From an optimization exercise on the open Yosys and OpenROAD flow, aimed at small area; shortcuts taken in it are not production practice.
RTL that was checked went through simulation tests only; none was proved equivalent to the original.
The series may have gaps, and a smaller design here may also do less where the tests do not look.
No functional check of the RTL was part of runs 3 to 9.
No activity file was given, so power comes from the tool's default toggle rates.

**flow/design.v**
```verilog
module common_axis_shim #(
    parameter int W = 74
)(
    input  logic         clk,
    input  logic         rst,
    input  logic [W-1:0] s_data,
    input  logic         s_valid,
    output logic         s_ready,
    output logic [W-1:0] m_data,
    output logic         m_valid,
    input  logic         m_ready
);
    logic [W-1:0] skid;
    always_ff @(posedge clk) begin
        if (rst) begin
            s_ready <= 1'b1;
            m_valid <= 1'b0;
        end else begin
            m_valid <= s_valid | (m_valid & (~s_ready | ~m_ready));
            s_ready <= m_ready | (s_ready & (~m_valid | ~s_valid));
        end
    end
    always_ff @(posedge clk) begin
        if (s_ready)
            skid <= s_data;
        if (m_ready || !m_valid)
            m_data <= s_ready ? s_data : skid;
    end
endmodule
module hsb_mipi_holo_shim #(
    parameter int C_AXIS_TUSER_WIDTH   = 1,
    parameter int C_M_AXIS_TDATA_WIDTH = 64,
    parameter int C_S_AXIS_TDATA_WIDTH = 64
)(
    input  logic                                 axis_aclk,
    input  logic                                 axis_aresetn,
    input  logic [C_AXIS_TUSER_WIDTH-1:0]        s_axis_tuser,
    input  logic                                 s_axis_tlast,
    output logic                                 s_axis_tready,
    input  logic                                 s_axis_tvalid,
    input  logic [C_S_AXIS_TDATA_WIDTH-1:0]      s_axis_tdata,
    input  logic [(C_S_AXIS_TDATA_WIDTH/8)-1:0]  s_axis_tkeep,
    output logic [C_AXIS_TUSER_WIDTH-1:0]        m_axis_tuser,
    output logic                                 m_axis_tlast,
    input  logic                                 m_axis_tready,
    output logic                                 m_axis_tvalid,
    output logic [C_M_AXIS_TDATA_WIDTH-1:0]      m_axis_tdata,
    output logic [(C_M_AXIS_TDATA_WIDTH/8)-1:0]  m_axis_tkeep,
    input  logic                                 stat_we,
    input  logic [5:0]                           stat_addr,
    input  logic [31:0]                          stat_wdata,
    output logic [31:0]                          stat_rdata
);
    localparam int DW = C_M_AXIS_TDATA_WIDTH;
    localparam int KW = C_M_AXIS_TDATA_WIDTH / 8;
    localparam int UW = C_AXIS_TUSER_WIDTH;
    localparam int BW = UW + 1 + KW + DW;    
    localparam logic [5:0] PT_SOF = 6'h00;
    localparam logic [5:0] PT_EOF = 6'h01;
    localparam logic [5:0] PT_SOL = 6'h02;
    localparam logic [5:0] PT_EOL = 6'h03;
    localparam logic [5:0] PT_EOT = 6'h04;
    localparam logic [5:0] PT_EMB = 6'h12;
    localparam logic [5:0] PT_R10 = 6'h2B;
    localparam logic [5:0] PT_R12 = 6'h2C;
    localparam logic [31:0] SIZE_R10 = 32'd4808;
    localparam logic [31:0] SIZE_R12 = 32'd5768;
    localparam int A_HDR   = 0;     
    localparam int A_GOOD  = 8;     
    localparam int A_BAD   = 16;    
    localparam int A_UNK   = 24;
    localparam int A_UNKS  = 25;
    localparam int A_UNKL  = 26;
    localparam int A_PSIZE = 27;
    localparam int A_FLINE = 28;
    localparam int A_LCNT  = 29;
    localparam int A_UNEXP = 30;
    localparam int A_RLCNT = 31;
    localparam int A_RLLAT = 32;
    localparam int A_RLMAX = 33;
    localparam int NREG    = 34;
    logic rst;
    assign rst = ~axis_aresetn;
    logic [BW-1:0] beat_int, beat_mid, beat_out;
    logic          tvalid_int, tready_int;
    logic [UW-1:0] tuser_int;
    logic          tlast_int, tlast_out;
    logic [KW-1:0] tkeep_int;
    logic [DW-1:0] tdata_int;
    common_axis_shim #(.W(BW)) u_input_shim (
        .clk     (axis_aclk),
        .rst     (rst),
        .s_data  ({s_axis_tuser, s_axis_tlast, s_axis_tkeep, s_axis_tdata}),
        .s_valid (s_axis_tvalid),
        .s_ready (s_axis_tready),
        .m_data  (beat_int),
        .m_valid (tvalid_int),
        .m_ready (tready_int)
    );
    assign {tuser_int, tlast_int, tkeep_int, tdata_int} = beat_int;
    assign beat_mid = {tuser_int, tlast_out, tkeep_int, tdata_int};
    common_axis_shim #(.W(BW)) u_output_shim (
        .clk     (axis_aclk),
        .rst     (rst),
        .s_data  (beat_mid),
        .s_valid (tvalid_int),
        .s_ready (tready_int),
        .m_data  (beat_out),
        .m_valid (m_axis_tvalid),
        .m_ready (m_axis_tready)
    );
    assign {m_axis_tuser, m_axis_tlast, m_axis_tkeep, m_axis_tdata} = beat_out;
    logic       pass, hdr, last;
    logic [5:0] pt, pt_reg;
    assign pass = tvalid_int & tready_int;
    assign hdr  = tuser_int[0];
    assign last = tlast_int;
    assign pt   = tdata_int[5:0];
    always_ff @(posedge axis_aclk) begin
        if (rst)
            pt_reg <= 6'h3F;
        else if (pass && hdr)
            pt_reg <= pt;
    end
    logic [5:0] cur;
    assign cur = hdr ? pt : pt_reg;
    logic c_sof, c_eof, c_sol, c_eol, c_eot, c_emb, c_r10, c_r12, c_unk;
    assign c_sof = (cur == PT_SOF);
    assign c_eof = (cur == PT_EOF);
    assign c_sol = (cur == PT_SOL);
    assign c_eol = (cur == PT_EOL);
    assign c_eot = (cur == PT_EOT);
    assign c_emb = (cur == PT_EMB);
    assign c_r10 = (cur == PT_R10);
    assign c_r12 = (cur == PT_R12);
    assign c_unk = ~(c_sof | c_eof | c_sol | c_eol | c_eot | c_emb | c_r10 | c_r12);
    assign tlast_out = last & (c_eof | c_eot);
    logic [NREG-1:0][31:0] r;
    logic [NREG-1:0]       ld;
    logic [31:0]           bus;
    assign bus = rst ? 32'd0 : stat_wdata;
    always_comb
        for (int i = 0; i < NREG; i++)
            ld[i] = rst | (stat_we & (stat_addr == 6'(i)));
    logic [31:0] psize;
    assign psize = r[A_PSIZE];
    logic sz_r10, sz_r12, sz_hdr;
    assign sz_r10 = (psize == SIZE_R10);
    assign sz_r12 = (psize == SIZE_R12);
    assign sz_hdr = (psize == 32'd8);
    logic ph, pe, pl;            
    assign ph = pass & hdr;
    assign pe = pass & last;
    assign pl = pe & ~hdr;
    logic [NREG-1:0] inc;
    always_comb begin
        inc = '0;
        inc[A_HDR+0]  = ph & c_sof;
        inc[A_HDR+1]  = ph & c_eof;
        inc[A_HDR+2]  = ph & c_sol;
        inc[A_HDR+3]  = ph & c_eol;
        inc[A_HDR+4]  = ph & c_eot;
        inc[A_HDR+5]  = ph & c_emb;
        inc[A_HDR+6]  = ph & c_r10;
        inc[A_HDR+7]  = ph & c_r12;
        inc[A_UNK]    = ph & c_unk;
        inc[A_GOOD+0] = pe & hdr & c_sof;
        inc[A_GOOD+1] = pe & hdr & c_eof;
        inc[A_GOOD+2] = pe & hdr & c_sol;
        inc[A_GOOD+3] = pe & hdr & c_eol;
        inc[A_GOOD+4] = pe & hdr & c_eot;
        inc[A_GOOD+5] = pl & c_emb & (sz_r10 | sz_r12);
        inc[A_GOOD+6] = pl & c_r10 & sz_r10;
        inc[A_GOOD+7] = pl & c_r12 & sz_r12;
        inc[A_BAD+0]  = pl & c_sof;
        inc[A_BAD+1]  = pl & c_eof;
        inc[A_BAD+2]  = pl & c_sol;
        inc[A_BAD+3]  = pl & c_eol;
        inc[A_BAD+4]  = pl & c_eot;
        inc[A_BAD+5]  = pe & c_emb & (hdr | ~(sz_r10 | sz_r12));
        inc[A_BAD+6]  = pe & c_r10 & (hdr | ~sz_r10);
        inc[A_BAD+7]  = pe & c_r12 & (hdr | ~sz_r12);
        inc[A_UNKS]   = pe & hdr & c_unk;
        inc[A_UNKL]   = pl & c_unk;
        inc[A_UNEXP]  = ph & ~sz_hdr;
    end
    genvar g;
    generate
        for (g = 0; g < NREG; g++) begin : g_cnt
            if (g <= A_UNKL || g == A_UNEXP) begin : g_inc
                always_ff @(posedge axis_aclk)
                    r[g] <= ld[g] ? bus : r[g] + {31'd0, inc[g]};
            end
        end
    endgenerate
    always_ff @(posedge axis_aclk)
        if (ld[A_PSIZE])
            r[A_PSIZE] <= {bus[31:4], bus[3] | rst, bus[2:0]};
        else if (pass && last)
            r[A_PSIZE] <= 32'd8;
        else
            r[A_PSIZE] <= psize + {28'd0, pass, 3'd0};
    logic fend, lend;
    assign fend = pe & c_eof;
    assign lend = pe & (c_r10 | c_r12);
    always_ff @(posedge axis_aclk)
        if (ld[A_FLINE])
            r[A_FLINE] <= bus;
        else if (fend)
            r[A_FLINE] <= r[A_LCNT];
    always_ff @(posedge axis_aclk)
        if (ld[A_LCNT])
            r[A_LCNT] <= bus;
        else if (fend)
            r[A_LCNT] <= 32'd0;
        else
            r[A_LCNT] <= r[A_LCNT] + {31'd0, lend};
    logic tready_d1, rise;
    always_ff @(posedge axis_aclk)
        if (rst)
            tready_d1 <= 1'b0;
        else
            tready_d1 <= tready_int;
    assign rise = tready_int & ~tready_d1;
    always_ff @(posedge axis_aclk)
        if (ld[A_RLCNT])
            r[A_RLCNT] <= bus;
        else if (rise)
            r[A_RLCNT] <= 32'd0;
        else
            r[A_RLCNT] <= r[A_RLCNT] + {31'd0, ~tready_int};
    always_ff @(posedge axis_aclk)
        if (ld[A_RLLAT])
            r[A_RLLAT] <= bus;
        else if (rise)
            r[A_RLLAT] <= r[A_RLCNT];
    logic [31:0] rl_cnt, rl_max;
    logic        rl_gt;
    assign rl_cnt = r[A_RLCNT];
    assign rl_max = r[A_RLMAX];
    assign rl_gt  = (rl_cnt[31] != rl_max[31]) ? rl_max[31] : (rl_cnt[30:0] > rl_max[30:0]);
    always_ff @(posedge axis_aclk)
        if (ld[A_RLMAX])
            r[A_RLMAX] <= bus;
        else if (rise && rl_gt)
            r[A_RLMAX] <= r[A_RLCNT];
    logic [NREG:0] rsel;
    always_comb begin
        for (int i = 0; i <= NREG; i++)
            rsel[i] = (stat_addr == 6'(i));
        stat_rdata = {26'd0, pt_reg} & {32{rsel[NREG]}};
        for (int i = 0; i < NREG; i++)
            stat_rdata = stat_rdata | (r[i] & {32{rsel[i]}});
    end
endmodule
```
**flow/run.sh**
```bash
#!/bin/bash
# synth_recipe.tcl (not shown) runs the flow's synth.tcl, then flattens the netlist and writes it again
# the make line also repeats each setting of config.mk as NAME=value (left out here)
make -C /OpenROAD-flow-scripts/flow DESIGN_CONFIG=/design/flow/config.mk WORK_HOME=/design/flow/orfs CLKGATE_MAP_FILE= SYNTH_SCRIPT=/design/flow/synth_recipe.tcl finish
```
**flow/config.mk**
```make
export PLATFORM = sky130hd
export DESIGN_NAME = hsb_mipi_holo_shim
export DESIGN_NICKNAME = hsb_mipi_holo_shim
export VERILOG_FILES = /design/flow/design.v
export SDC_FILE = /design/flow/constraint.sdc
export NUM_CORES = 4
export LEC_CHECK = 0
export CAP_MARGIN = 20
export CORE_MARGIN = 2
export CORE_UTILIZATION = 40
export PLACE_DENSITY = 0.6
export SETUP_SLACK_MARGIN = 0.3
export SLEW_MARGIN = 20
```
**flow/constraint.sdc**
```tcl
create_clock -name core_clock -period 6.0 [get_ports {axis_aclk}]
set_input_delay 1.2000 -clock core_clock [delete_from_list [all_inputs] [get_ports {axis_aclk}]]
set_output_delay 1.2000 -clock core_clock [all_outputs]
set_load 0.01 [all_outputs]
```
==> impl_metrics.ini, run 1 <==
[job]
max_cap_violations = 0

[cells_and_area]
diodes = 16
layout.clock_buffers = 240
post-route-cell-area_um2 = 84000
most-common-layout-cells = sky130_fd_sc_hd__dfxtp_1 (1,146), sky130_fd_sc_hd__nor2_1 (762), sky130_fd_sc_hd__nand2_1 (610)
multi_input_area_um2 = 38700
fraction_of_layout_instances_using_a_drive_strength_above_1 = 0.126
synthToLayoutAreaGrowth_pct = 17.3
final_net_count = 8519
sequential_cell_total = 1395
nonclk_buf_count = 647

[drt]
top_layer = met5
met3_length_mm = 59.2
ant_nets = 0
post_drt_via_cell_ratio = 6.58
drc = 0
route.met2.wl_mm = 161

[clocking]
cts.sinks = 1395
postCtsSetupRepairBufs = 8
cts_tree = yes

[setup_path]
timing.critical_path.fanout_max = 19
crit_path_end_kind = output port
crit_arrival_ps = 4650
worst_path_cell_trace = clkdlybuf4s50_1 -> buf_4 -> nor4b_1 -> buf_4 -> and2_2 -> buf_12 -> a22oi_1 -> nand4_1 -> nor4_2 -> nand4_1 -> buf_6 -> clkdlybuf4s50_1
cpPeakStageDelay_ps = 570

[floorplanning]
die_height_um = 427
nWellTaps = 2355
placement_rows = 155
top_level_ports = 225
floorplan.initialDensity = 0.402

[global_routing]
global_route.usage.met2 = 0.596
groute.layer.met1.usage = 0.608
first_global_vias = 63900
grt_most_used_layer = met1
antenna_found_initial = 43

[power_and_ir_drop]
p_leak_nw = 29.0
worst_ir_drop_vdd_mv = 0.314
power_frac_comb = 0.052

[yosys]
async_reset_ff_frac = 0
synthDistinctLibCells = 87
syn_nets = 8363
synth.top_cells.by_count = sky130_fd_sc_hd__dfxtp_1 (1,148), sky130_fd_sc_hd__nor2_1 (765), sky130_fd_sc_hd__nand2_1 (646)
synth_top_area_cell = sky130_fd_sc_hd__dfxtp_1
synth_cells = 8153
synth.yosys.seq_area_share = 0.424
synth_adder_area_share = 0.0162
post-synth-top-count-cell = sky130_fd_sc_hd__dfxtp_1

[timing]
final_critical_path_setup_slack_ps = 151
setup_tns_ps = 0
finalCritPeriodShare = 0.975
setup-violations-final = 0
max_clock_freq_mhz = 171

[placement]
buffers_added_on_ports = 224
finalWeightedCongestion = 1.06
pre_cts_slack_ps = -493

[run_status]
run_status = finished clean
run 1: power by group through the flow:
stage	clock [mW]	sequential [mW]	combinational, mW
5_1_grt	10.7	9.95	1.15
6_report	10.3	9.95	1.12
4_1_cts	10.4	9.93	1.09
3_3_place_gp	0	10.1	1.07
3_5_place_dp	0	10.1	1.08
2_1_floorplan	0	10.0	0.479
run 1: final timing paths:
check / startpoint / endpoint / slack, ps / cells past startpoint
setup / recovery: stat_addr[4] / stat_rdata[29] / 150 / 12
setup reg to reg: u_input_shim.m_data[73] / r[828] / 670 / 14
hold reg to reg: u_input_shim.skid[33] / u_input_shim.skid[33] / 470 / 1
hold / removal: u_input_shim.skid[33] / u_input_shim.skid[33] / 470 / 1
run 1: cells by family after synthesis:
family,count (synthesis)
DFF,1395
and+or+nand+nor,2980
AOI/OAI and AO/OA,1853
adders and majority gates,93
xor gates and xnor gates,910
buffers and inverters,771
muxes,151
run 1: metrics by stage:
| step | hold WS (ps) | util |
|---|---|---|
| CTS | 474 | 0.471 |
| floorplan | 447 | - |
| global route | 484 | 0.471 |
| finish | 470 | 0.471 |
| detailed placement | 461 | 0.439 |
| global placement | 453 | 0.439 |
Fig. 1: run 1, routed clock nets over the placement
Scale bar: 100 um.
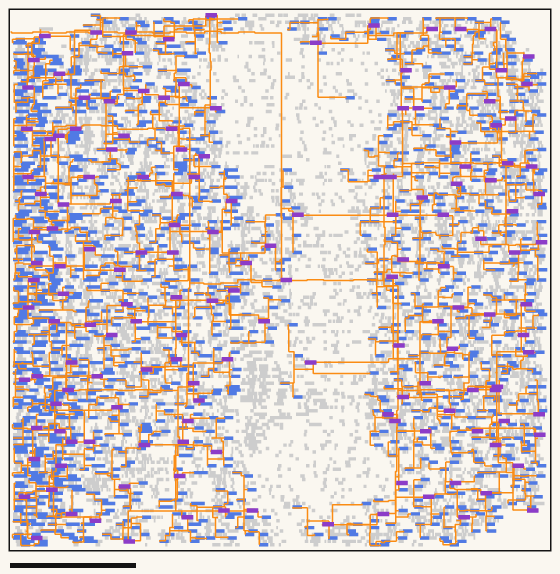
- orange: clock wires (length 19,900 um)
- purple: cells driving clock nets (count 159)
- blue: flip-flops (count 1,395)
- routed clock nets: 160
- flops lie: spread over the die
worst clock skew on the final layout: 33.2 ps
clock network power: 10.3 mW

Fig. 2: run 1, IR drop over the die
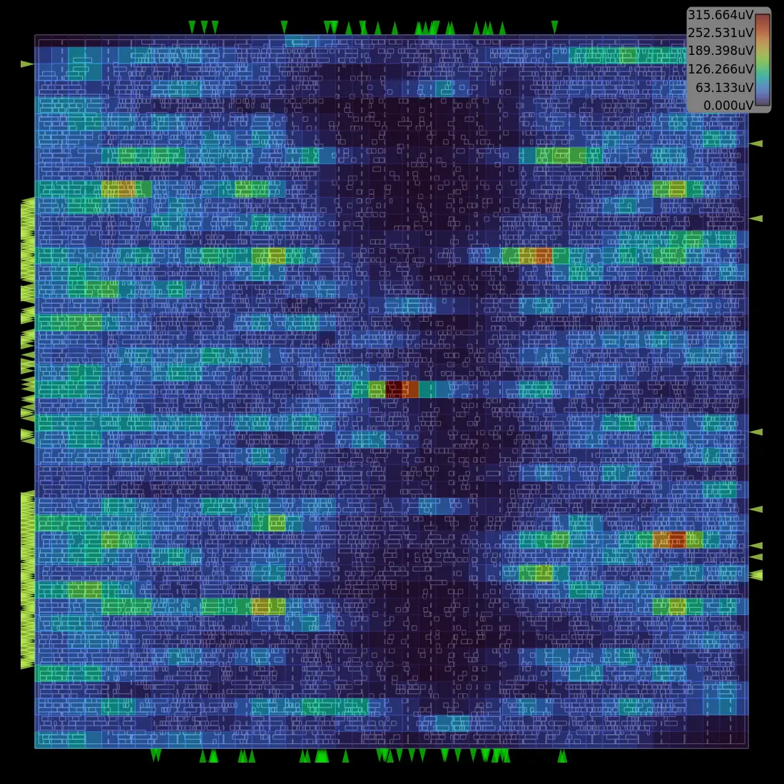
Total Power Consumption: 21.4 mW
cell-internal power: 16.0 mW
power density cells: 255 nW/um^2
power spent charging and discharging nets: 5.37 mW

Fig. 3: run 1, I/O nets highlighted
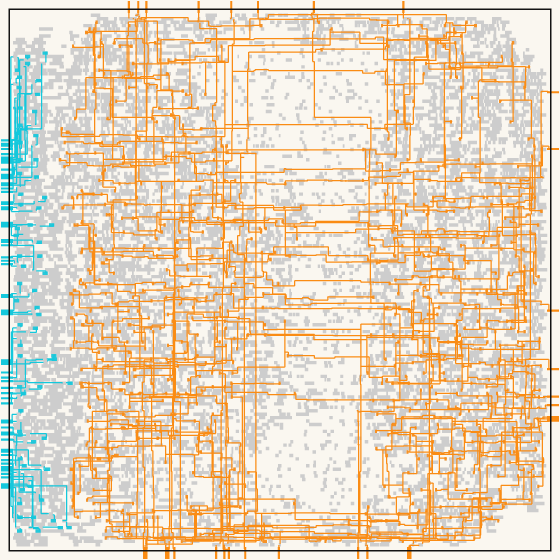
- cyan: `s_axis_tdata` (bits 64; direction input; edge left; end cells 64; buffers 64; wire 2,420 um)
- orange: `stat_wdata` (bits 32; direction input; edge 15 bottom, 9 right, 8 top; end cells 846; buffers 62; wire 29.6 mm)

==> inputs of run 2 (changes only) <==
--- a/flow/config.mk
+++ b/flow/config.mk
@@ -9,4 +9,7 @@
 export CORE_MARGIN = 2
 export CORE_UTILIZATION = 40
+export CTS_BUF_LIST = sky130_fd_sc_hd__clkbuf_8
+export CTS_CLUSTER_DIAMETER = 60
+export CTS_CLUSTER_SIZE = 14
 export PLACE_DENSITY = 0.6
 export SETUP_SLACK_MARGIN = 0.3
Fig. 4: run 2, I/O nets highlighted
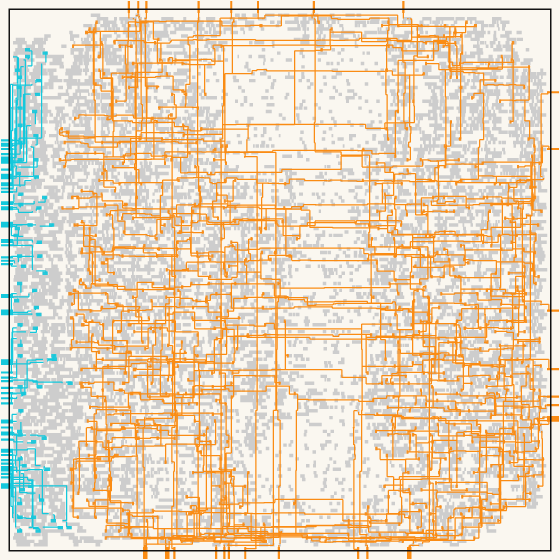
- orange: `stat_wdata` (bits 32; direction input; edge 15 bottom, 9 right, 8 top; end cells 846; buffers 62; wire 29.7 mm)
- cyan: `s_axis_tdata` (bits 64; direction input; edge left; end cells 64; buffers 64; wire 2,440 um)
buffers added on ports: 224
# IOs: 225

Fig. 5: run 2, routed clock nets over the placement
Scale bar: 100 um.
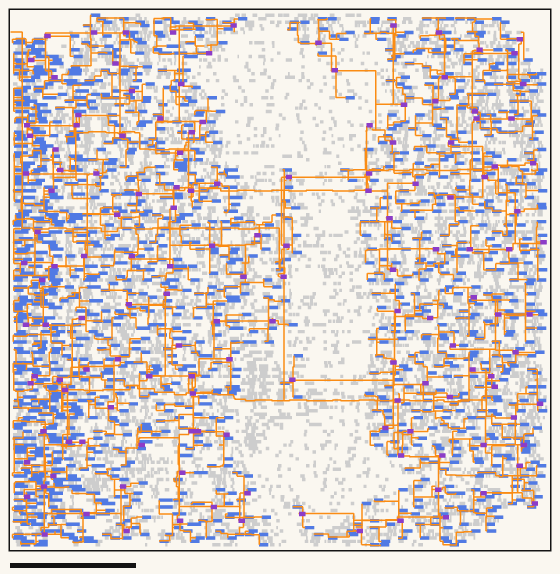
- blue: flip-flops (count 1,395)
- purple: cells driving clock nets (count 145)
- orange: clock wires (length 19,300 um)
- routed clock nets: 146

Fig. 6: run 2, IR drop over the die
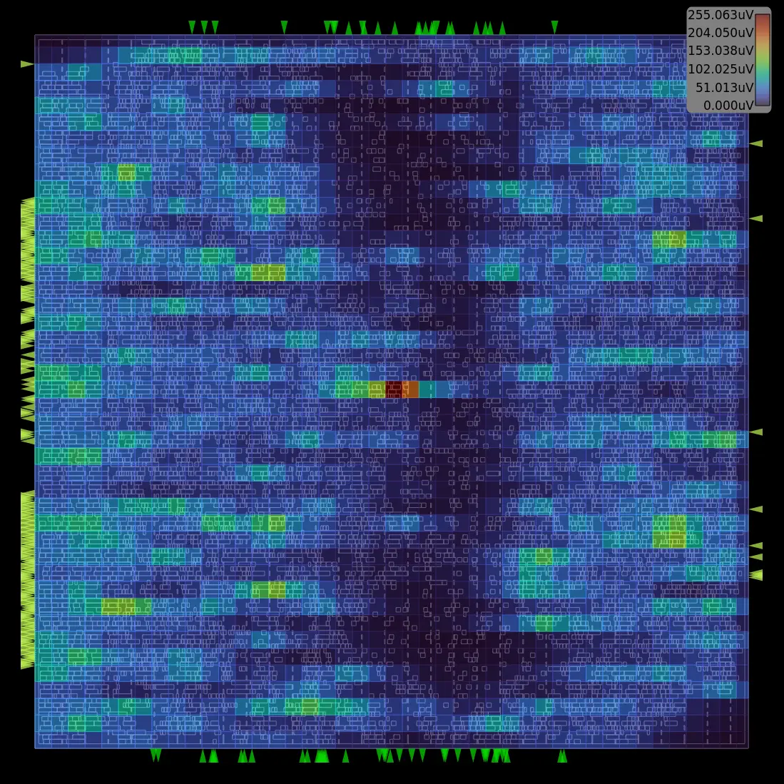
power density cells: 221 nW/um^2
power spent charging and discharging nets: 4.98 mW
cell-internal power: 13.1 mW
Total Power Consumption: 18.1 mW

Fig. 7: run 2, metal 1
Supply wires on this layer in grey.
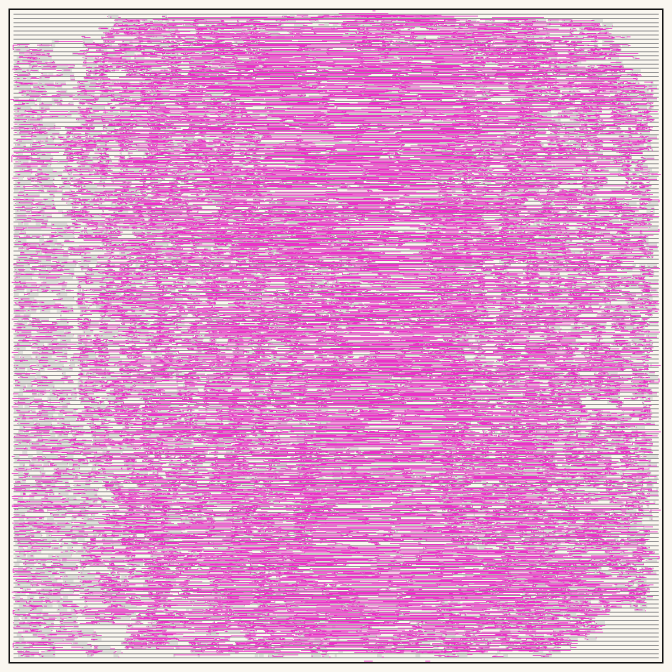
- share of all routed wire: 41%
- main direction: horizontal
routing usage on met1: 0.603
routed via count: 70,800

==> run 2 against run 1 <==
Effect of this change:
- still clean on timing, DRC and antenna
- die area stayed put
- clock power is 32% lower
- synthesized area stayed put
- sequential power hardly changed
- final area is 2.8% lower
- global-route usage is 0.089 points lower
- count of clock-buffer cells in the layout is 84 lower
- flip-flop and latch count stayed put
- fmax is 0.61% higher
- non-clock buffer count stayed put
- critical path type unchanged
- largest power group is now sequential cells
==> impl_metrics.ini, run 2 <==
[yosys]
syn_nets = 8363
synth_adder_area_share = 0.0162
synth.yosys.seq_area_share = 0.424
async_reset_ff_frac = 0

[setup_path]
setup.worst_path.start = stat_addr[5]
cpPeakStageDelay_ps = 710
critical_path.endpoint = stat_rdata[10]
crit_path_end_kind = output port
timing.critical_path.fanout_max = 30
crit_arrival_ps = 4610
critical_r2r_launch = u_input_shim.m_data[73]
worst_path_cell_trace = dlygate4sd2_1 -> or4_1 -> buf_4 -> nor3_4 -> buf_12 -> a22oi_1 -> nand4_1 -> and4b_1 -> nand4_1 -> buf_4 -> clkdlybuf4s50_1
count_of_cell_instances_traversed_by_the_critical_path = 11

[worst_hold_path]
endpoint_of_the_worst_hold_timing_path = u_input_shim.skid[26]
hold_path.startpoint = u_input_shim.skid[26]
min_path_cells = 1

[timing]
setup-violations-final = 0
setup_tns_ps = 0
finalCritPeriodShare = 0.969
finalHoldWorstSlack_ps = 477
fin_worst_skew_ps = 67.8
final_critical_path_setup_slack_ps = 187

[placement]
finalWeightedCongestion = 1.06
pre_cts_slack_ps = -493

[cells_and_area]
finish.utilization = 0.458
post-route-cell-area_um2 = 81700
multi_input_area_um2 = 38700

[clocking]
cts_tree = yes

[drt]
ant_nets = 0
post_drt_via_cell_ratio = 6.56
drc = 0

[power_and_ir_drop]
worst_ir_drop_vdd_mv = 0.225

[floorplanning]
floorplan.initialDensity = 0.402

[run_status]
run_status = finished clean
-- run 2: cell count changes in the layout (fill, tap and decap cells not counted), sizes merged --
cell           previous run  this run
clkinvlp                  5        10
bufinv                   11        12
inv                     123       177
clkdlybuf4s50           195       196
clkinv                   34        26
clkdlybuf4s15             1         0
diode                    16        14
dlymetal6s2s              2         1
clkbuf                  240       157
-- run 2: layout make-up --
cell class / count / area share
multi-input cells: 5987 / 0.473
repair buffers: 647 / 0.0740
flip-flops and latches: 1395 / 0.372
inverters: 119 / 0.00556
clock buffers: 156 / 0.0263
clock inverters: 106 / 0.0121
diodes: 14 / 0.000429
well taps: 2355 / 0.0361
-- run 2: layer usage --
| layer | up-vias | global-route usage | share of wire | wire length (um) |
|---|---|---|---|---|
| met5 | - | 0 | 0.00024 | 98 |
| met3 | 709 | 0.167 | 0.15 | 59700 |
| met4 | 16 | 0.192 | 0.052 | 21200 |
| li1 | 30000 | - | - | - |
| met2 | 4799 | 0.601 | 0.39 | 162000 |
| met1 | 35200 | 0.603 | 0.41 | 168000 |
-- run 2: power breakdown --
part,switching (mW),leakage [nW],total (mW),internal (mW)
combinational,0.779,14.4,1.12,0.343
clock,3.98,1.71,7.02,3.04
sequential,0.225,11.9,9.94,9.72
==> inputs of run 3 (changes only) <==
--- a/flow/design.v
+++ b/flow/design.v
@@ -235,13 +235,8 @@
         else if (rise)
             r[A_RLLAT] <= r[A_RLCNT];
-    logic [31:0] rl_cnt, rl_max;
-    logic        rl_gt;
-    assign rl_cnt = r[A_RLCNT];
-    assign rl_max = r[A_RLMAX];
-    assign rl_gt  = (rl_cnt[31] != rl_max[31]) ? rl_max[31] : (rl_cnt[30:0] > rl_max[30:0]);
     always_ff @(posedge axis_aclk)
         if (ld[A_RLMAX])
             r[A_RLMAX] <= bus;
-        else if (rise && rl_gt)
+        else if (rise && ($signed(r[A_RLCNT]) > $signed(r[A_RLMAX])))
             r[A_RLMAX] <= r[A_RLCNT];
     logic [NREG:0] rsel;
--- a/flow/config.mk
+++ b/flow/config.mk
@@ -9,7 +9,4 @@
 export CORE_MARGIN = 2
 export CORE_UTILIZATION = 40
-export CTS_BUF_LIST = sky130_fd_sc_hd__clkbuf_8
-export CTS_CLUSTER_DIAMETER = 60
-export CTS_CLUSTER_SIZE = 14
 export PLACE_DENSITY = 0.6
 export SETUP_SLACK_MARGIN = 0.3
==> run 3 against run 2 <==
Effect of this change:
- still clean
- fmax increased by 0.77%
- combinational power decreased by 4%
- synthesized area decreased by 1.5%
- sequential power about the same
- non-clock buffer count decreased by 69
- via count decreased by 1.4%
- critical path depth increased by 2
- clock power increased by 48%
- power increased by 18%
- final cell count decreased by 0.49%
- register-to-register slack got worse by 490 ps
- first-iteration DRC count decreased by 12%
- largest power group is now the clock network
==> impl_metrics.ini, run 3 <==
[global_routing]
grt_most_used_layer = met2
groute.layer.met1.usage = 0.501
antenna_found_initial = 28
first_global_vias = 62700

[drt]
ant_nets = 0
met3_length_mm = 36.7
wl_met1_mm = 143
drc = 0
vias = 69800
post_drt_via_cell_ratio = 6.51

[placement]
buffers_added_on_ports = 224
finalWeightedCongestion = 1.08

[power_and_ir_drop]
power_frac_seq = 0.465
sw_frac_of_total = 0.253
worst_ir_drop_vdd_mv = 0.258
power_frac_comb = 0.050
sequentialPower_mw = 9.96
power.combinational.total_mw = 1.08
power_switching_mw = 5.42

[timing]
setup_tns_ps = 0
max_clock_freq_mhz = 173
setup-violations-final = 0
finalCritPeriodShare = 0.961

[floorplanning]
top_level_ports = 225
placement_rows = 154
die_height_um = 424
floorplan.initialDensity = 0.402

[cells_and_area]
most-common-layout-cells = sky130_fd_sc_hd__dfxtp_1 (1,146), sky130_fd_sc_hd__nor2_1 (864), sky130_fd_sc_hd__nand2_1 (627)
finish.utilization = 0.471
fraction_of_layout_instances_using_a_drive_strength_above_1 = 0.109
post-route-cell-area_um2 = 82700
final_net_count = 8449

[yosys]
async_reset_ff_frac = 0
synth_cells = 8124
synth_top_area_cell = sky130_fd_sc_hd__dfxtp_1
syn_nets = 8335
synth_adder_area_share = 0.0167
post-synth-top-count-cell = sky130_fd_sc_hd__dfxtp_1
synthDistinctLibCells = 59

[run_status]
run_status = finished clean

[setup_path]
cpPeakStageDelay_ps = 1070
crit_path_end_kind = flop

[clocking]
cts.sinks = 1395
cts_tree = yes
postCtsSetupRepairBufs = 6

[job]
max_cap_violations = 0
## run 3: changes by cell type in the layout (fill, tap and decap cells not counted), sizes merged, moves of 53 or more
cell | previous run | this run
o22ai | 131 | 52
buf | 446 | 379
inv | 177 | 124
nor4 | 116 | 58
nor2 | 772 | 899
clkbuf | 157 | 238
## run 3: layout make-up
class	instances	area, um^2
flip-flops and latches	1395	30400
inverters	114	435
repair buffers	578	5480
multi-input cells	5987	37900
well taps	2340	2930
clock inverters	63	872
fillers	16900	93000
diodes	15	37.5
clock buffers	234	4680
## run 3: per-stage QoR
stage	setup slack [ps]	hold slack [ps]
5_1_grt	307	483
4_1_cts	334	475
6_report	231	471
3_3_place_gp	-301	446
3_5_place_dp	-293	460
2_1_floorplan	1610	429
## run 3: final timing paths
path / from / end / slack [ps] / cells past startpoint
hold reg to reg: u_output_shim.skid[25] / u_output_shim.skid[25] / 470 / 1
setup / recovery: u_input_shim.m_data[73] / r[863] / 230 / 13
setup reg to reg: u_input_shim.m_data[73] / r[863] / 230 / 13
hold / removal: u_output_shim.skid[25] / u_output_shim.skid[25] / 470 / 1
Fig. 8: run 3, M2 wires
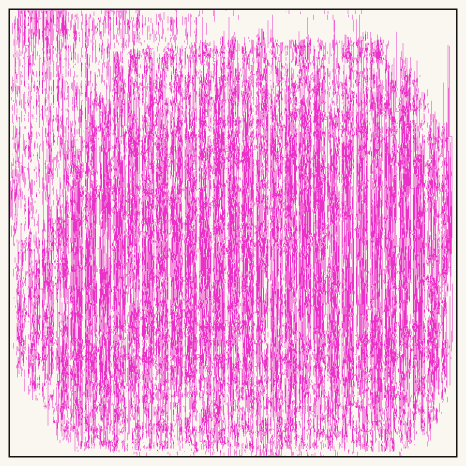
- wire length on this layer: 166 mm
- main direction: vertical

Fig. 9: run 3, metal 1
Supply wires on this layer in grey.
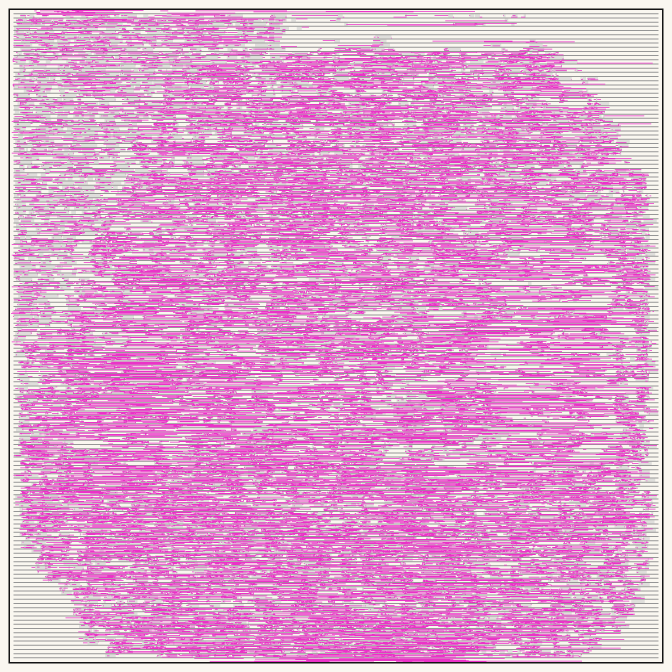
- main direction: horizontal
- longest straight run: 129 um
- wire length on this layer: 143 mm

Fig. 10: run 3, IR drop over the die
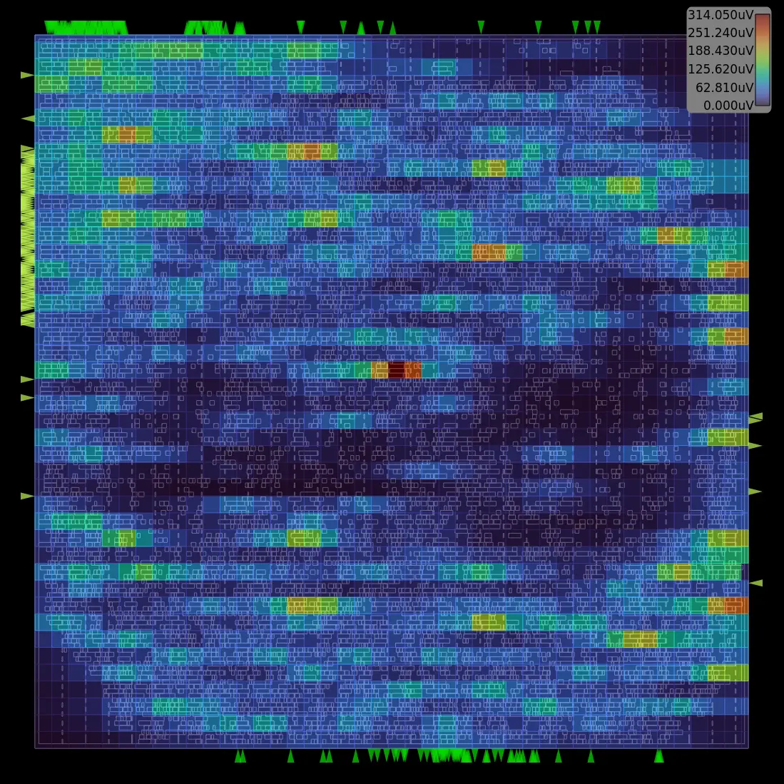
power density cells: 259 nW/um^2
cell-internal power: 16.0 mW

Fig. 11: run 3, routed clock nets over the placement
Scale bar: 100 um.
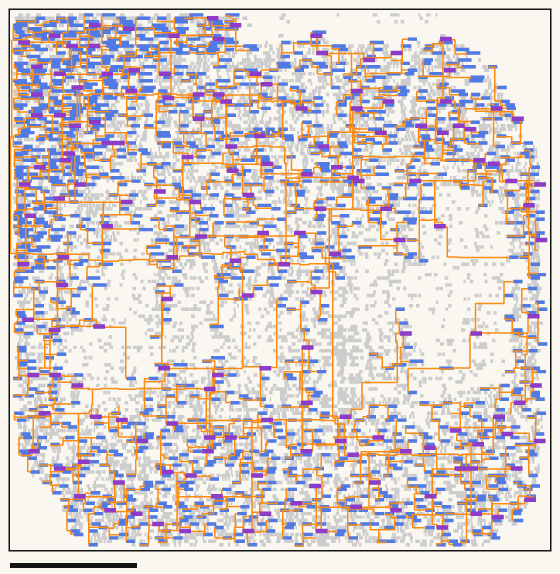
- blue: flip-flops (count 1,395)
- orange: clock wires (length 19,700 um)
- purple: cells driving clock nets (count 162)
- routed clock nets: 163
clock group share of total power: 0.485
clock network power: 10.4 mW
source-to-sink clock delay at the later pin of the worst-skew pair: 910 ps
worst clock skew on the final layout: 71.9 ps

==> inputs of run 4 (changes only) <==
--- a/flow/config.mk
+++ b/flow/config.mk
@@ -9,4 +9,5 @@
 export CORE_MARGIN = 2
 export CORE_UTILIZATION = 40
+export CTS_BUF_LIST = sky130_fd_sc_hd__clkbuf_4 sky130_fd_sc_hd__clkbuf_8
 export PLACE_DENSITY = 0.6
 export SETUP_SLACK_MARGIN = 0.3
Fig. 12: run 4, M2 wires
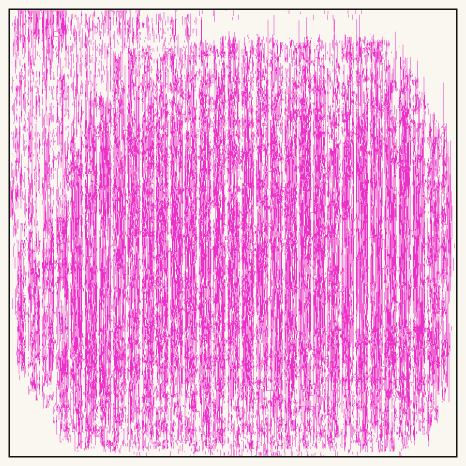
met2 global-route usage: 0.628
total wire length after detailed routing: 396 mm
routed via count: 70,400

Fig. 13: run 4, IR drop over the die
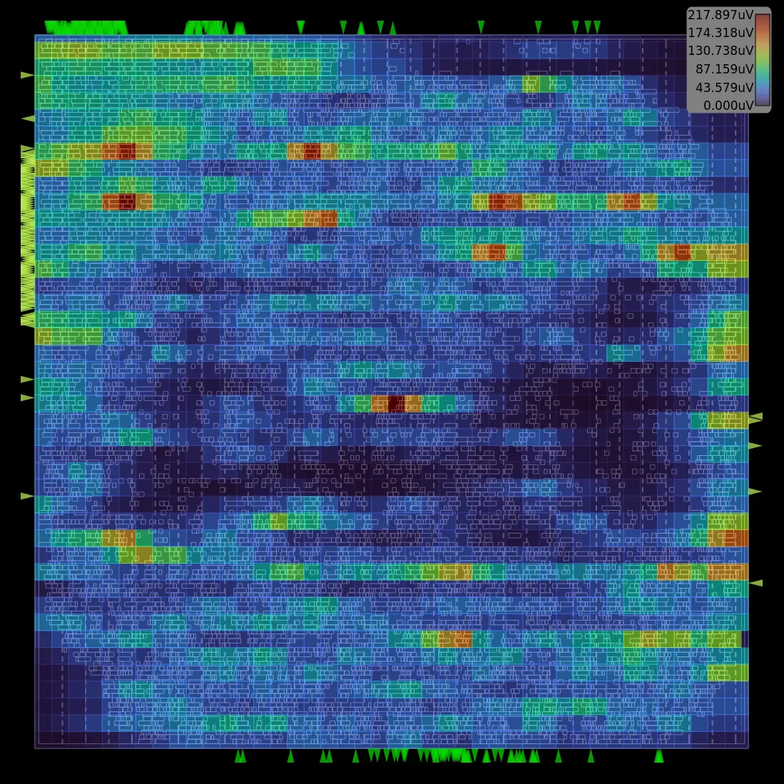
power density cells: 251 nW/um^2
cell-internal power: 15.3 mW
Total Power Consumption: 20.7 mW
power spent charging and discharging nets: 5.38 mW

==> run 4 against run 3 <==
Effect of this change:
- utilization down 0.10 points
- first-iteration DRC count grew 0.94%
- setup slack better by 5.0 ps
- largest cell class unchanged
==> impl_metrics.ini, run 4 <==
[run_status]
run_status = finished clean

[cells_and_area]
clock_area_frac = 0.0646
sequential_cell_area_um2 = 30400
seq_area_frac = 0.368
layout.non_clock_inverters = 114
fraction_of_layout_instances_using_a_drive_strength_above_1 = 0.129
layout.buffer.nonclock.area_share = 0.0668
final_net_count = 8531
multi_input_area_um2 = 37900
fillCellCount = 17000
biggestCellCategory = multi-input combinational cells
nonclk_buf_count = 581

[power_and_ir_drop]
power_frac_comb = 0.052
clk-power_mw = 9.68
sw_frac_of_total = 0.259
p_leak_nw = 28.1
power_frac_seq = 0.481
power.combinational.total_mw = 1.08
p_clk_frac = 0.467
sequentialPower_mw = 9.96
top_power_group = sequential cells

[placement]
pre_cts_slack_ps = -293
finalWeightedCongestion = 1.08

[timing]
finalHoldWorstSlack_ps = 457
max_clock_freq_mhz = 173
setup_tns_ps = 0
finalCritPeriodShare = 0.961
setup-violations-final = 0
final_critical_path_setup_slack_ps = 236

[floorplanning]
floorplan.initialDensity = 0.402
placement_rows = 154
nWellTaps = 2340
top_level_ports = 225

[yosys]
synth_top_area_cell = sky130_fd_sc_hd__dfxtp_1
synth_adder_area_share = 0.0167
async_reset_ff_frac = 0
post-synth-top-count-cell = sky130_fd_sc_hd__dfxtp_1
synth.yosys.seq_area_share = 0.431
synth.top_cells.by_count = sky130_fd_sc_hd__dfxtp_1 (1,148), sky130_fd_sc_hd__nor2_1 (898), sky130_fd_sc_hd__nand2_1 (661)
synth_cells = 8124
synthDistinctLibCells = 59

[drt]
ant_nets = 0

[job]
max_cap_violations = 0

[global_routing]
antenna_found_initial = 33
first_global_vias = 63200

[worst_hold_path]
min_path_cells = 1
hold_path.startpoint = u_input_shim.m_data[46]
endpoint_of_the_worst_hold_timing_path = u_output_shim.skid[46]

[setup_path]
timing.critical_path.fanout_max = 22
worst_r2r_endpoint = r[863]
crit_path_end_kind = output port
ff2ff_path_depth = 16

[clocking]
cts_tree = yes
cts.sinks = 1395
Fig. 14: run 4, I/O nets highlighted
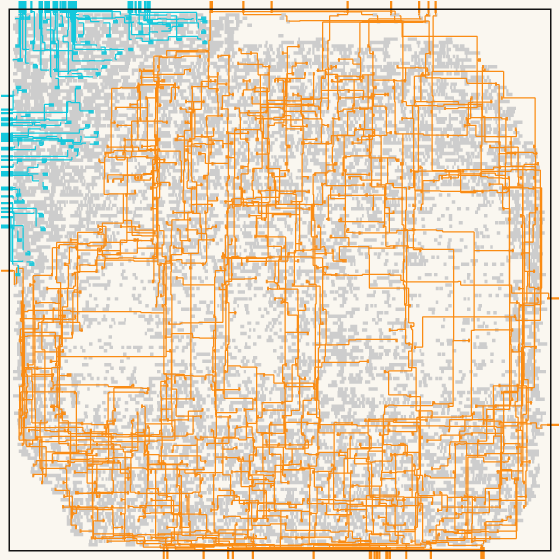

Fig. 15: run 4, metal 1
Supply wires on this layer in grey.
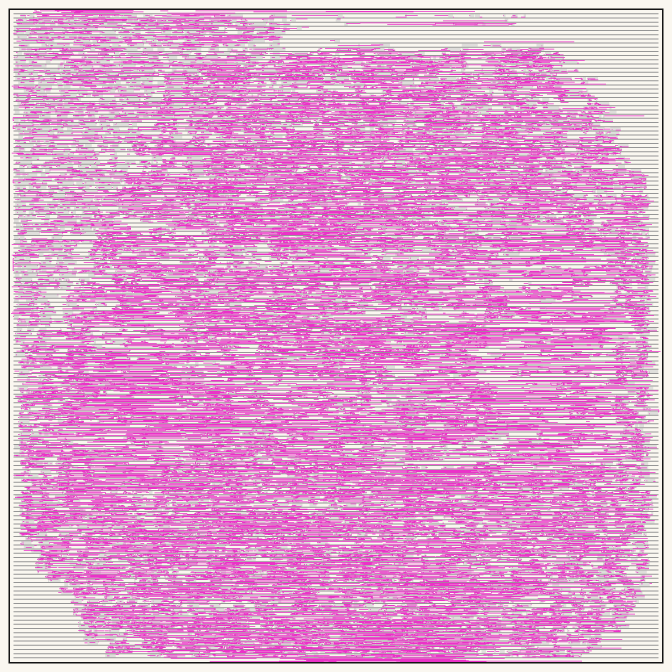
- share of all routed wire: 36%
- nets with wire on the layer: 8,052
- longest straight run: 118 um
- wire length on this layer: 144 mm
- main direction: horizontal

## run 4: how the worst max path moves through the flow
stage                                       start        endpoint  cells after the start  slack (ps)
after floorplan                      stat_addr[2]  stat_rdata[20]                      7        1610
after global placement               stat_addr[0]   stat_rdata[9]                     14        -300
after detailed placement             stat_addr[0]   stat_rdata[9]                     14        -290
after CTS                            stat_addr[5]   stat_rdata[9]                     13         330
after global routing      u_input_shim.m_data[73]          r[863]                     13         310
final                                stat_addr[0]   stat_rdata[9]                     10         240
## run 4: layer usage
layer,GRT usage,part of all wire,vias to the layer above
met2,0.628,0.42,4681
met4,0.422,0.13,24
met5,0.00108,0.00042,-
li1,-,-,30100
met3,0.0981,0.092,1480
met1,0.503,0.36,34100
## run 4: critical path, cell delays in order
cell                              delay (ps)
sky130_fd_sc_hd__clkdlybuf4s15_2         300
sky130_fd_sc_hd__or2_4                   240
sky130_fd_sc_hd__buf_4                   150
sky130_fd_sc_hd__buf_4                   110
sky130_fd_sc_hd__nor2_4                   40
sky130_fd_sc_hd__buf_12                  170
sky130_fd_sc_hd__a22oi_1                 880
sky130_fd_sc_hd__nand4_1                 630
sky130_fd_sc_hd__buf_4                   320
sky130_fd_sc_hd__clkdlybuf4s50_1         470
==> inputs of run 5 (changes only) <==
--- a/flow/design.v
+++ b/flow/design.v
@@ -238,5 +238,5 @@
         if (ld[A_RLMAX])
             r[A_RLMAX] <= bus;
-        else if (rise && ($signed(r[A_RLCNT]) > $signed(r[A_RLMAX])))
+        else if (rise && ({~r[A_RLCNT][31], r[A_RLCNT][30:0]} > {~r[A_RLMAX][31], r[A_RLMAX][30:0]}))
             r[A_RLMAX] <= r[A_RLCNT];
     logic [NREG:0] rsel;
--- a/flow/config.mk
+++ b/flow/config.mk
@@ -9,5 +9,7 @@
 export CORE_MARGIN = 2
 export CORE_UTILIZATION = 40
-export CTS_BUF_LIST = sky130_fd_sc_hd__clkbuf_4 sky130_fd_sc_hd__clkbuf_8
+export CTS_BUF_LIST = sky130_fd_sc_hd__clkbuf_16
+export CTS_CLUSTER_DIAMETER = 80
+export CTS_CLUSTER_SIZE = 24
 export PLACE_DENSITY = 0.6
 export SETUP_SLACK_MARGIN = 0.3
==> run 5 against run 4 <==
Effect of this change:
- largest power group unchanged
- highest routed layer unchanged
- sequential power hardly changed
- sequential share of layout area is 1.4 points lower
- clock skew is 36 ps lower
==> impl_metrics.ini, run 5 <==
[run_status]
run_status = finished clean

[floorplanning]
floorplan.initialDensity = 0.402
die_height_um = 438
placement_rows = 159

[drt]
drc = 0
top_layer = met5
ant_nets = 0
wl_met1_mm = 185
post_drt_via_cell_ratio = 6.94

[timing]
finalHoldWorstSlack_ps = 477
max_clock_freq_mhz = 173
finalCritPeriodShare = 0.963
setup_tns_ps = 0
final_critical_path_setup_slack_ps = 223
setup-violations-final = 0

[power_and_ir_drop]
worst_ir_drop_vdd_mv = 0.276
power.density_nw_per_um2 = 227
p_leak_nw = 28.9
fin_total_pwr_mw = 19.5

[yosys]
post-synth-top-count-cell = sky130_fd_sc_hd__dfxtp_1
synth_top_area_cell = sky130_fd_sc_hd__dfxtp_1
synth_adder_area_share = 0.0156
synth_cells = 8866
synth.top_cells.by_count = sky130_fd_sc_hd__dfxtp_1 (1,148), sky130_fd_sc_hd__nand3_1 (953), sky130_fd_sc_hd__nor2_1 (796)
synth.yosys.seq_area_share = 0.404
async_reset_ff_frac = 0
syn_nets = 9077

[setup_path]
crit_path_end_kind = output port
r2r_setup_slack_ps = 710
setup.worst_path.start = stat_addr[0]
cpPeakStageDelay_ps = 640
worst_path_cell_trace = clkdlybuf4s50_1 -> buf_6 -> nor2_4 -> buf_12 -> buf_12 -> nand3_1 -> nand4_1 -> or4_1 -> or4_4 -> clkdlybuf4s50_1
crit_slowest_cell = sky130_fd_sc_hd__or4_1

[global_routing]
antenna_found_initial = 87
first_global_vias = 70300

[placement]
finalWeightedCongestion = 1.16
pre_cts_slack_ps = -252
buffers_added_on_ports = 224

[job]
max_cap_violations = 0

[clocking]
source_to_sink_clock_delay_at_the_later_pin_of_the_worst_skew_pair_ps = 830
cts.sinks = 1395
postCtsSetupRepairBufs = 5

[worst_hold_path]
endpoint_of_the_worst_hold_timing_path = u_output_shim.skid[58]
hold_path.startpoint = u_output_shim.skid[58]

[cells_and_area]
most-common-layout-cells = sky130_fd_sc_hd__dfxtp_1 (1,146), sky130_fd_sc_hd__nand3_1 (938), sky130_fd_sc_hd__nor2_1 (793)
fraction_of_layout_instances_using_a_drive_strength_above_1 = 0.119
synthToLayoutAreaGrowth_pct = 14.1
==> run 5: logic make-up (layout without fill, tap and decap cells) <==
kind of cell / after synthesis / in the layout
simple gates: 3766 / 3767
flops: 1395 / 1395
fa+ha+maj: 94 / 94
mux: 188 / 188
compound gates: 1603 / 1603
xor+xnor: 856 / 856
other cells: 0 / 36
buf+inv: 964 / 1039
==> run 5: report_power, final <==
part           internal [mW]  switching (mW)  total [mW]
combinational          0.408            1.07        1.48
clock                   3.76            4.24        8.00
sequential              9.73           0.254        9.98
total                   13.9            5.56        19.5
==> run 5: final cells by class <==
| type | instances | area, um^2 |
|---|---|---|
| flip-flops and latches | 1395 | 30400 |
| inverters | 173 | 657 |
| clock inverters | 90 | 980 |
| clock buffers | 108 | 2700 |
| well taps | 2495 | 3120 |
| fillers | 18500 | 102000 |
| multi-input cells | 6508 | 41400 |
| diodes | 36 | 90.1 |
| repair buffers | 668 | 6490 |
==> run 5: critical path: cells and delay by family <==
kind / cells / cell delay, ps
and+or+nand+nor: 5 / 1770
buffers and inverters: 5 / 1530
==> run 5: per-stage QoR <==
stage	cells	cell area, um^2
detailed placement	11200	81700
finish	11500	85900
global placement	11200	81700
CTS	11400	85600
floorplan	8866	75300
global route	11400	85800
Fig. 16: run 5, routed clock nets over the placement
Scale bar: 100 um.
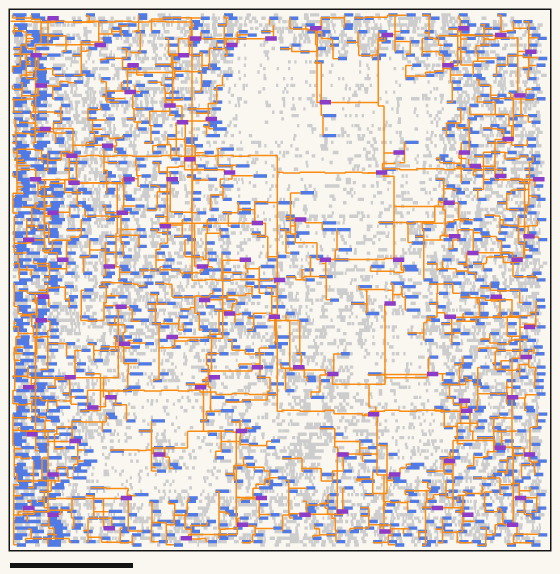
- blue: flip-flops (count 1,395)
- orange: clock wires (length 19,100 um)
- purple: cells driving clock nets (count 106)
- flops lie: spread over the die

Fig. 17: run 5, I/O nets highlighted
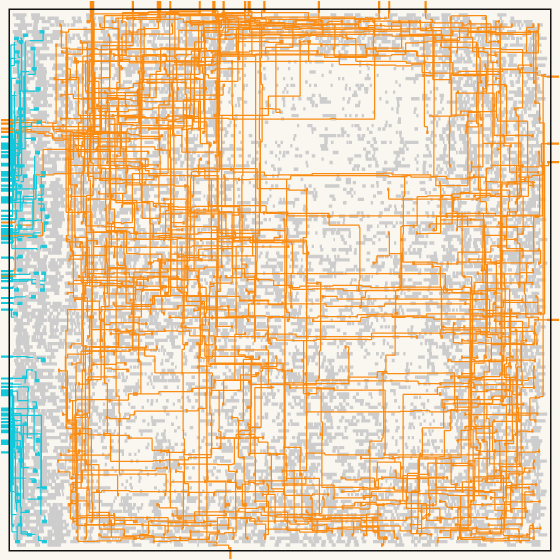
- orange: `stat_wdata` (bits 32; direction input; edge 20 top, 7 left, 4 right, 1 bottom; end cells 900; buffers 64; wire 46.5 mm)
- cyan: `s_axis_tdata` (bits 64; direction input; edge left; end cells 64; buffers 64; wire 3,270 um)

Fig. 18: run 5, M2 wires
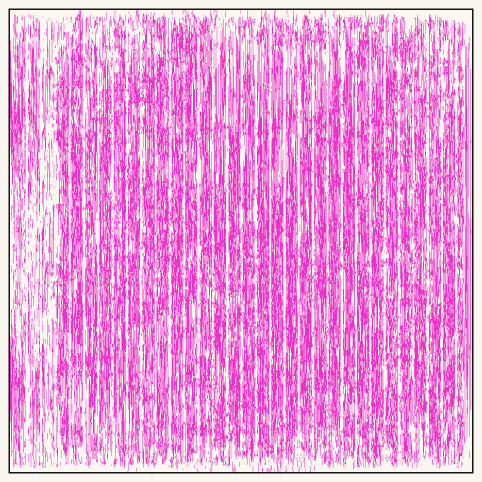
- longest straight run: 324 um
- nets with wire on the layer: 7,288
total wire length after detailed routing: 495 mm
met2 global-route usage: 0.688
routed via count: 79,600

Fig. 19: run 5, metal 1
Supply wires on this layer in grey.
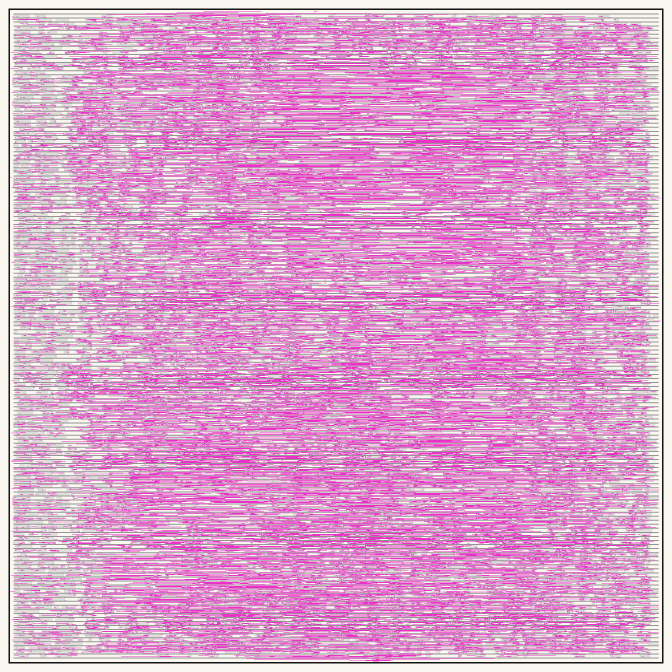
routing usage on met1: 0.629

Fig. 20: run 5, IR drop over the die
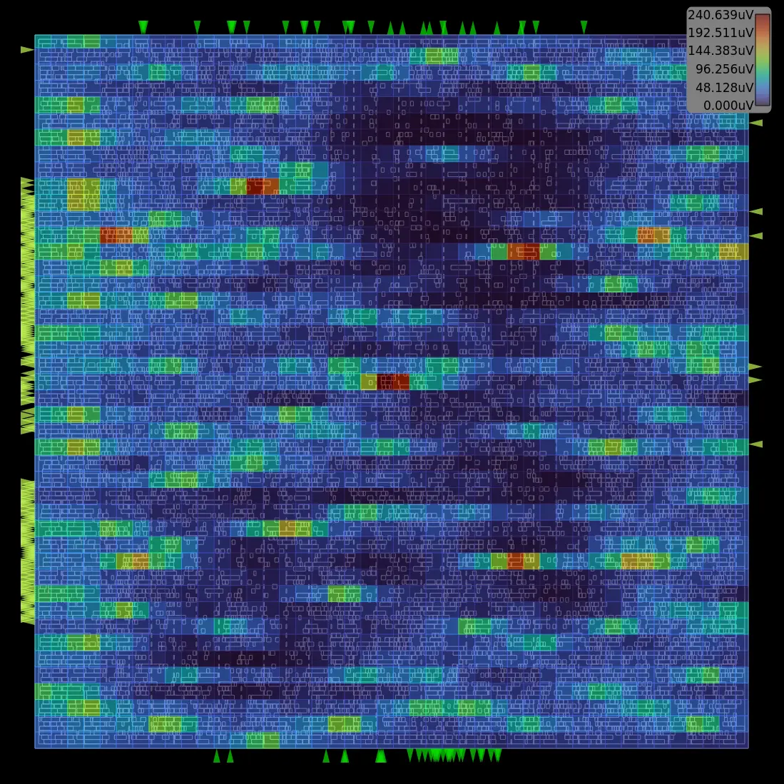

==> inputs of run 6 (changes only) <==
--- a/flow/config.mk
+++ b/flow/config.mk
@@ -9,7 +9,7 @@
 export CORE_MARGIN = 2
 export CORE_UTILIZATION = 40
-export CTS_BUF_LIST = sky130_fd_sc_hd__clkbuf_16
-export CTS_CLUSTER_DIAMETER = 80
-export CTS_CLUSTER_SIZE = 24
+export CTS_BUF_LIST = sky130_fd_sc_hd__clkbuf_8
+export CTS_CLUSTER_DIAMETER = 60
+export CTS_CLUSTER_SIZE = 14
 export PLACE_DENSITY = 0.6
 export SETUP_SLACK_MARGIN = 0.3
Fig. 21: run 6, IR drop over the die
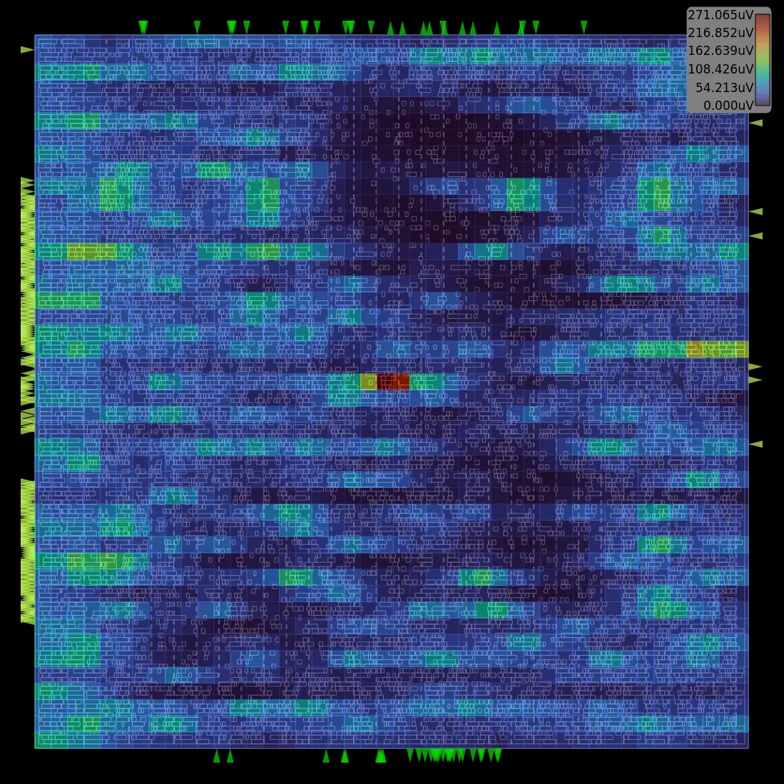
power density cells: 222 nW/um^2
power spent charging and discharging nets: 5.50 mW
cell-internal power: 13.5 mW

Fig. 22: run 6, routed clock nets over the placement
Scale bar: 100 um.
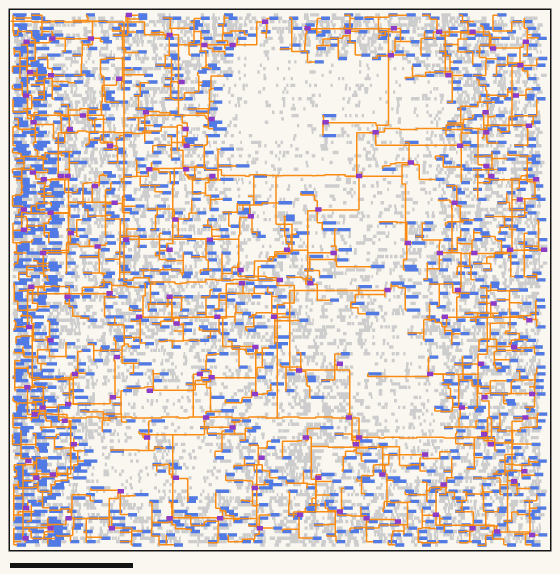
source-to-sink clock delay at the later pin of the worst-skew pair: 1050 ps
clock group share of total power: 0.397

==> run 6 against run 5 <==
Effect of this change:
- clock power decreased by 5.6%
- power decreased by 2.3%
- clock skew increased by 13 ps
- non-clock buffer count increased by 1
- combinational power about the same
- final cell count increased by 0.76%
- sequential share of layout area increased by 0.069 points
- critical path depth unchanged
- synthesized area unchanged
- utilization decreased by 0.089 points
- critical path type unchanged
- largest cell class unchanged
- largest power group unchanged
==> impl_metrics.ini, run 6 <==
[cells_and_area]
post_layout_nonfiller_instances = 11600
layout.clock_buffers = 168
diodes = 41
most-common-layout-cells = sky130_fd_sc_hd__dfxtp_1 (1,146), sky130_fd_sc_hd__nand3_1 (937), sky130_fd_sc_hd__nor2_1 (793)
clock_area_frac = 0.0403
layout.non_clock_inverters = 173
sequential_cell_area_um2 = 30400
multi_input_area_share = 0.483
finish.utilization = 0.457
biggestCellCategory = multi-input combinational cells
final_net_count = 9110
synthToLayoutAreaGrowth_pct = 13.8
nonclk_buf_count = 669
layout.buffer.nonclock.area_share = 0.0761
multi_input_area_um2 = 41400
fraction_of_layout_instances_using_a_drive_strength_above_1 = 0.126
layout.comb_gates.multi_input = 6507

[timing]
finalCritPeriodShare = 0.966
max_clock_freq_mhz = 173
setup_tns_ps = 0
fin_worst_skew_ps = 57.8
finalHoldWorstSlack_ps = 474
setup-violations-final = 0

[clocking]
cts_tree = yes
post_cts.resized_instances = 48
postCtsSetupRepairBufs = 4

[setup_path]
timing.critical_path.fanout_max = 16
cp.buffers_inverters = 5
crit_path_end_kind = output port
worst_path_cell_trace = clkdlybuf4s50_1 -> buf_12 -> and4bb_4 -> buf_6 -> nand3_1 -> nand4_1 -> or4_1 -> or4_4 -> buf_12 -> clkdlybuf4s50_1
cpPeakStageDelay_ps = 590

[power_and_ir_drop]
p_leak_nw = 28.9
sequentialPower_mw = 9.98
sw_frac_of_total = 0.290
top_power_group = sequential cells
power_frac_seq = 0.525
worst_ir_drop_vdd_mv = 0.399
power.combinational.total_mw = 1.47

[drt]
drc = 0
post_drt_via_cell_ratio = 6.94
vias = 80200

[yosys]
synth_cells = 8866
synth_top_area_cell = sky130_fd_sc_hd__dfxtp_1
synthDistinctLibCells = 82
syn_nets = 9077
synth.yosys.seq_area_share = 0.404

[placement]
buffers_added_on_ports = 224
placement.cell_area_um2 = 81700
pre_cts_slack_ps = -252

[global_routing]
antenna_found_initial = 85
first_global_vias = 70600

[floorplanning]
floorplan.initialDensity = 0.402
placement_rows = 159
nWellTaps = 2495
top_level_ports = 225

[run_status]
run_status = finished clean
Fig. 23: run 6, metal 1
Supply wires on this layer in grey.
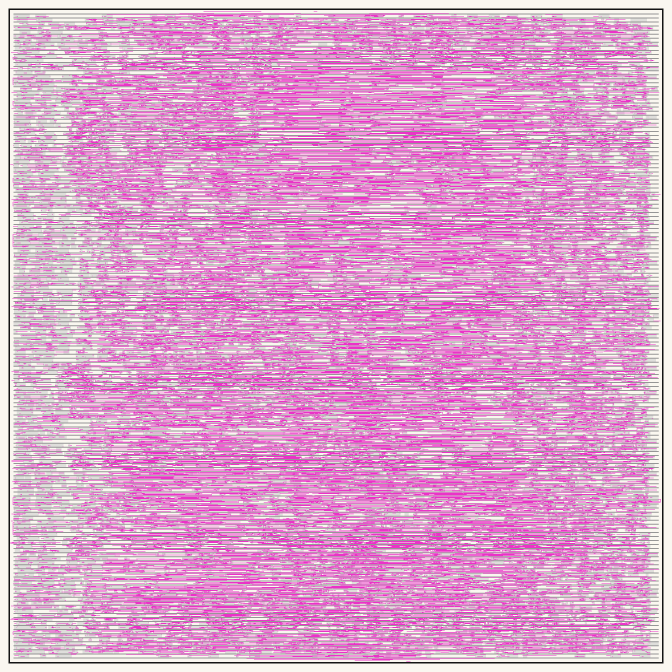
routing usage on met1: 0.631
total wire length after detailed routing: 496 mm

Fig. 24: run 6, M2 wires
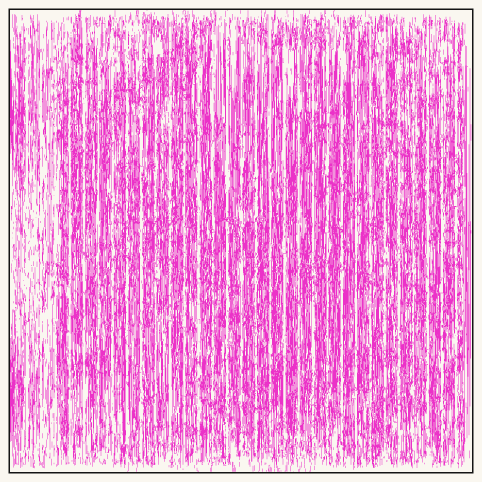
- share of all routed wire: 40%
- longest straight run: 321 um
- wire length on this layer: 196 mm

## run 6: cell count changes in the layout (fill, tap and decap cells not counted), sizes merged
cell	previous run	this run
bufinv	7	15
clkinvlp	7	11
and4bb	3	2
dlygate4sd2	6	5
diode	36	41
inv	221	220
clkinv	28	39
clkdlybuf4s50	184	185
clkbuf	109	170
## run 6: worst paths after layout
kind / startpoint / endpoint / slack, ps / depth (start not counted)
setup / recovery: stat_addr[2] / stat_rdata[8] / 200 / 10
hold / removal: u_input_shim.m_data[70] / u_output_shim.skid[70] / 470 / 1
setup reg to reg: u_input_shim.m_data[73] / r[636] / 680 / 11
hold reg to reg: u_input_shim.m_data[70] / u_output_shim.skid[70] / 470 / 1
## run 6: cells by family after synthesis
logic type      Yosys count  synth area share
simple gates           3766             0.258
compound gates         1603             0.143
flops                  1395             0.404
buf+inv                 964            0.0528
xor+xnor                856            0.0996
mux                     188            0.0275
fa+ha+maj                94            0.0156
## run 6: per-layer routing
layer	share of wire	track usage	vias up	routed length [um]
li1	-	-	32500	-
met1	0.37	0.631	39600	185000
met2	0.39	0.690	6453	196000
met3	0.14	0.194	1605	70800
met4	0.089	0.364	56	43900
met5	0.0011	0.00422	-	537
Fig. 25: run 6, I/O nets highlighted
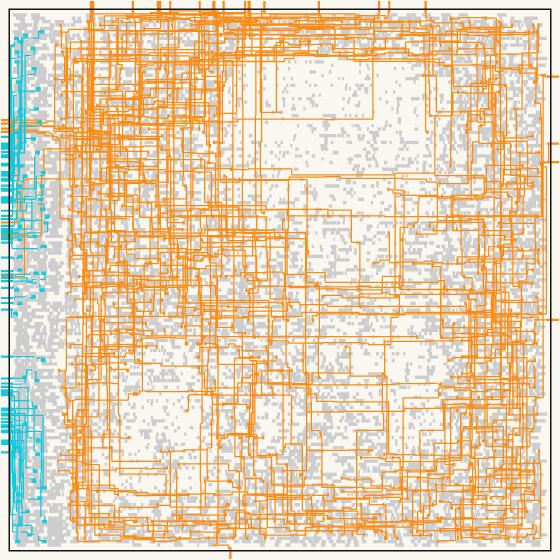

==> inputs of run 7 (changes only) <==
--- a/flow/design.v
+++ b/flow/design.v
@@ -189,6 +189,11 @@
         for (g = 0; g < NREG; g++) begin : g_cnt
             if (g <= A_UNKL || g == A_UNEXP) begin : g_inc
-                always_ff @(posedge axis_aclk)
-                    r[g] <= ld[g] ? bus : r[g] + {31'd0, inc[g]};
+                logic [32:0] c;
+                assign c[0] = inc[g];
+                for (genvar b = 0; b < 32; b++) begin : g_bit
+                    assign c[b+1] = c[b] & r[g][b];
+                    always_ff @(posedge axis_aclk)
+                        r[g][b] <= ld[g] ? bus[b] : r[g][b] ^ c[b];
+                end
             end
         end
@@ -238,5 +243,5 @@
         if (ld[A_RLMAX])
             r[A_RLMAX] <= bus;
-        else if (rise && ({~r[A_RLCNT][31], r[A_RLCNT][30:0]} > {~r[A_RLMAX][31], r[A_RLMAX][30:0]}))
+        else if (rise && ($signed(r[A_RLCNT]) > $signed(r[A_RLMAX])))
             r[A_RLMAX] <= r[A_RLCNT];
     logic [NREG:0] rsel;
--- a/flow/config.mk
+++ b/flow/config.mk
@@ -9,7 +9,4 @@
 export CORE_MARGIN = 2
 export CORE_UTILIZATION = 40
-export CTS_BUF_LIST = sky130_fd_sc_hd__clkbuf_8
-export CTS_CLUSTER_DIAMETER = 60
-export CTS_CLUSTER_SIZE = 14
 export PLACE_DENSITY = 0.6
 export SETUP_SLACK_MARGIN = 0.3
Fig. 26: run 7, I/O nets highlighted
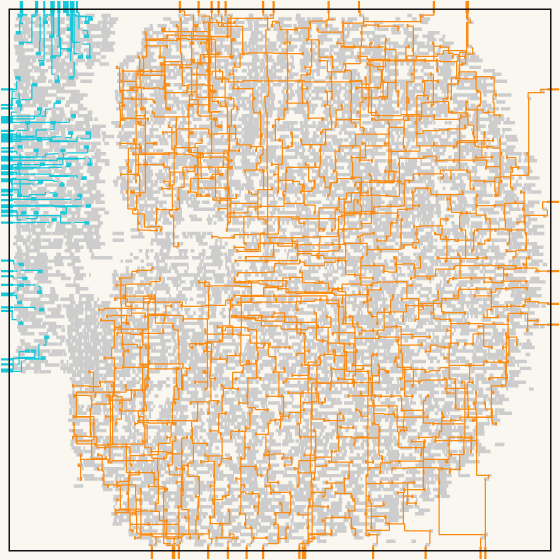

Fig. 27: run 7, IR drop over the die
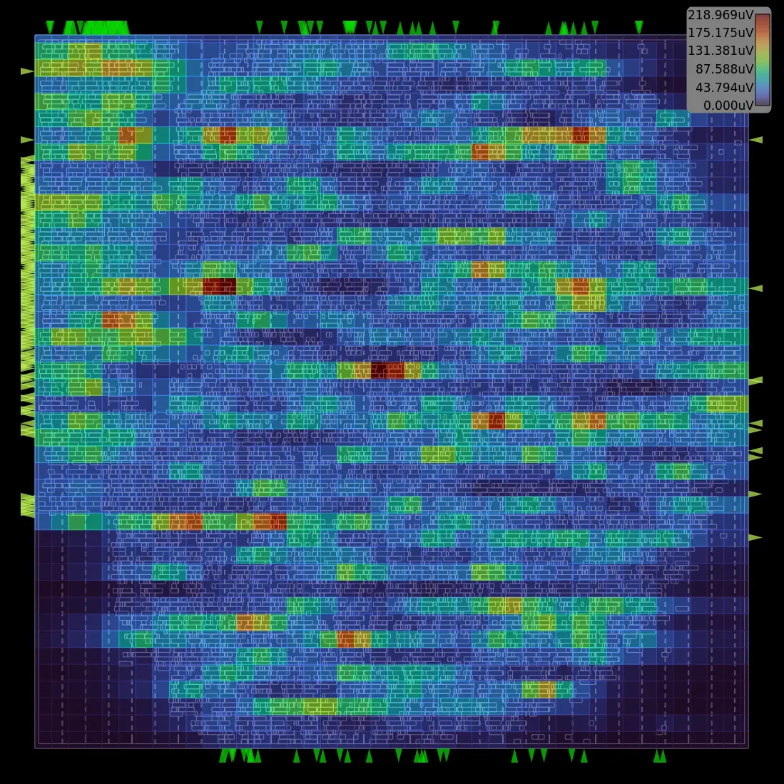
power spent charging and discharging nets: 5.13 mW
power density cells: 223 nW/um^2

Fig. 28: run 7, metal 1
Supply wires on this layer in grey.
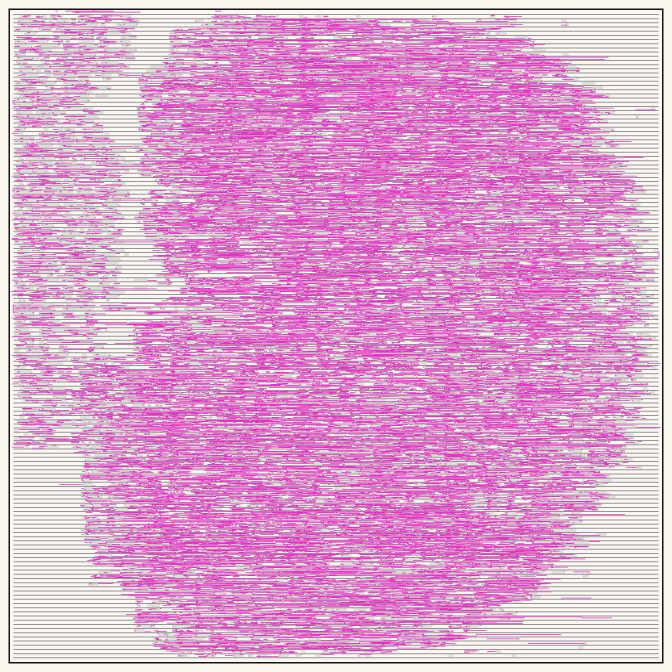
total wire length after detailed routing: 316 mm
routing usage on met1: 0.447
routed via count: 61,700

Fig. 29: run 7, M2 wires
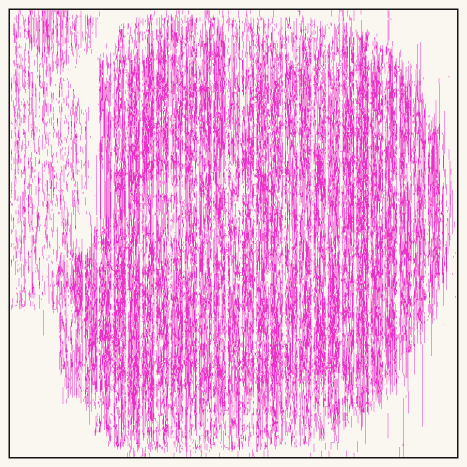
- longest straight run: 159 um
- wire length on this layer: 137 mm
- main direction: vertical
- nets with wire on the layer: 7,118

==> run 7 against run 6 <==
Effect of this change:
- non-clock buffer count shrank 42
- clock skew fell by 13 ps
- count of clock-buffer cells in the layout is 85 higher
- setup slack lost 1500 ps
- now fails the layout checks on negative setup slack
- final area grew 11%
- sequential share of layout area is 3.6 points lower
- sequential power fell by 2%
- clock power grew 38%
- wire length is 36% lower
- flip-flop and latch count unchanged
==> impl_metrics.ini, run 7 <==
[run_status]
run_status = finished with violations
check.faults = negative setup slack

[yosys]
post-synth-top-count-cell = sky130_fd_sc_hd__nand2_1
synthDistinctLibCells = 63

[power_and_ir_drop]
p_leak_nw = 32.8
power_frac_seq = 0.461
fin_total_pwr_mw = 21.3
p_clk_frac = 0.486
p_int_mw = 16.2
sw_frac_of_total = 0.241
top_power_group = the clock network
power.combinational.total_mw = 1.13

[setup_path]
count_of_cell_instances_traversed_by_the_critical_path = 42
timing.critical_path.fanout_max = 5
crit_slowest_cell = sky130_fd_sc_hd__edfxtp_1

[timing]
fin_worst_skew_ps = 44.7
setup-violations-final = 218
max_clock_freq_mhz = 138
final_critical_path_setup_slack_ps = -1260

[floorplanning]
placement_rows = 154
nWellTaps = 2340
floorplan.initialDensity = 0.402
top_level_ports = 225

[cells_and_area]
sequential_cell_area_um2 = 30400
seq_area_frac = 0.319
most-common-layout-cells = sky130_fd_sc_hd__nand2_1 (1,947), sky130_fd_sc_hd__dfxtp_1 (1,143), sky130_fd_sc_hd__ha_4 (858)
multi_input_area_share = 0.524
biggestCellCategory = multi-input combinational cells
final_net_count = 8729
synthToLayoutAreaGrowth_pct = 34.8

[drt]
top_layer = met5
wl_met1_mm = 128
post_drt_via_cell_ratio = 6.06

[global_routing]
first_global_vias = 58500

[worst_hold_path]
hold_path.startpoint = u_output_shim.skid[28]
-- run 7: final timing paths --
| kind | end | slack, ps |
|---|---|---|
| min | u_output_shim.skid[28] | 470 |
| min reg2reg | u_output_shim.skid[28] | 470 |
| max reg2reg | r[607] | -1260 |
| max | r[607] | -1260 |
-- run 7: per-stage QoR --
step / instances / instance area, um^2 / util
2_1_floorplan: 7537 / 79100 / -
3_3_place_gp: 9815 / 85100 / 0.484
3_5_place_dp: 9815 / 85100 / 0.484
4_1_cts: 10100 / 92900 / 0.528
5_1_grt: 10200 / 95300 / 0.542
6_report: 10200 / 95300 / 0.542
-- run 7: logic make-up (layout without fill, tap and decap cells) --
| family | count (synthesis) | after routing | share of synthesized area |
|---|---|---|---|
| AND/OR/NAND/NOR | 2629 | 2629 | 0.156 |
| XOR/XNOR | 117 | 117 | 0.0145 |
| AO/OA/AOI/OAI | 1669 | 1669 | 0.175 |
| flip-flops | 1395 | 1395 | 0.430 |
| other | 0 | 3 | 0 |
| buffers and inverters | 667 | 972 | 0.0402 |
| adder cells (fa/ha/maj) | 906 | 906 | 0.160 |
| multiplexers | 154 | 154 | 0.0244 |
==> inputs of run 8 (changes only) <==
--- a/flow/config.mk
+++ b/flow/config.mk
@@ -8,6 +8,6 @@
 export CAP_MARGIN = 20
 export CORE_MARGIN = 2
-export CORE_UTILIZATION = 40
-export PLACE_DENSITY = 0.6
+export CORE_UTILIZATION = 70
+export PLACE_DENSITY = 0.8
 export SETUP_SLACK_MARGIN = 0.3
 export SLEW_MARGIN = 20
==> run 8 against run 7 <==
Effect of this change:
- the flow now stops in global routing
- synthesized area is the same
- synthesized cell count unchanged
==> impl_metrics.ini, run 8 <==
[yosys]
synth.yosys.seq_area_share = 0.430
synthDistinctLibCells = 63
ys_warn_count = 2
post-synth-top-count-cell = sky130_fd_sc_hd__nand2_1
async_reset_ff_frac = 0
synth.top_cells.by_count = sky130_fd_sc_hd__nand2_1 (2,140), sky130_fd_sc_hd__dfxtp_1 (1,148), sky130_fd_sc_hd__ha_1 (906)
synth_cells = 7537
synth_top_area_cell = sky130_fd_sc_hd__dfxtp_1
syn_nets = 8560
ys_ff_latch = 1395

[floorplanning]
die_x_um = 322
top_level_ports = 225
floorplan.initialDensity = 0.706
placement_rows = 116
die_height_um = 322

[clocking]
cts.sinks = 1395
cts_max_level = 4

[placement]
buffers_added_on_ports = 224
pre_cts_slack_ps = -1430
finalWeightedCongestion = 1.10
dp_cells = 8731
placement.cell_area_um2 = 83200

[run_status]
run_status = stopped before the end
toolErrorMsg = [ERROR GRT-0232] Routing congestion too high. Check the congestion heatmap in the GUI.
stop_stage = global routing

[global_routing]
track_usage = 0.871
==> run 8: cell counts after synthesis <==
Identical to the previous run, type by type.
==> run 8: what timing repair did <==
item / CTS
setup buffers: 56
endpoints found under the setup margin: 333
gates resized for setup: 574
pin swaps: 346
==> run 8: worst max path at each step <==
stage	depth (start not counted)	to	startpoint	slack (ps)
floorplan	41	r[799]	u_input_shim.m_data[73]	-570
global placement	39	r[511]	r[865]	-1270
detailed placement	39	r[511]	r[881]	-1430
CTS	45	r[799]	u_input_shim.m_data[73]	-1240
==> run 8: metal layers <==
layer  overflow  global-route usage
met4        189               0.851
met3         26               0.798
met1         22               0.869
met5          3               0.576
met2        188               0.969
==> run 8: logic make-up after synthesis <==
logic type,Yosys count,share of synthesized area
AO/OA/AOI/OAI,1669,0.175
XOR/XNOR,117,0.0145
adder cells (fa/ha/maj),906,0.160
buffers and inverters,667,0.0402
flip-flops,1395,0.430
multiplexers,154,0.0244
AND/OR/NAND/NOR,2629,0.156
==> run 8: power by group through the flow <==
stage / Combinational [mW] / Sequential [mW] / Clock, mW
floorplan: 0.512 / 9.99 / 0
global placement: 0.983 / 9.99 / 0
detailed placement: 1.02 / 10.0 / 0
CTS: 1.09 / 9.82 / 9.40
## Run 9: files that changed since run 8, shown whole
==> flow/design.v <==
module common_axis_shim #(
    parameter int C_AXIS_TDATA_WIDTH = 32,
    parameter int C_AXIS_TUSER_WIDTH = 2,
    parameter int C_USE_RDY_MSK      = 0    
)(
    input  logic                                 clk,
    input  logic                                 rst,
    input  logic [C_AXIS_TUSER_WIDTH-1:0]        s_axis_tuser,
    input  logic [C_AXIS_TDATA_WIDTH-1:0]        s_axis_tdata,
    input  logic [C_AXIS_TDATA_WIDTH/8-1:0]      s_axis_tkeep,
    input  logic [C_AXIS_TDATA_WIDTH/8-1:0]      s_axis_tstrb,
    input  logic                                 s_axis_tvalid,
    output logic                                 s_axis_tready,
    input  logic                                 s_axis_tlast,
    input  logic                                 in_rdy_msk,
    output logic [C_AXIS_TUSER_WIDTH-1:0]        m_axis_tuser,
    output logic [C_AXIS_TDATA_WIDTH-1:0]        m_axis_tdata,
    output logic [C_AXIS_TDATA_WIDTH/8-1:0]      m_axis_tkeep,
    output logic [C_AXIS_TDATA_WIDTH/8-1:0]      m_axis_tstrb,
    output logic                                 m_axis_tvalid,
    input  logic                                 m_axis_tready,
    output logic                                 m_axis_tlast
);
    logic m_axis_tvalid_dup, m_axis_tvalid_out;
    logic s_axis_tready_dup, s_axis_tready_out;
    logic [C_AXIS_TDATA_WIDTH-1:0]     tdata_reg;
    logic [C_AXIS_TDATA_WIDTH/8-1:0]   tkeep_reg, tstrb_reg;
    logic [C_AXIS_TUSER_WIDTH-1:0]     tuser_reg;
    logic                              tlast_reg;
    logic m_axis_tvalid_raw, s_axis_tready_raw;
    logic in_rdy_msk_int;
    assign m_axis_tvalid_raw = s_axis_tvalid | (m_axis_tvalid_dup & (~s_axis_tready_dup | ~m_axis_tready));
    assign s_axis_tready_raw = m_axis_tready | (s_axis_tready_dup & (~m_axis_tvalid_dup | ~s_axis_tvalid));
    generate
        if (C_USE_RDY_MSK == 1) begin : g_use_tready_mask
            always_comb in_rdy_msk_int = in_rdy_msk;
        end else begin : g_dont_use_tready_mask
            always_comb in_rdy_msk_int = 1'b1;
        end
    endgenerate
    always_ff @(posedge clk) begin
        if (rst) begin
            s_axis_tready_out  <= 1'b1;
            s_axis_tready_dup  <= 1'b1;
            m_axis_tvalid_out  <= 1'b0;
            m_axis_tvalid_dup  <= 1'b0;
            tdata_reg          <= '0;
            tkeep_reg          <= '0;
            tstrb_reg          <= '0;
            tuser_reg          <= '0;
            tlast_reg          <= 1'b0;
        end else begin
            m_axis_tvalid_out  <= m_axis_tvalid_raw;
            m_axis_tvalid_dup  <= m_axis_tvalid_raw;
            s_axis_tready_out  <= s_axis_tready_raw & in_rdy_msk_int;
            s_axis_tready_dup  <= s_axis_tready_raw;
            if (s_axis_tready_dup) begin
                tdata_reg <= s_axis_tdata;
                tlast_reg <= s_axis_tlast;
                tuser_reg <= s_axis_tuser;
                tkeep_reg <= s_axis_tkeep;
                tstrb_reg <= s_axis_tstrb;
            end
            if (m_axis_tready || !m_axis_tvalid_dup) begin
                if (!s_axis_tready_dup) begin
                    m_axis_tdata <= tdata_reg;
                    m_axis_tuser <= tuser_reg;
                    m_axis_tkeep <= tkeep_reg;
                    m_axis_tstrb <= tstrb_reg;
                    m_axis_tlast <= tlast_reg;
                end else begin
                    m_axis_tdata <= s_axis_tdata;
                    m_axis_tuser <= s_axis_tuser;
                    m_axis_tlast <= s_axis_tlast;
                    m_axis_tkeep <= s_axis_tkeep;
                    m_axis_tstrb <= s_axis_tstrb;
                end
            end
        end
    end
    assign s_axis_tready = s_axis_tready_out;
    assign m_axis_tvalid = m_axis_tvalid_out;
endmodule
module hsb_mipi_holo_shim #(
    parameter int C_AXIS_TUSER_WIDTH   = 1,
    parameter int C_M_AXIS_TDATA_WIDTH = 64,
    parameter int C_S_AXIS_TDATA_WIDTH = 64
)(
    input  logic                                 axis_aclk,
    input  logic                                 axis_aresetn,
    input  logic [C_AXIS_TUSER_WIDTH-1:0]        s_axis_tuser,
    input  logic                                 s_axis_tlast,
    output logic                                 s_axis_tready,
    input  logic                                 s_axis_tvalid,
    input  logic [C_S_AXIS_TDATA_WIDTH-1:0]      s_axis_tdata,
    input  logic [(C_S_AXIS_TDATA_WIDTH/8)-1:0]  s_axis_tkeep,
    output logic [C_AXIS_TUSER_WIDTH-1:0]        m_axis_tuser,
    output logic                                 m_axis_tlast,
    input  logic                                 m_axis_tready,
    output logic                                 m_axis_tvalid,
    output logic [C_M_AXIS_TDATA_WIDTH-1:0]      m_axis_tdata,
    output logic [(C_M_AXIS_TDATA_WIDTH/8)-1:0]  m_axis_tkeep,
    input  logic                                 stat_we,
    input  logic [5:0]                           stat_addr,
    input  logic [31:0]                          stat_wdata,
    output logic [31:0]                          stat_rdata
);
    localparam logic [5:0] PT_SOF = 6'b000000;
    localparam logic [5:0] PT_EOF = 6'b000001;
    localparam logic [5:0] PT_SOL = 6'b000010;
    localparam logic [5:0] PT_EOL = 6'b000011;
    localparam logic [5:0] PT_EOT = 6'b000100;
    localparam logic [5:0] PT_EMB = 6'b010010;
    localparam logic [5:0] PT_R10 = 6'b101011;
    localparam logic [5:0] PT_R12 = 6'b101100;
    localparam int EXP_EMB_SIZE = 5768;
    localparam int EXP_R10_SIZE = 4808;
    localparam int EXP_R12_SIZE = 5768;
    localparam int BYTES_PER_TICK = 8;
    logic axis_areset;
    logic [C_AXIS_TUSER_WIDTH-1:0] axis_tuser_int;
    logic [C_M_AXIS_TDATA_WIDTH-1:0] axis_tdata_int;
    logic axis_tvalid_int;
    logic axis_tready_int;
    logic axis_tready_int_d1;
    logic axis_tlast_int;
    logic axis_tlast_out;
    logic [(C_S_AXIS_TDATA_WIDTH/8)-1:0] axis_tkeep_int;
    logic tlast_mask, tlast_mask_d1, tlast_fast_mask;
    logic [5:0] packet_type, packet_type_reg;
    logic [15:0] packet_hdr_size;
    int sof_count, eof_count, sol_count, eol_count, eot_count, emb_count, r10_count, r12_count;
    int sof_size_good, eof_size_good, sol_size_good, eol_size_good, eot_size_good, emb_size_good, r10_size_good, r12_size_good;
    int sof_size_bad, eof_size_bad, sol_size_bad, eol_size_bad, eot_size_bad, emb_size_bad, r10_size_bad, r12_size_bad;
    int unknown_count, unknown_short, unknown_long;
    int packet_size, frame_lines, line_count;
    int unexpected_tuser;
    int ready_low_count, ready_low_latched, ready_low_max;
    assign axis_areset = ~axis_aresetn;
    common_axis_shim #(
        .C_AXIS_TDATA_WIDTH(C_M_AXIS_TDATA_WIDTH),
        .C_AXIS_TUSER_WIDTH(C_AXIS_TUSER_WIDTH)
    ) u_input_shim (
        .clk            (axis_aclk),
        .rst            (axis_areset),
        .s_axis_tuser   (s_axis_tuser),
        .s_axis_tdata   (s_axis_tdata),
        .s_axis_tkeep   (s_axis_tkeep),
        .s_axis_tstrb   ('0),  
        .s_axis_tvalid  (s_axis_tvalid),
        .s_axis_tready  (s_axis_tready),
        .s_axis_tlast   (s_axis_tlast),
        .m_axis_tuser   (axis_tuser_int),
        .m_axis_tdata   (axis_tdata_int),
        .m_axis_tkeep   (axis_tkeep_int),
        .m_axis_tstrb   (),    
        .m_axis_tvalid  (axis_tvalid_int),
        .m_axis_tready  (axis_tready_int),
        .m_axis_tlast   (axis_tlast_int)
    );
    common_axis_shim #(
        .C_AXIS_TDATA_WIDTH(C_M_AXIS_TDATA_WIDTH),
        .C_AXIS_TUSER_WIDTH(C_AXIS_TUSER_WIDTH)
    ) u_output_shim (
        .clk            (axis_aclk),
        .rst            (axis_areset),
        .s_axis_tuser   (axis_tuser_int),
        .s_axis_tdata   (axis_tdata_int),
        .s_axis_tkeep   (axis_tkeep_int),
        .s_axis_tstrb   ('0),
        .s_axis_tvalid  (axis_tvalid_int),
        .s_axis_tready  (axis_tready_int),
        .s_axis_tlast   (axis_tlast_out),
        .m_axis_tuser   (m_axis_tuser),
        .m_axis_tdata   (m_axis_tdata),
        .m_axis_tkeep   (m_axis_tkeep),
        .m_axis_tstrb   (),  
        .m_axis_tvalid  (m_axis_tvalid),
        .m_axis_tready  (m_axis_tready),
        .m_axis_tlast   (m_axis_tlast)
    );
    always_comb begin
        packet_type = axis_tdata_int[5:0];
    end
    always_comb begin
        tlast_fast_mask = 1'b1;
        if (axis_tuser_int[0] == 1'b1 && (packet_type == PT_EOF || packet_type == PT_EOT))
            tlast_fast_mask = 1'b0;
    end
    always_ff @(posedge axis_aclk) begin
        if (axis_areset) begin
            tlast_mask <= 1'b1;
        end else if (axis_tready_int && axis_tvalid_int && axis_tuser_int[0]) begin
            tlast_mask <= tlast_fast_mask;
        end
    end
    always_comb begin
        if ((axis_tuser_int[0] && tlast_fast_mask == 1'b0) || (!axis_tuser_int[0] && tlast_mask == 1'b0))
            axis_tlast_out = axis_tlast_int;
        else
            axis_tlast_out = 1'b0;
    end
    always_ff @(posedge axis_aclk) begin
        if (axis_areset) begin
            packet_type_reg <= 6'b111111;
            sof_count <= 0; eof_count <= 0; sol_count <= 0; eol_count <= 0; eot_count <= 0;
            emb_count <= 0; r10_count <= 0; r12_count <= 0;
            sof_size_good <= 0; eof_size_good <= 0; sol_size_good <= 0; eol_size_good <= 0; eot_size_good <= 0;
            emb_size_good <= 0; r10_size_good <= 0; r12_size_good <= 0;
            sof_size_bad <= 0; eof_size_bad <= 0; sol_size_bad <= 0; eol_size_bad <= 0; eot_size_bad <= 0;
            emb_size_bad <= 0; r10_size_bad <= 0; r12_size_bad <= 0;
            unknown_count <= 0; unknown_short <= 0; unknown_long <= 0;
            packet_size <= BYTES_PER_TICK;
            frame_lines <= 0; line_count <= 0;
            unexpected_tuser <= 0;
        end else begin
          if (axis_tready_int && axis_tvalid_int) begin
            packet_size <= packet_size + BYTES_PER_TICK;
            if (axis_tuser_int[0]) begin
                packet_type_reg <= packet_type;
                packet_hdr_size <= BYTES_PER_TICK;
                case (packet_type)
                    PT_SOF:  sof_count  <= sof_count + 1;
                    PT_EOF:  eof_count  <= eof_count + 1;
                    PT_SOL:  sol_count  <= sol_count + 1;
                    PT_EOL:  eol_count  <= eol_count + 1;
                    PT_EOT:  eot_count  <= eot_count + 1;
                    PT_EMB:  begin
                        emb_count <= emb_count + 1;
                        packet_hdr_size <= axis_tdata_int[23:8];
                    end
                    PT_R10:  begin
                        r10_count <= r10_count + 1;
                        packet_hdr_size <= axis_tdata_int[23:8];
                    end
                    PT_R12:  begin
                        r12_count <= r12_count + 1;
                        packet_hdr_size <= axis_tdata_int[23:8];
                    end
                    default: unknown_count <= unknown_count + 1;
                endcase
                if (packet_size != BYTES_PER_TICK)
                    unexpected_tuser <= unexpected_tuser + 1;
            end
            if (axis_tlast_int) begin
                packet_size <= BYTES_PER_TICK;
                if (axis_tuser_int[0]) begin
                    case (packet_type)
                        PT_SOF:  sof_size_good <= sof_size_good + 1;
                        PT_EOF:  begin
                            eof_size_good <= eof_size_good + 1;
                            frame_lines   <= line_count;
                            line_count    <= 0;
                        end
                        PT_SOL:  sol_size_good <= sol_size_good + 1;
                        PT_EOL:  eol_size_good <= eol_size_good + 1;
                        PT_EOT:  eot_size_good <= eot_size_good + 1;
                        PT_EMB:  emb_size_bad  <= emb_size_bad + 1;
                        PT_R10:  begin
                            r10_size_bad <= r10_size_bad + 1;
                            line_count   <= line_count + 1;
                        end
                        PT_R12:  begin
                            r12_size_bad <= r12_size_bad + 1;
                            line_count   <= line_count + 1;
                        end
                        default: unknown_short <= unknown_short + 1;
                    endcase
                end else begin
                    case (packet_type_reg)
                        PT_SOF:  sof_size_bad  <= sof_size_bad + 1;
                        PT_EOF:  begin
                            eof_size_bad <= eof_size_bad + 1;
                            frame_lines  <= line_count;
                            line_count   <= 0;
                        end
                        PT_SOL:  sol_size_bad  <= sol_size_bad + 1;
                        PT_EOL:  eol_size_bad  <= eol_size_bad + 1;
                        PT_EOT:  eot_size_bad  <= eot_size_bad + 1;
                        PT_EMB:  if ((packet_size == EXP_R10_SIZE) || (packet_size == EXP_R12_SIZE))
                                    emb_size_good <= emb_size_good + 1;
                                 else
                                    emb_size_bad  <= emb_size_bad + 1;
                        PT_R10:  begin
                            if (packet_size == EXP_R10_SIZE)
                                r10_size_good <= r10_size_good + 1;
                            else
                                r10_size_bad  <= r10_size_bad + 1;
                            line_count     <= line_count + 1;
                        end
                        PT_R12: begin
                            if (packet_size == EXP_R12_SIZE)
                                r12_size_good <= r12_size_good + 1;
                            else
                                r12_size_bad  <= r12_size_bad + 1;
                            line_count     <= line_count + 1;
                        end
                        default: unknown_long  <= unknown_long + 1;
                    endcase
                end
            end
          end
          if (stat_we) begin
            case (stat_addr)
                6'd0:  sof_count        <= stat_wdata;
                6'd1:  eof_count        <= stat_wdata;
                6'd2:  sol_count        <= stat_wdata;
                6'd3:  eol_count        <= stat_wdata;
                6'd4:  eot_count        <= stat_wdata;
                6'd5:  emb_count        <= stat_wdata;
                6'd6:  r10_count        <= stat_wdata;
                6'd7:  r12_count        <= stat_wdata;
                6'd8:  sof_size_good    <= stat_wdata;
                6'd9:  eof_size_good    <= stat_wdata;
                6'd10: sol_size_good    <= stat_wdata;
                6'd11: eol_size_good    <= stat_wdata;
                6'd12: eot_size_good    <= stat_wdata;
                6'd13: emb_size_good    <= stat_wdata;
                6'd14: r10_size_good    <= stat_wdata;
                6'd15: r12_size_good    <= stat_wdata;
                6'd16: sof_size_bad     <= stat_wdata;
                6'd17: eof_size_bad     <= stat_wdata;
                6'd18: sol_size_bad     <= stat_wdata;
                6'd19: eol_size_bad     <= stat_wdata;
                6'd20: eot_size_bad     <= stat_wdata;
                6'd21: emb_size_bad     <= stat_wdata;
                6'd22: r10_size_bad     <= stat_wdata;
                6'd23: r12_size_bad     <= stat_wdata;
                6'd24: unknown_count    <= stat_wdata;
                6'd25: unknown_short    <= stat_wdata;
                6'd26: unknown_long     <= stat_wdata;
                6'd27: packet_size      <= stat_wdata;
                6'd28: frame_lines      <= stat_wdata;
                6'd29: line_count       <= stat_wdata;
                6'd30: unexpected_tuser <= stat_wdata;
                default: ;
            endcase
          end
        end
    end
    always_ff @(posedge axis_aclk) begin
        if (axis_areset) begin
            ready_low_count      <= 0;
            ready_low_latched    <= 0;
            ready_low_max        <= 0;
            axis_tready_int_d1   <= 1'b0;
        end else begin
            axis_tready_int_d1 <= axis_tready_int;
            if (axis_tready_int && !axis_tready_int_d1) begin
                ready_low_latched <= ready_low_count;
                if (ready_low_count > ready_low_max)
                    ready_low_max <= ready_low_count;
                ready_low_count <= 0;
            end else if (!axis_tready_int) begin
                ready_low_count <= ready_low_count + 1;
            end
            if (stat_we) begin
                case (stat_addr)
                    6'd31: ready_low_count   <= stat_wdata;
                    6'd32: ready_low_latched <= stat_wdata;
                    6'd33: ready_low_max     <= stat_wdata;
                    default: ;
                endcase
            end
        end
    end
    always_comb begin
        case (stat_addr)
            6'd0:  stat_rdata = sof_count;
            6'd1:  stat_rdata = eof_count;
            6'd2:  stat_rdata = sol_count;
            6'd3:  stat_rdata = eol_count;
            6'd4:  stat_rdata = eot_count;
            6'd5:  stat_rdata = emb_count;
            6'd6:  stat_rdata = r10_count;
            6'd7:  stat_rdata = r12_count;
            6'd8:  stat_rdata = sof_size_good;
            6'd9:  stat_rdata = eof_size_good;
            6'd10: stat_rdata = sol_size_good;
            6'd11: stat_rdata = eol_size_good;
            6'd12: stat_rdata = eot_size_good;
            6'd13: stat_rdata = emb_size_good;
            6'd14: stat_rdata = r10_size_good;
            6'd15: stat_rdata = r12_size_good;
            6'd16: stat_rdata = sof_size_bad;
            6'd17: stat_rdata = eof_size_bad;
            6'd18: stat_rdata = sol_size_bad;
            6'd19: stat_rdata = eol_size_bad;
            6'd20: stat_rdata = eot_size_bad;
            6'd21: stat_rdata = emb_size_bad;
            6'd22: stat_rdata = r10_size_bad;
            6'd23: stat_rdata = r12_size_bad;
            6'd24: stat_rdata = unknown_count;
            6'd25: stat_rdata = unknown_short;
            6'd26: stat_rdata = unknown_long;
            6'd27: stat_rdata = packet_size;
            6'd28: stat_rdata = frame_lines;
            6'd29: stat_rdata = line_count;
            6'd30: stat_rdata = unexpected_tuser;
            6'd31: stat_rdata = ready_low_count;
            6'd32: stat_rdata = ready_low_latched;
            6'd33: stat_rdata = ready_low_max;
            6'd34: stat_rdata = {26'd0, packet_type_reg};
            default: stat_rdata = 32'd0;
        endcase
    end
endmodule
==> flow/config.mk <==
export PLATFORM = sky130hd
export DESIGN_NAME = hsb_mipi_holo_shim
export DESIGN_NICKNAME = hsb_mipi_holo_shim
export VERILOG_FILES = /design/flow/design.v
export SDC_FILE = /design/flow/constraint.sdc
export NUM_CORES = 4
export LEC_CHECK = 0
export CAP_MARGIN = 20
export CORE_MARGIN = 2
export CORE_UTILIZATION = 40
export PLACE_DENSITY = 0.6
export SETUP_SLACK_MARGIN = 0.3
export SLEW_MARGIN = 20
==> run 9 against run 8 <==
Effect of this change:
- now clean on timing, DRC and antenna
- synthesized area is 5.6% higher
- synthesized cell count is 18% higher
==> impl_metrics.ini, run 9 <==
[run_status]
run_status = finished clean

[clocking]
postCtsSetupRepairBufs = 19
source_to_sink_clock_delay_at_the_later_pin_of_the_worst_skew_pair_ps = 870

[yosys]
synth_compound_gate_area_share = 0.195
synth.yosys.seq_area_share = 0.394
synth_top_area_cell = sky130_fd_sc_hd__dfxtp_1
synthDistinctLibCells = 82
async_reset_ff_frac = 0
synth_top_family_by_area = simple AND/OR/NAND/NOR gates

[setup_path]
timing.critical_path.fanout_max = 9
crit_slowest_cell = sky130_fd_sc_hd__nand4_1
timing.critical_path.mode_cell = sky130_fd_sc_hd__buf_4
crit_arrival_ps = 4530

[cells_and_area]
layout.buffer.nonclock.area_share = 0.0754
layout.non_clock_inverters = 140
most-common-layout-cells = sky130_fd_sc_hd__dfxtp_1 (1,246), sky130_fd_sc_hd__nor2_1 (972), sky130_fd_sc_hd__a211oi_1 (577)
fraction_of_layout_instances_using_a_drive_strength_above_1 = 0.123
post_layout_nonfiller_instances = 11600
diodes = 25
final_net_count = 9164

[power_and_ir_drop]
p_leak_nw = 29.6
worst_ir_drop_vdd_mv = 0.304

[timing]
setup_tns_ps = 0
final_critical_path_setup_slack_ps = 266
max_clock_freq_mhz = 174

[floorplanning]
die_x_um = 436
top_level_ports = 225

[drt]
drc = 0

[job]
max_cap_violations = 0

[global_routing]
first_global_vias = 70600
[run 9: changes by cell type after synthesis, sizes merged, moves of 203 or more]
cell | previous run | this run
a211oi | 1 | 579
nor2 | 85 | 1009
a21boi | 947 | 1
nand3 | 115 | 484
xor2 | 50 | 444
xnor2 | 67 | 367
ha | 906 | 63
nand4 | 108 | 331
nand2 | 2141 | 575
a21oi | 19 | 243
clkbuf | 433 | 636
o21ai | 91 | 407
[run 9: worst paths after layout]
check | startpoint | endpoint | slack [ps] | depth (start not counted)
worst max-delay path | stat_addr[1] | stat_rdata[9] | 270 | 13
worst min register to register | ready_low_latched[4] | ready_low_latched[4] | 490 | 2
worst min-delay path | ready_low_latched[4] | ready_low_latched[4] | 490 | 2
worst max register to register | packet_size[3] | unexpected_tuser[8] | 1230 | 8
[run 9: report_power, final]
group | total, mW | internal (mW) | switching (mW)
logic | 1.32 | 0.383 | 0.933
clock network | 10.7 | 6.13 | 4.59
registers | 9.83 | 9.61 | 0.221
[run 9: per-layer routing]
layer,global-route usage,part of all wire,vias to the layer above
li1,-,-,32900
met5,0,0.00038,-
met1,0.566,0.36,38400
met4,0.471,0.13,24
met3,0.113,0.10,1693
met2,0.696,0.41,5690
Fig. 30: run 9, IR drop over the die
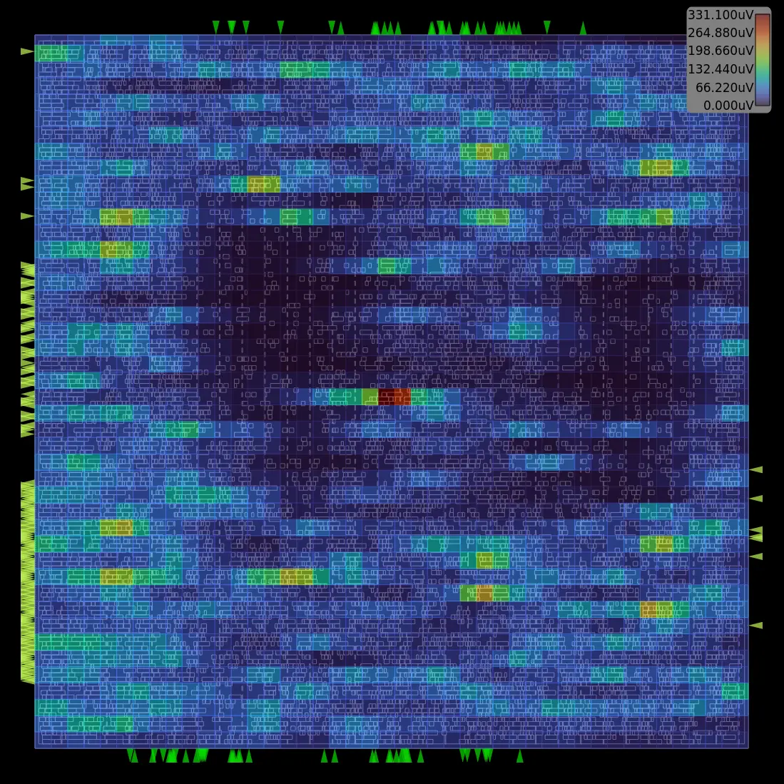
power density cells: 248 nW/um^2
power spent charging and discharging nets: 5.74 mW
Total Power Consumption: 21.9 mW

Fig. 31: run 9, M2 wires
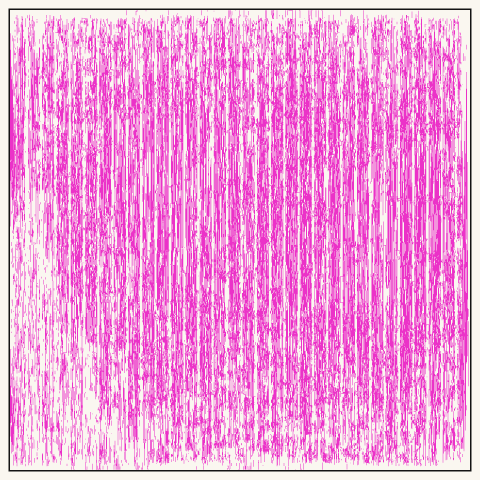
- wire length on this layer: 193 mm
- main direction: vertical
- share of all routed wire: 41%
- nets with wire on the layer: 7,525
- longest straight run: 204 um

Fig. 32: run 9, routed clock nets over the placement
Scale bar: 100 um.
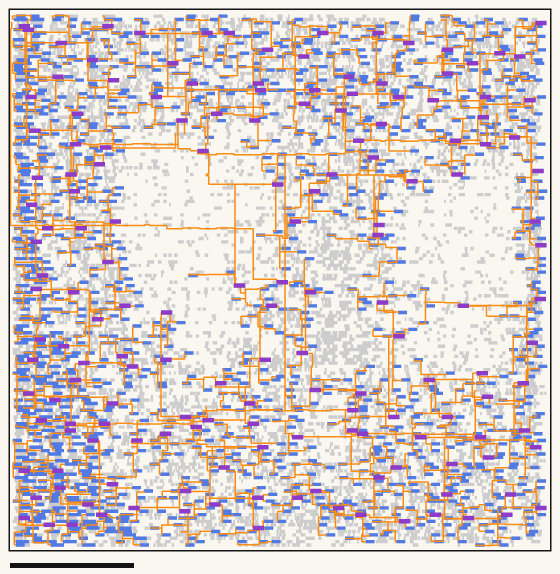
- purple: cells driving clock nets (count 163)
- orange: clock wires (length 20.6 mm)
- blue: flip-flops (count 1,396)
- routed clock nets: 164
- flops lie: spread over the die

Fig. 33: run 9, metal 1
Supply wires on this layer in grey.
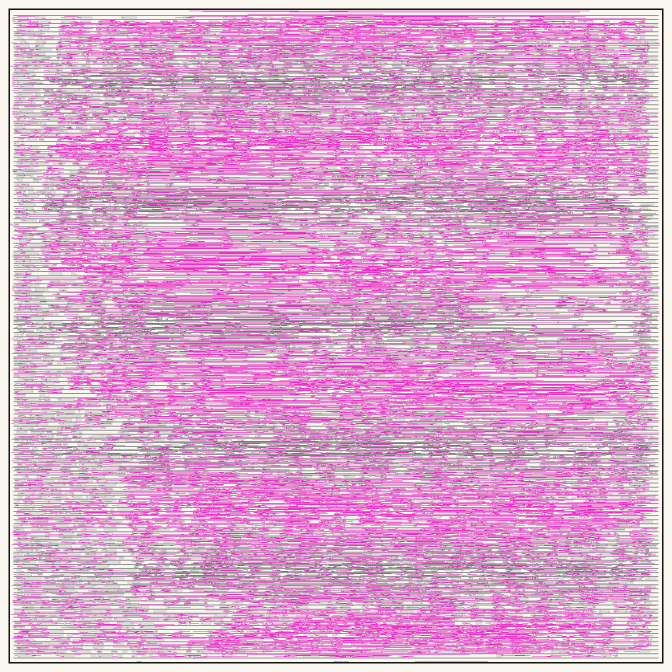
- wire length on this layer: 170 mm
- longest straight run: 198 um
- main direction: horizontal
- share of all routed wire: 36%
- nets with wire on the layer: 8,665
total wire length after detailed routing: 471 mm
routed via count: 78,700
routing usage on met1: 0.566

[static timing again, ports no longer ideal]
In the flow no input, the clock included, has a driving cell. The finished layouts below were timed again as built, in two steps. Step 1: set_driving_cell puts a clkbuf_16 on axis_aclk and a buf_2 on each other input, an assumption about the parent block. Step 2 moves the port delays by t, midway between the first and last clock arrival at a register: inputs arrive t later, outputs are due t later. That takes back most of the time a late clock gives input paths. Slacks: ideal / step 1 / step 2; pairs: ideal / step 1.
| run | t (ns) | slack for setup (ns) | worst register clock-pin slew, ns | worst data-port slew with drivers (ns) |
|---|---|---|---|---|
| run 1 | 0.926 | 0.151 / 0.040 / 0.040 | 0.07 / 0.07 | 0.31 |
| run 2 | 1.083 | 0.187 / 0.117 / 0.117 | 0.11 / 0.11 | 0.32 |
| run 3 | 0.967 | 0.231 / 0.144 / 0.144 | 0.07 / 0.07 | 0.19 |
| run 4 | 1.135 | 0.236 / 0.166 / 0.166 | 0.07 / 0.07 | 0.20 |
| run 5 | 0.912 | 0.223 / 0.188 / 0.188 | 0.10 / 0.10 | 0.10 |
| run 6 | 1.121 | 0.204 / 0.174 / 0.174 | 0.10 / 0.10 | 0.10 |
| run 7 | 0.921 | -1.262 / -1.262 / -1.262 | 0.07 / 0.07 | 0.08 |
| run 9 | 0.944 | 0.266 / 0.241 / 0.241 | 0.07 / 0.07 | 0.14 |
For run 1, which loses most, drivers alone change the setup slack by -0.111 ns; drivers and shift together by -0.111 ns.
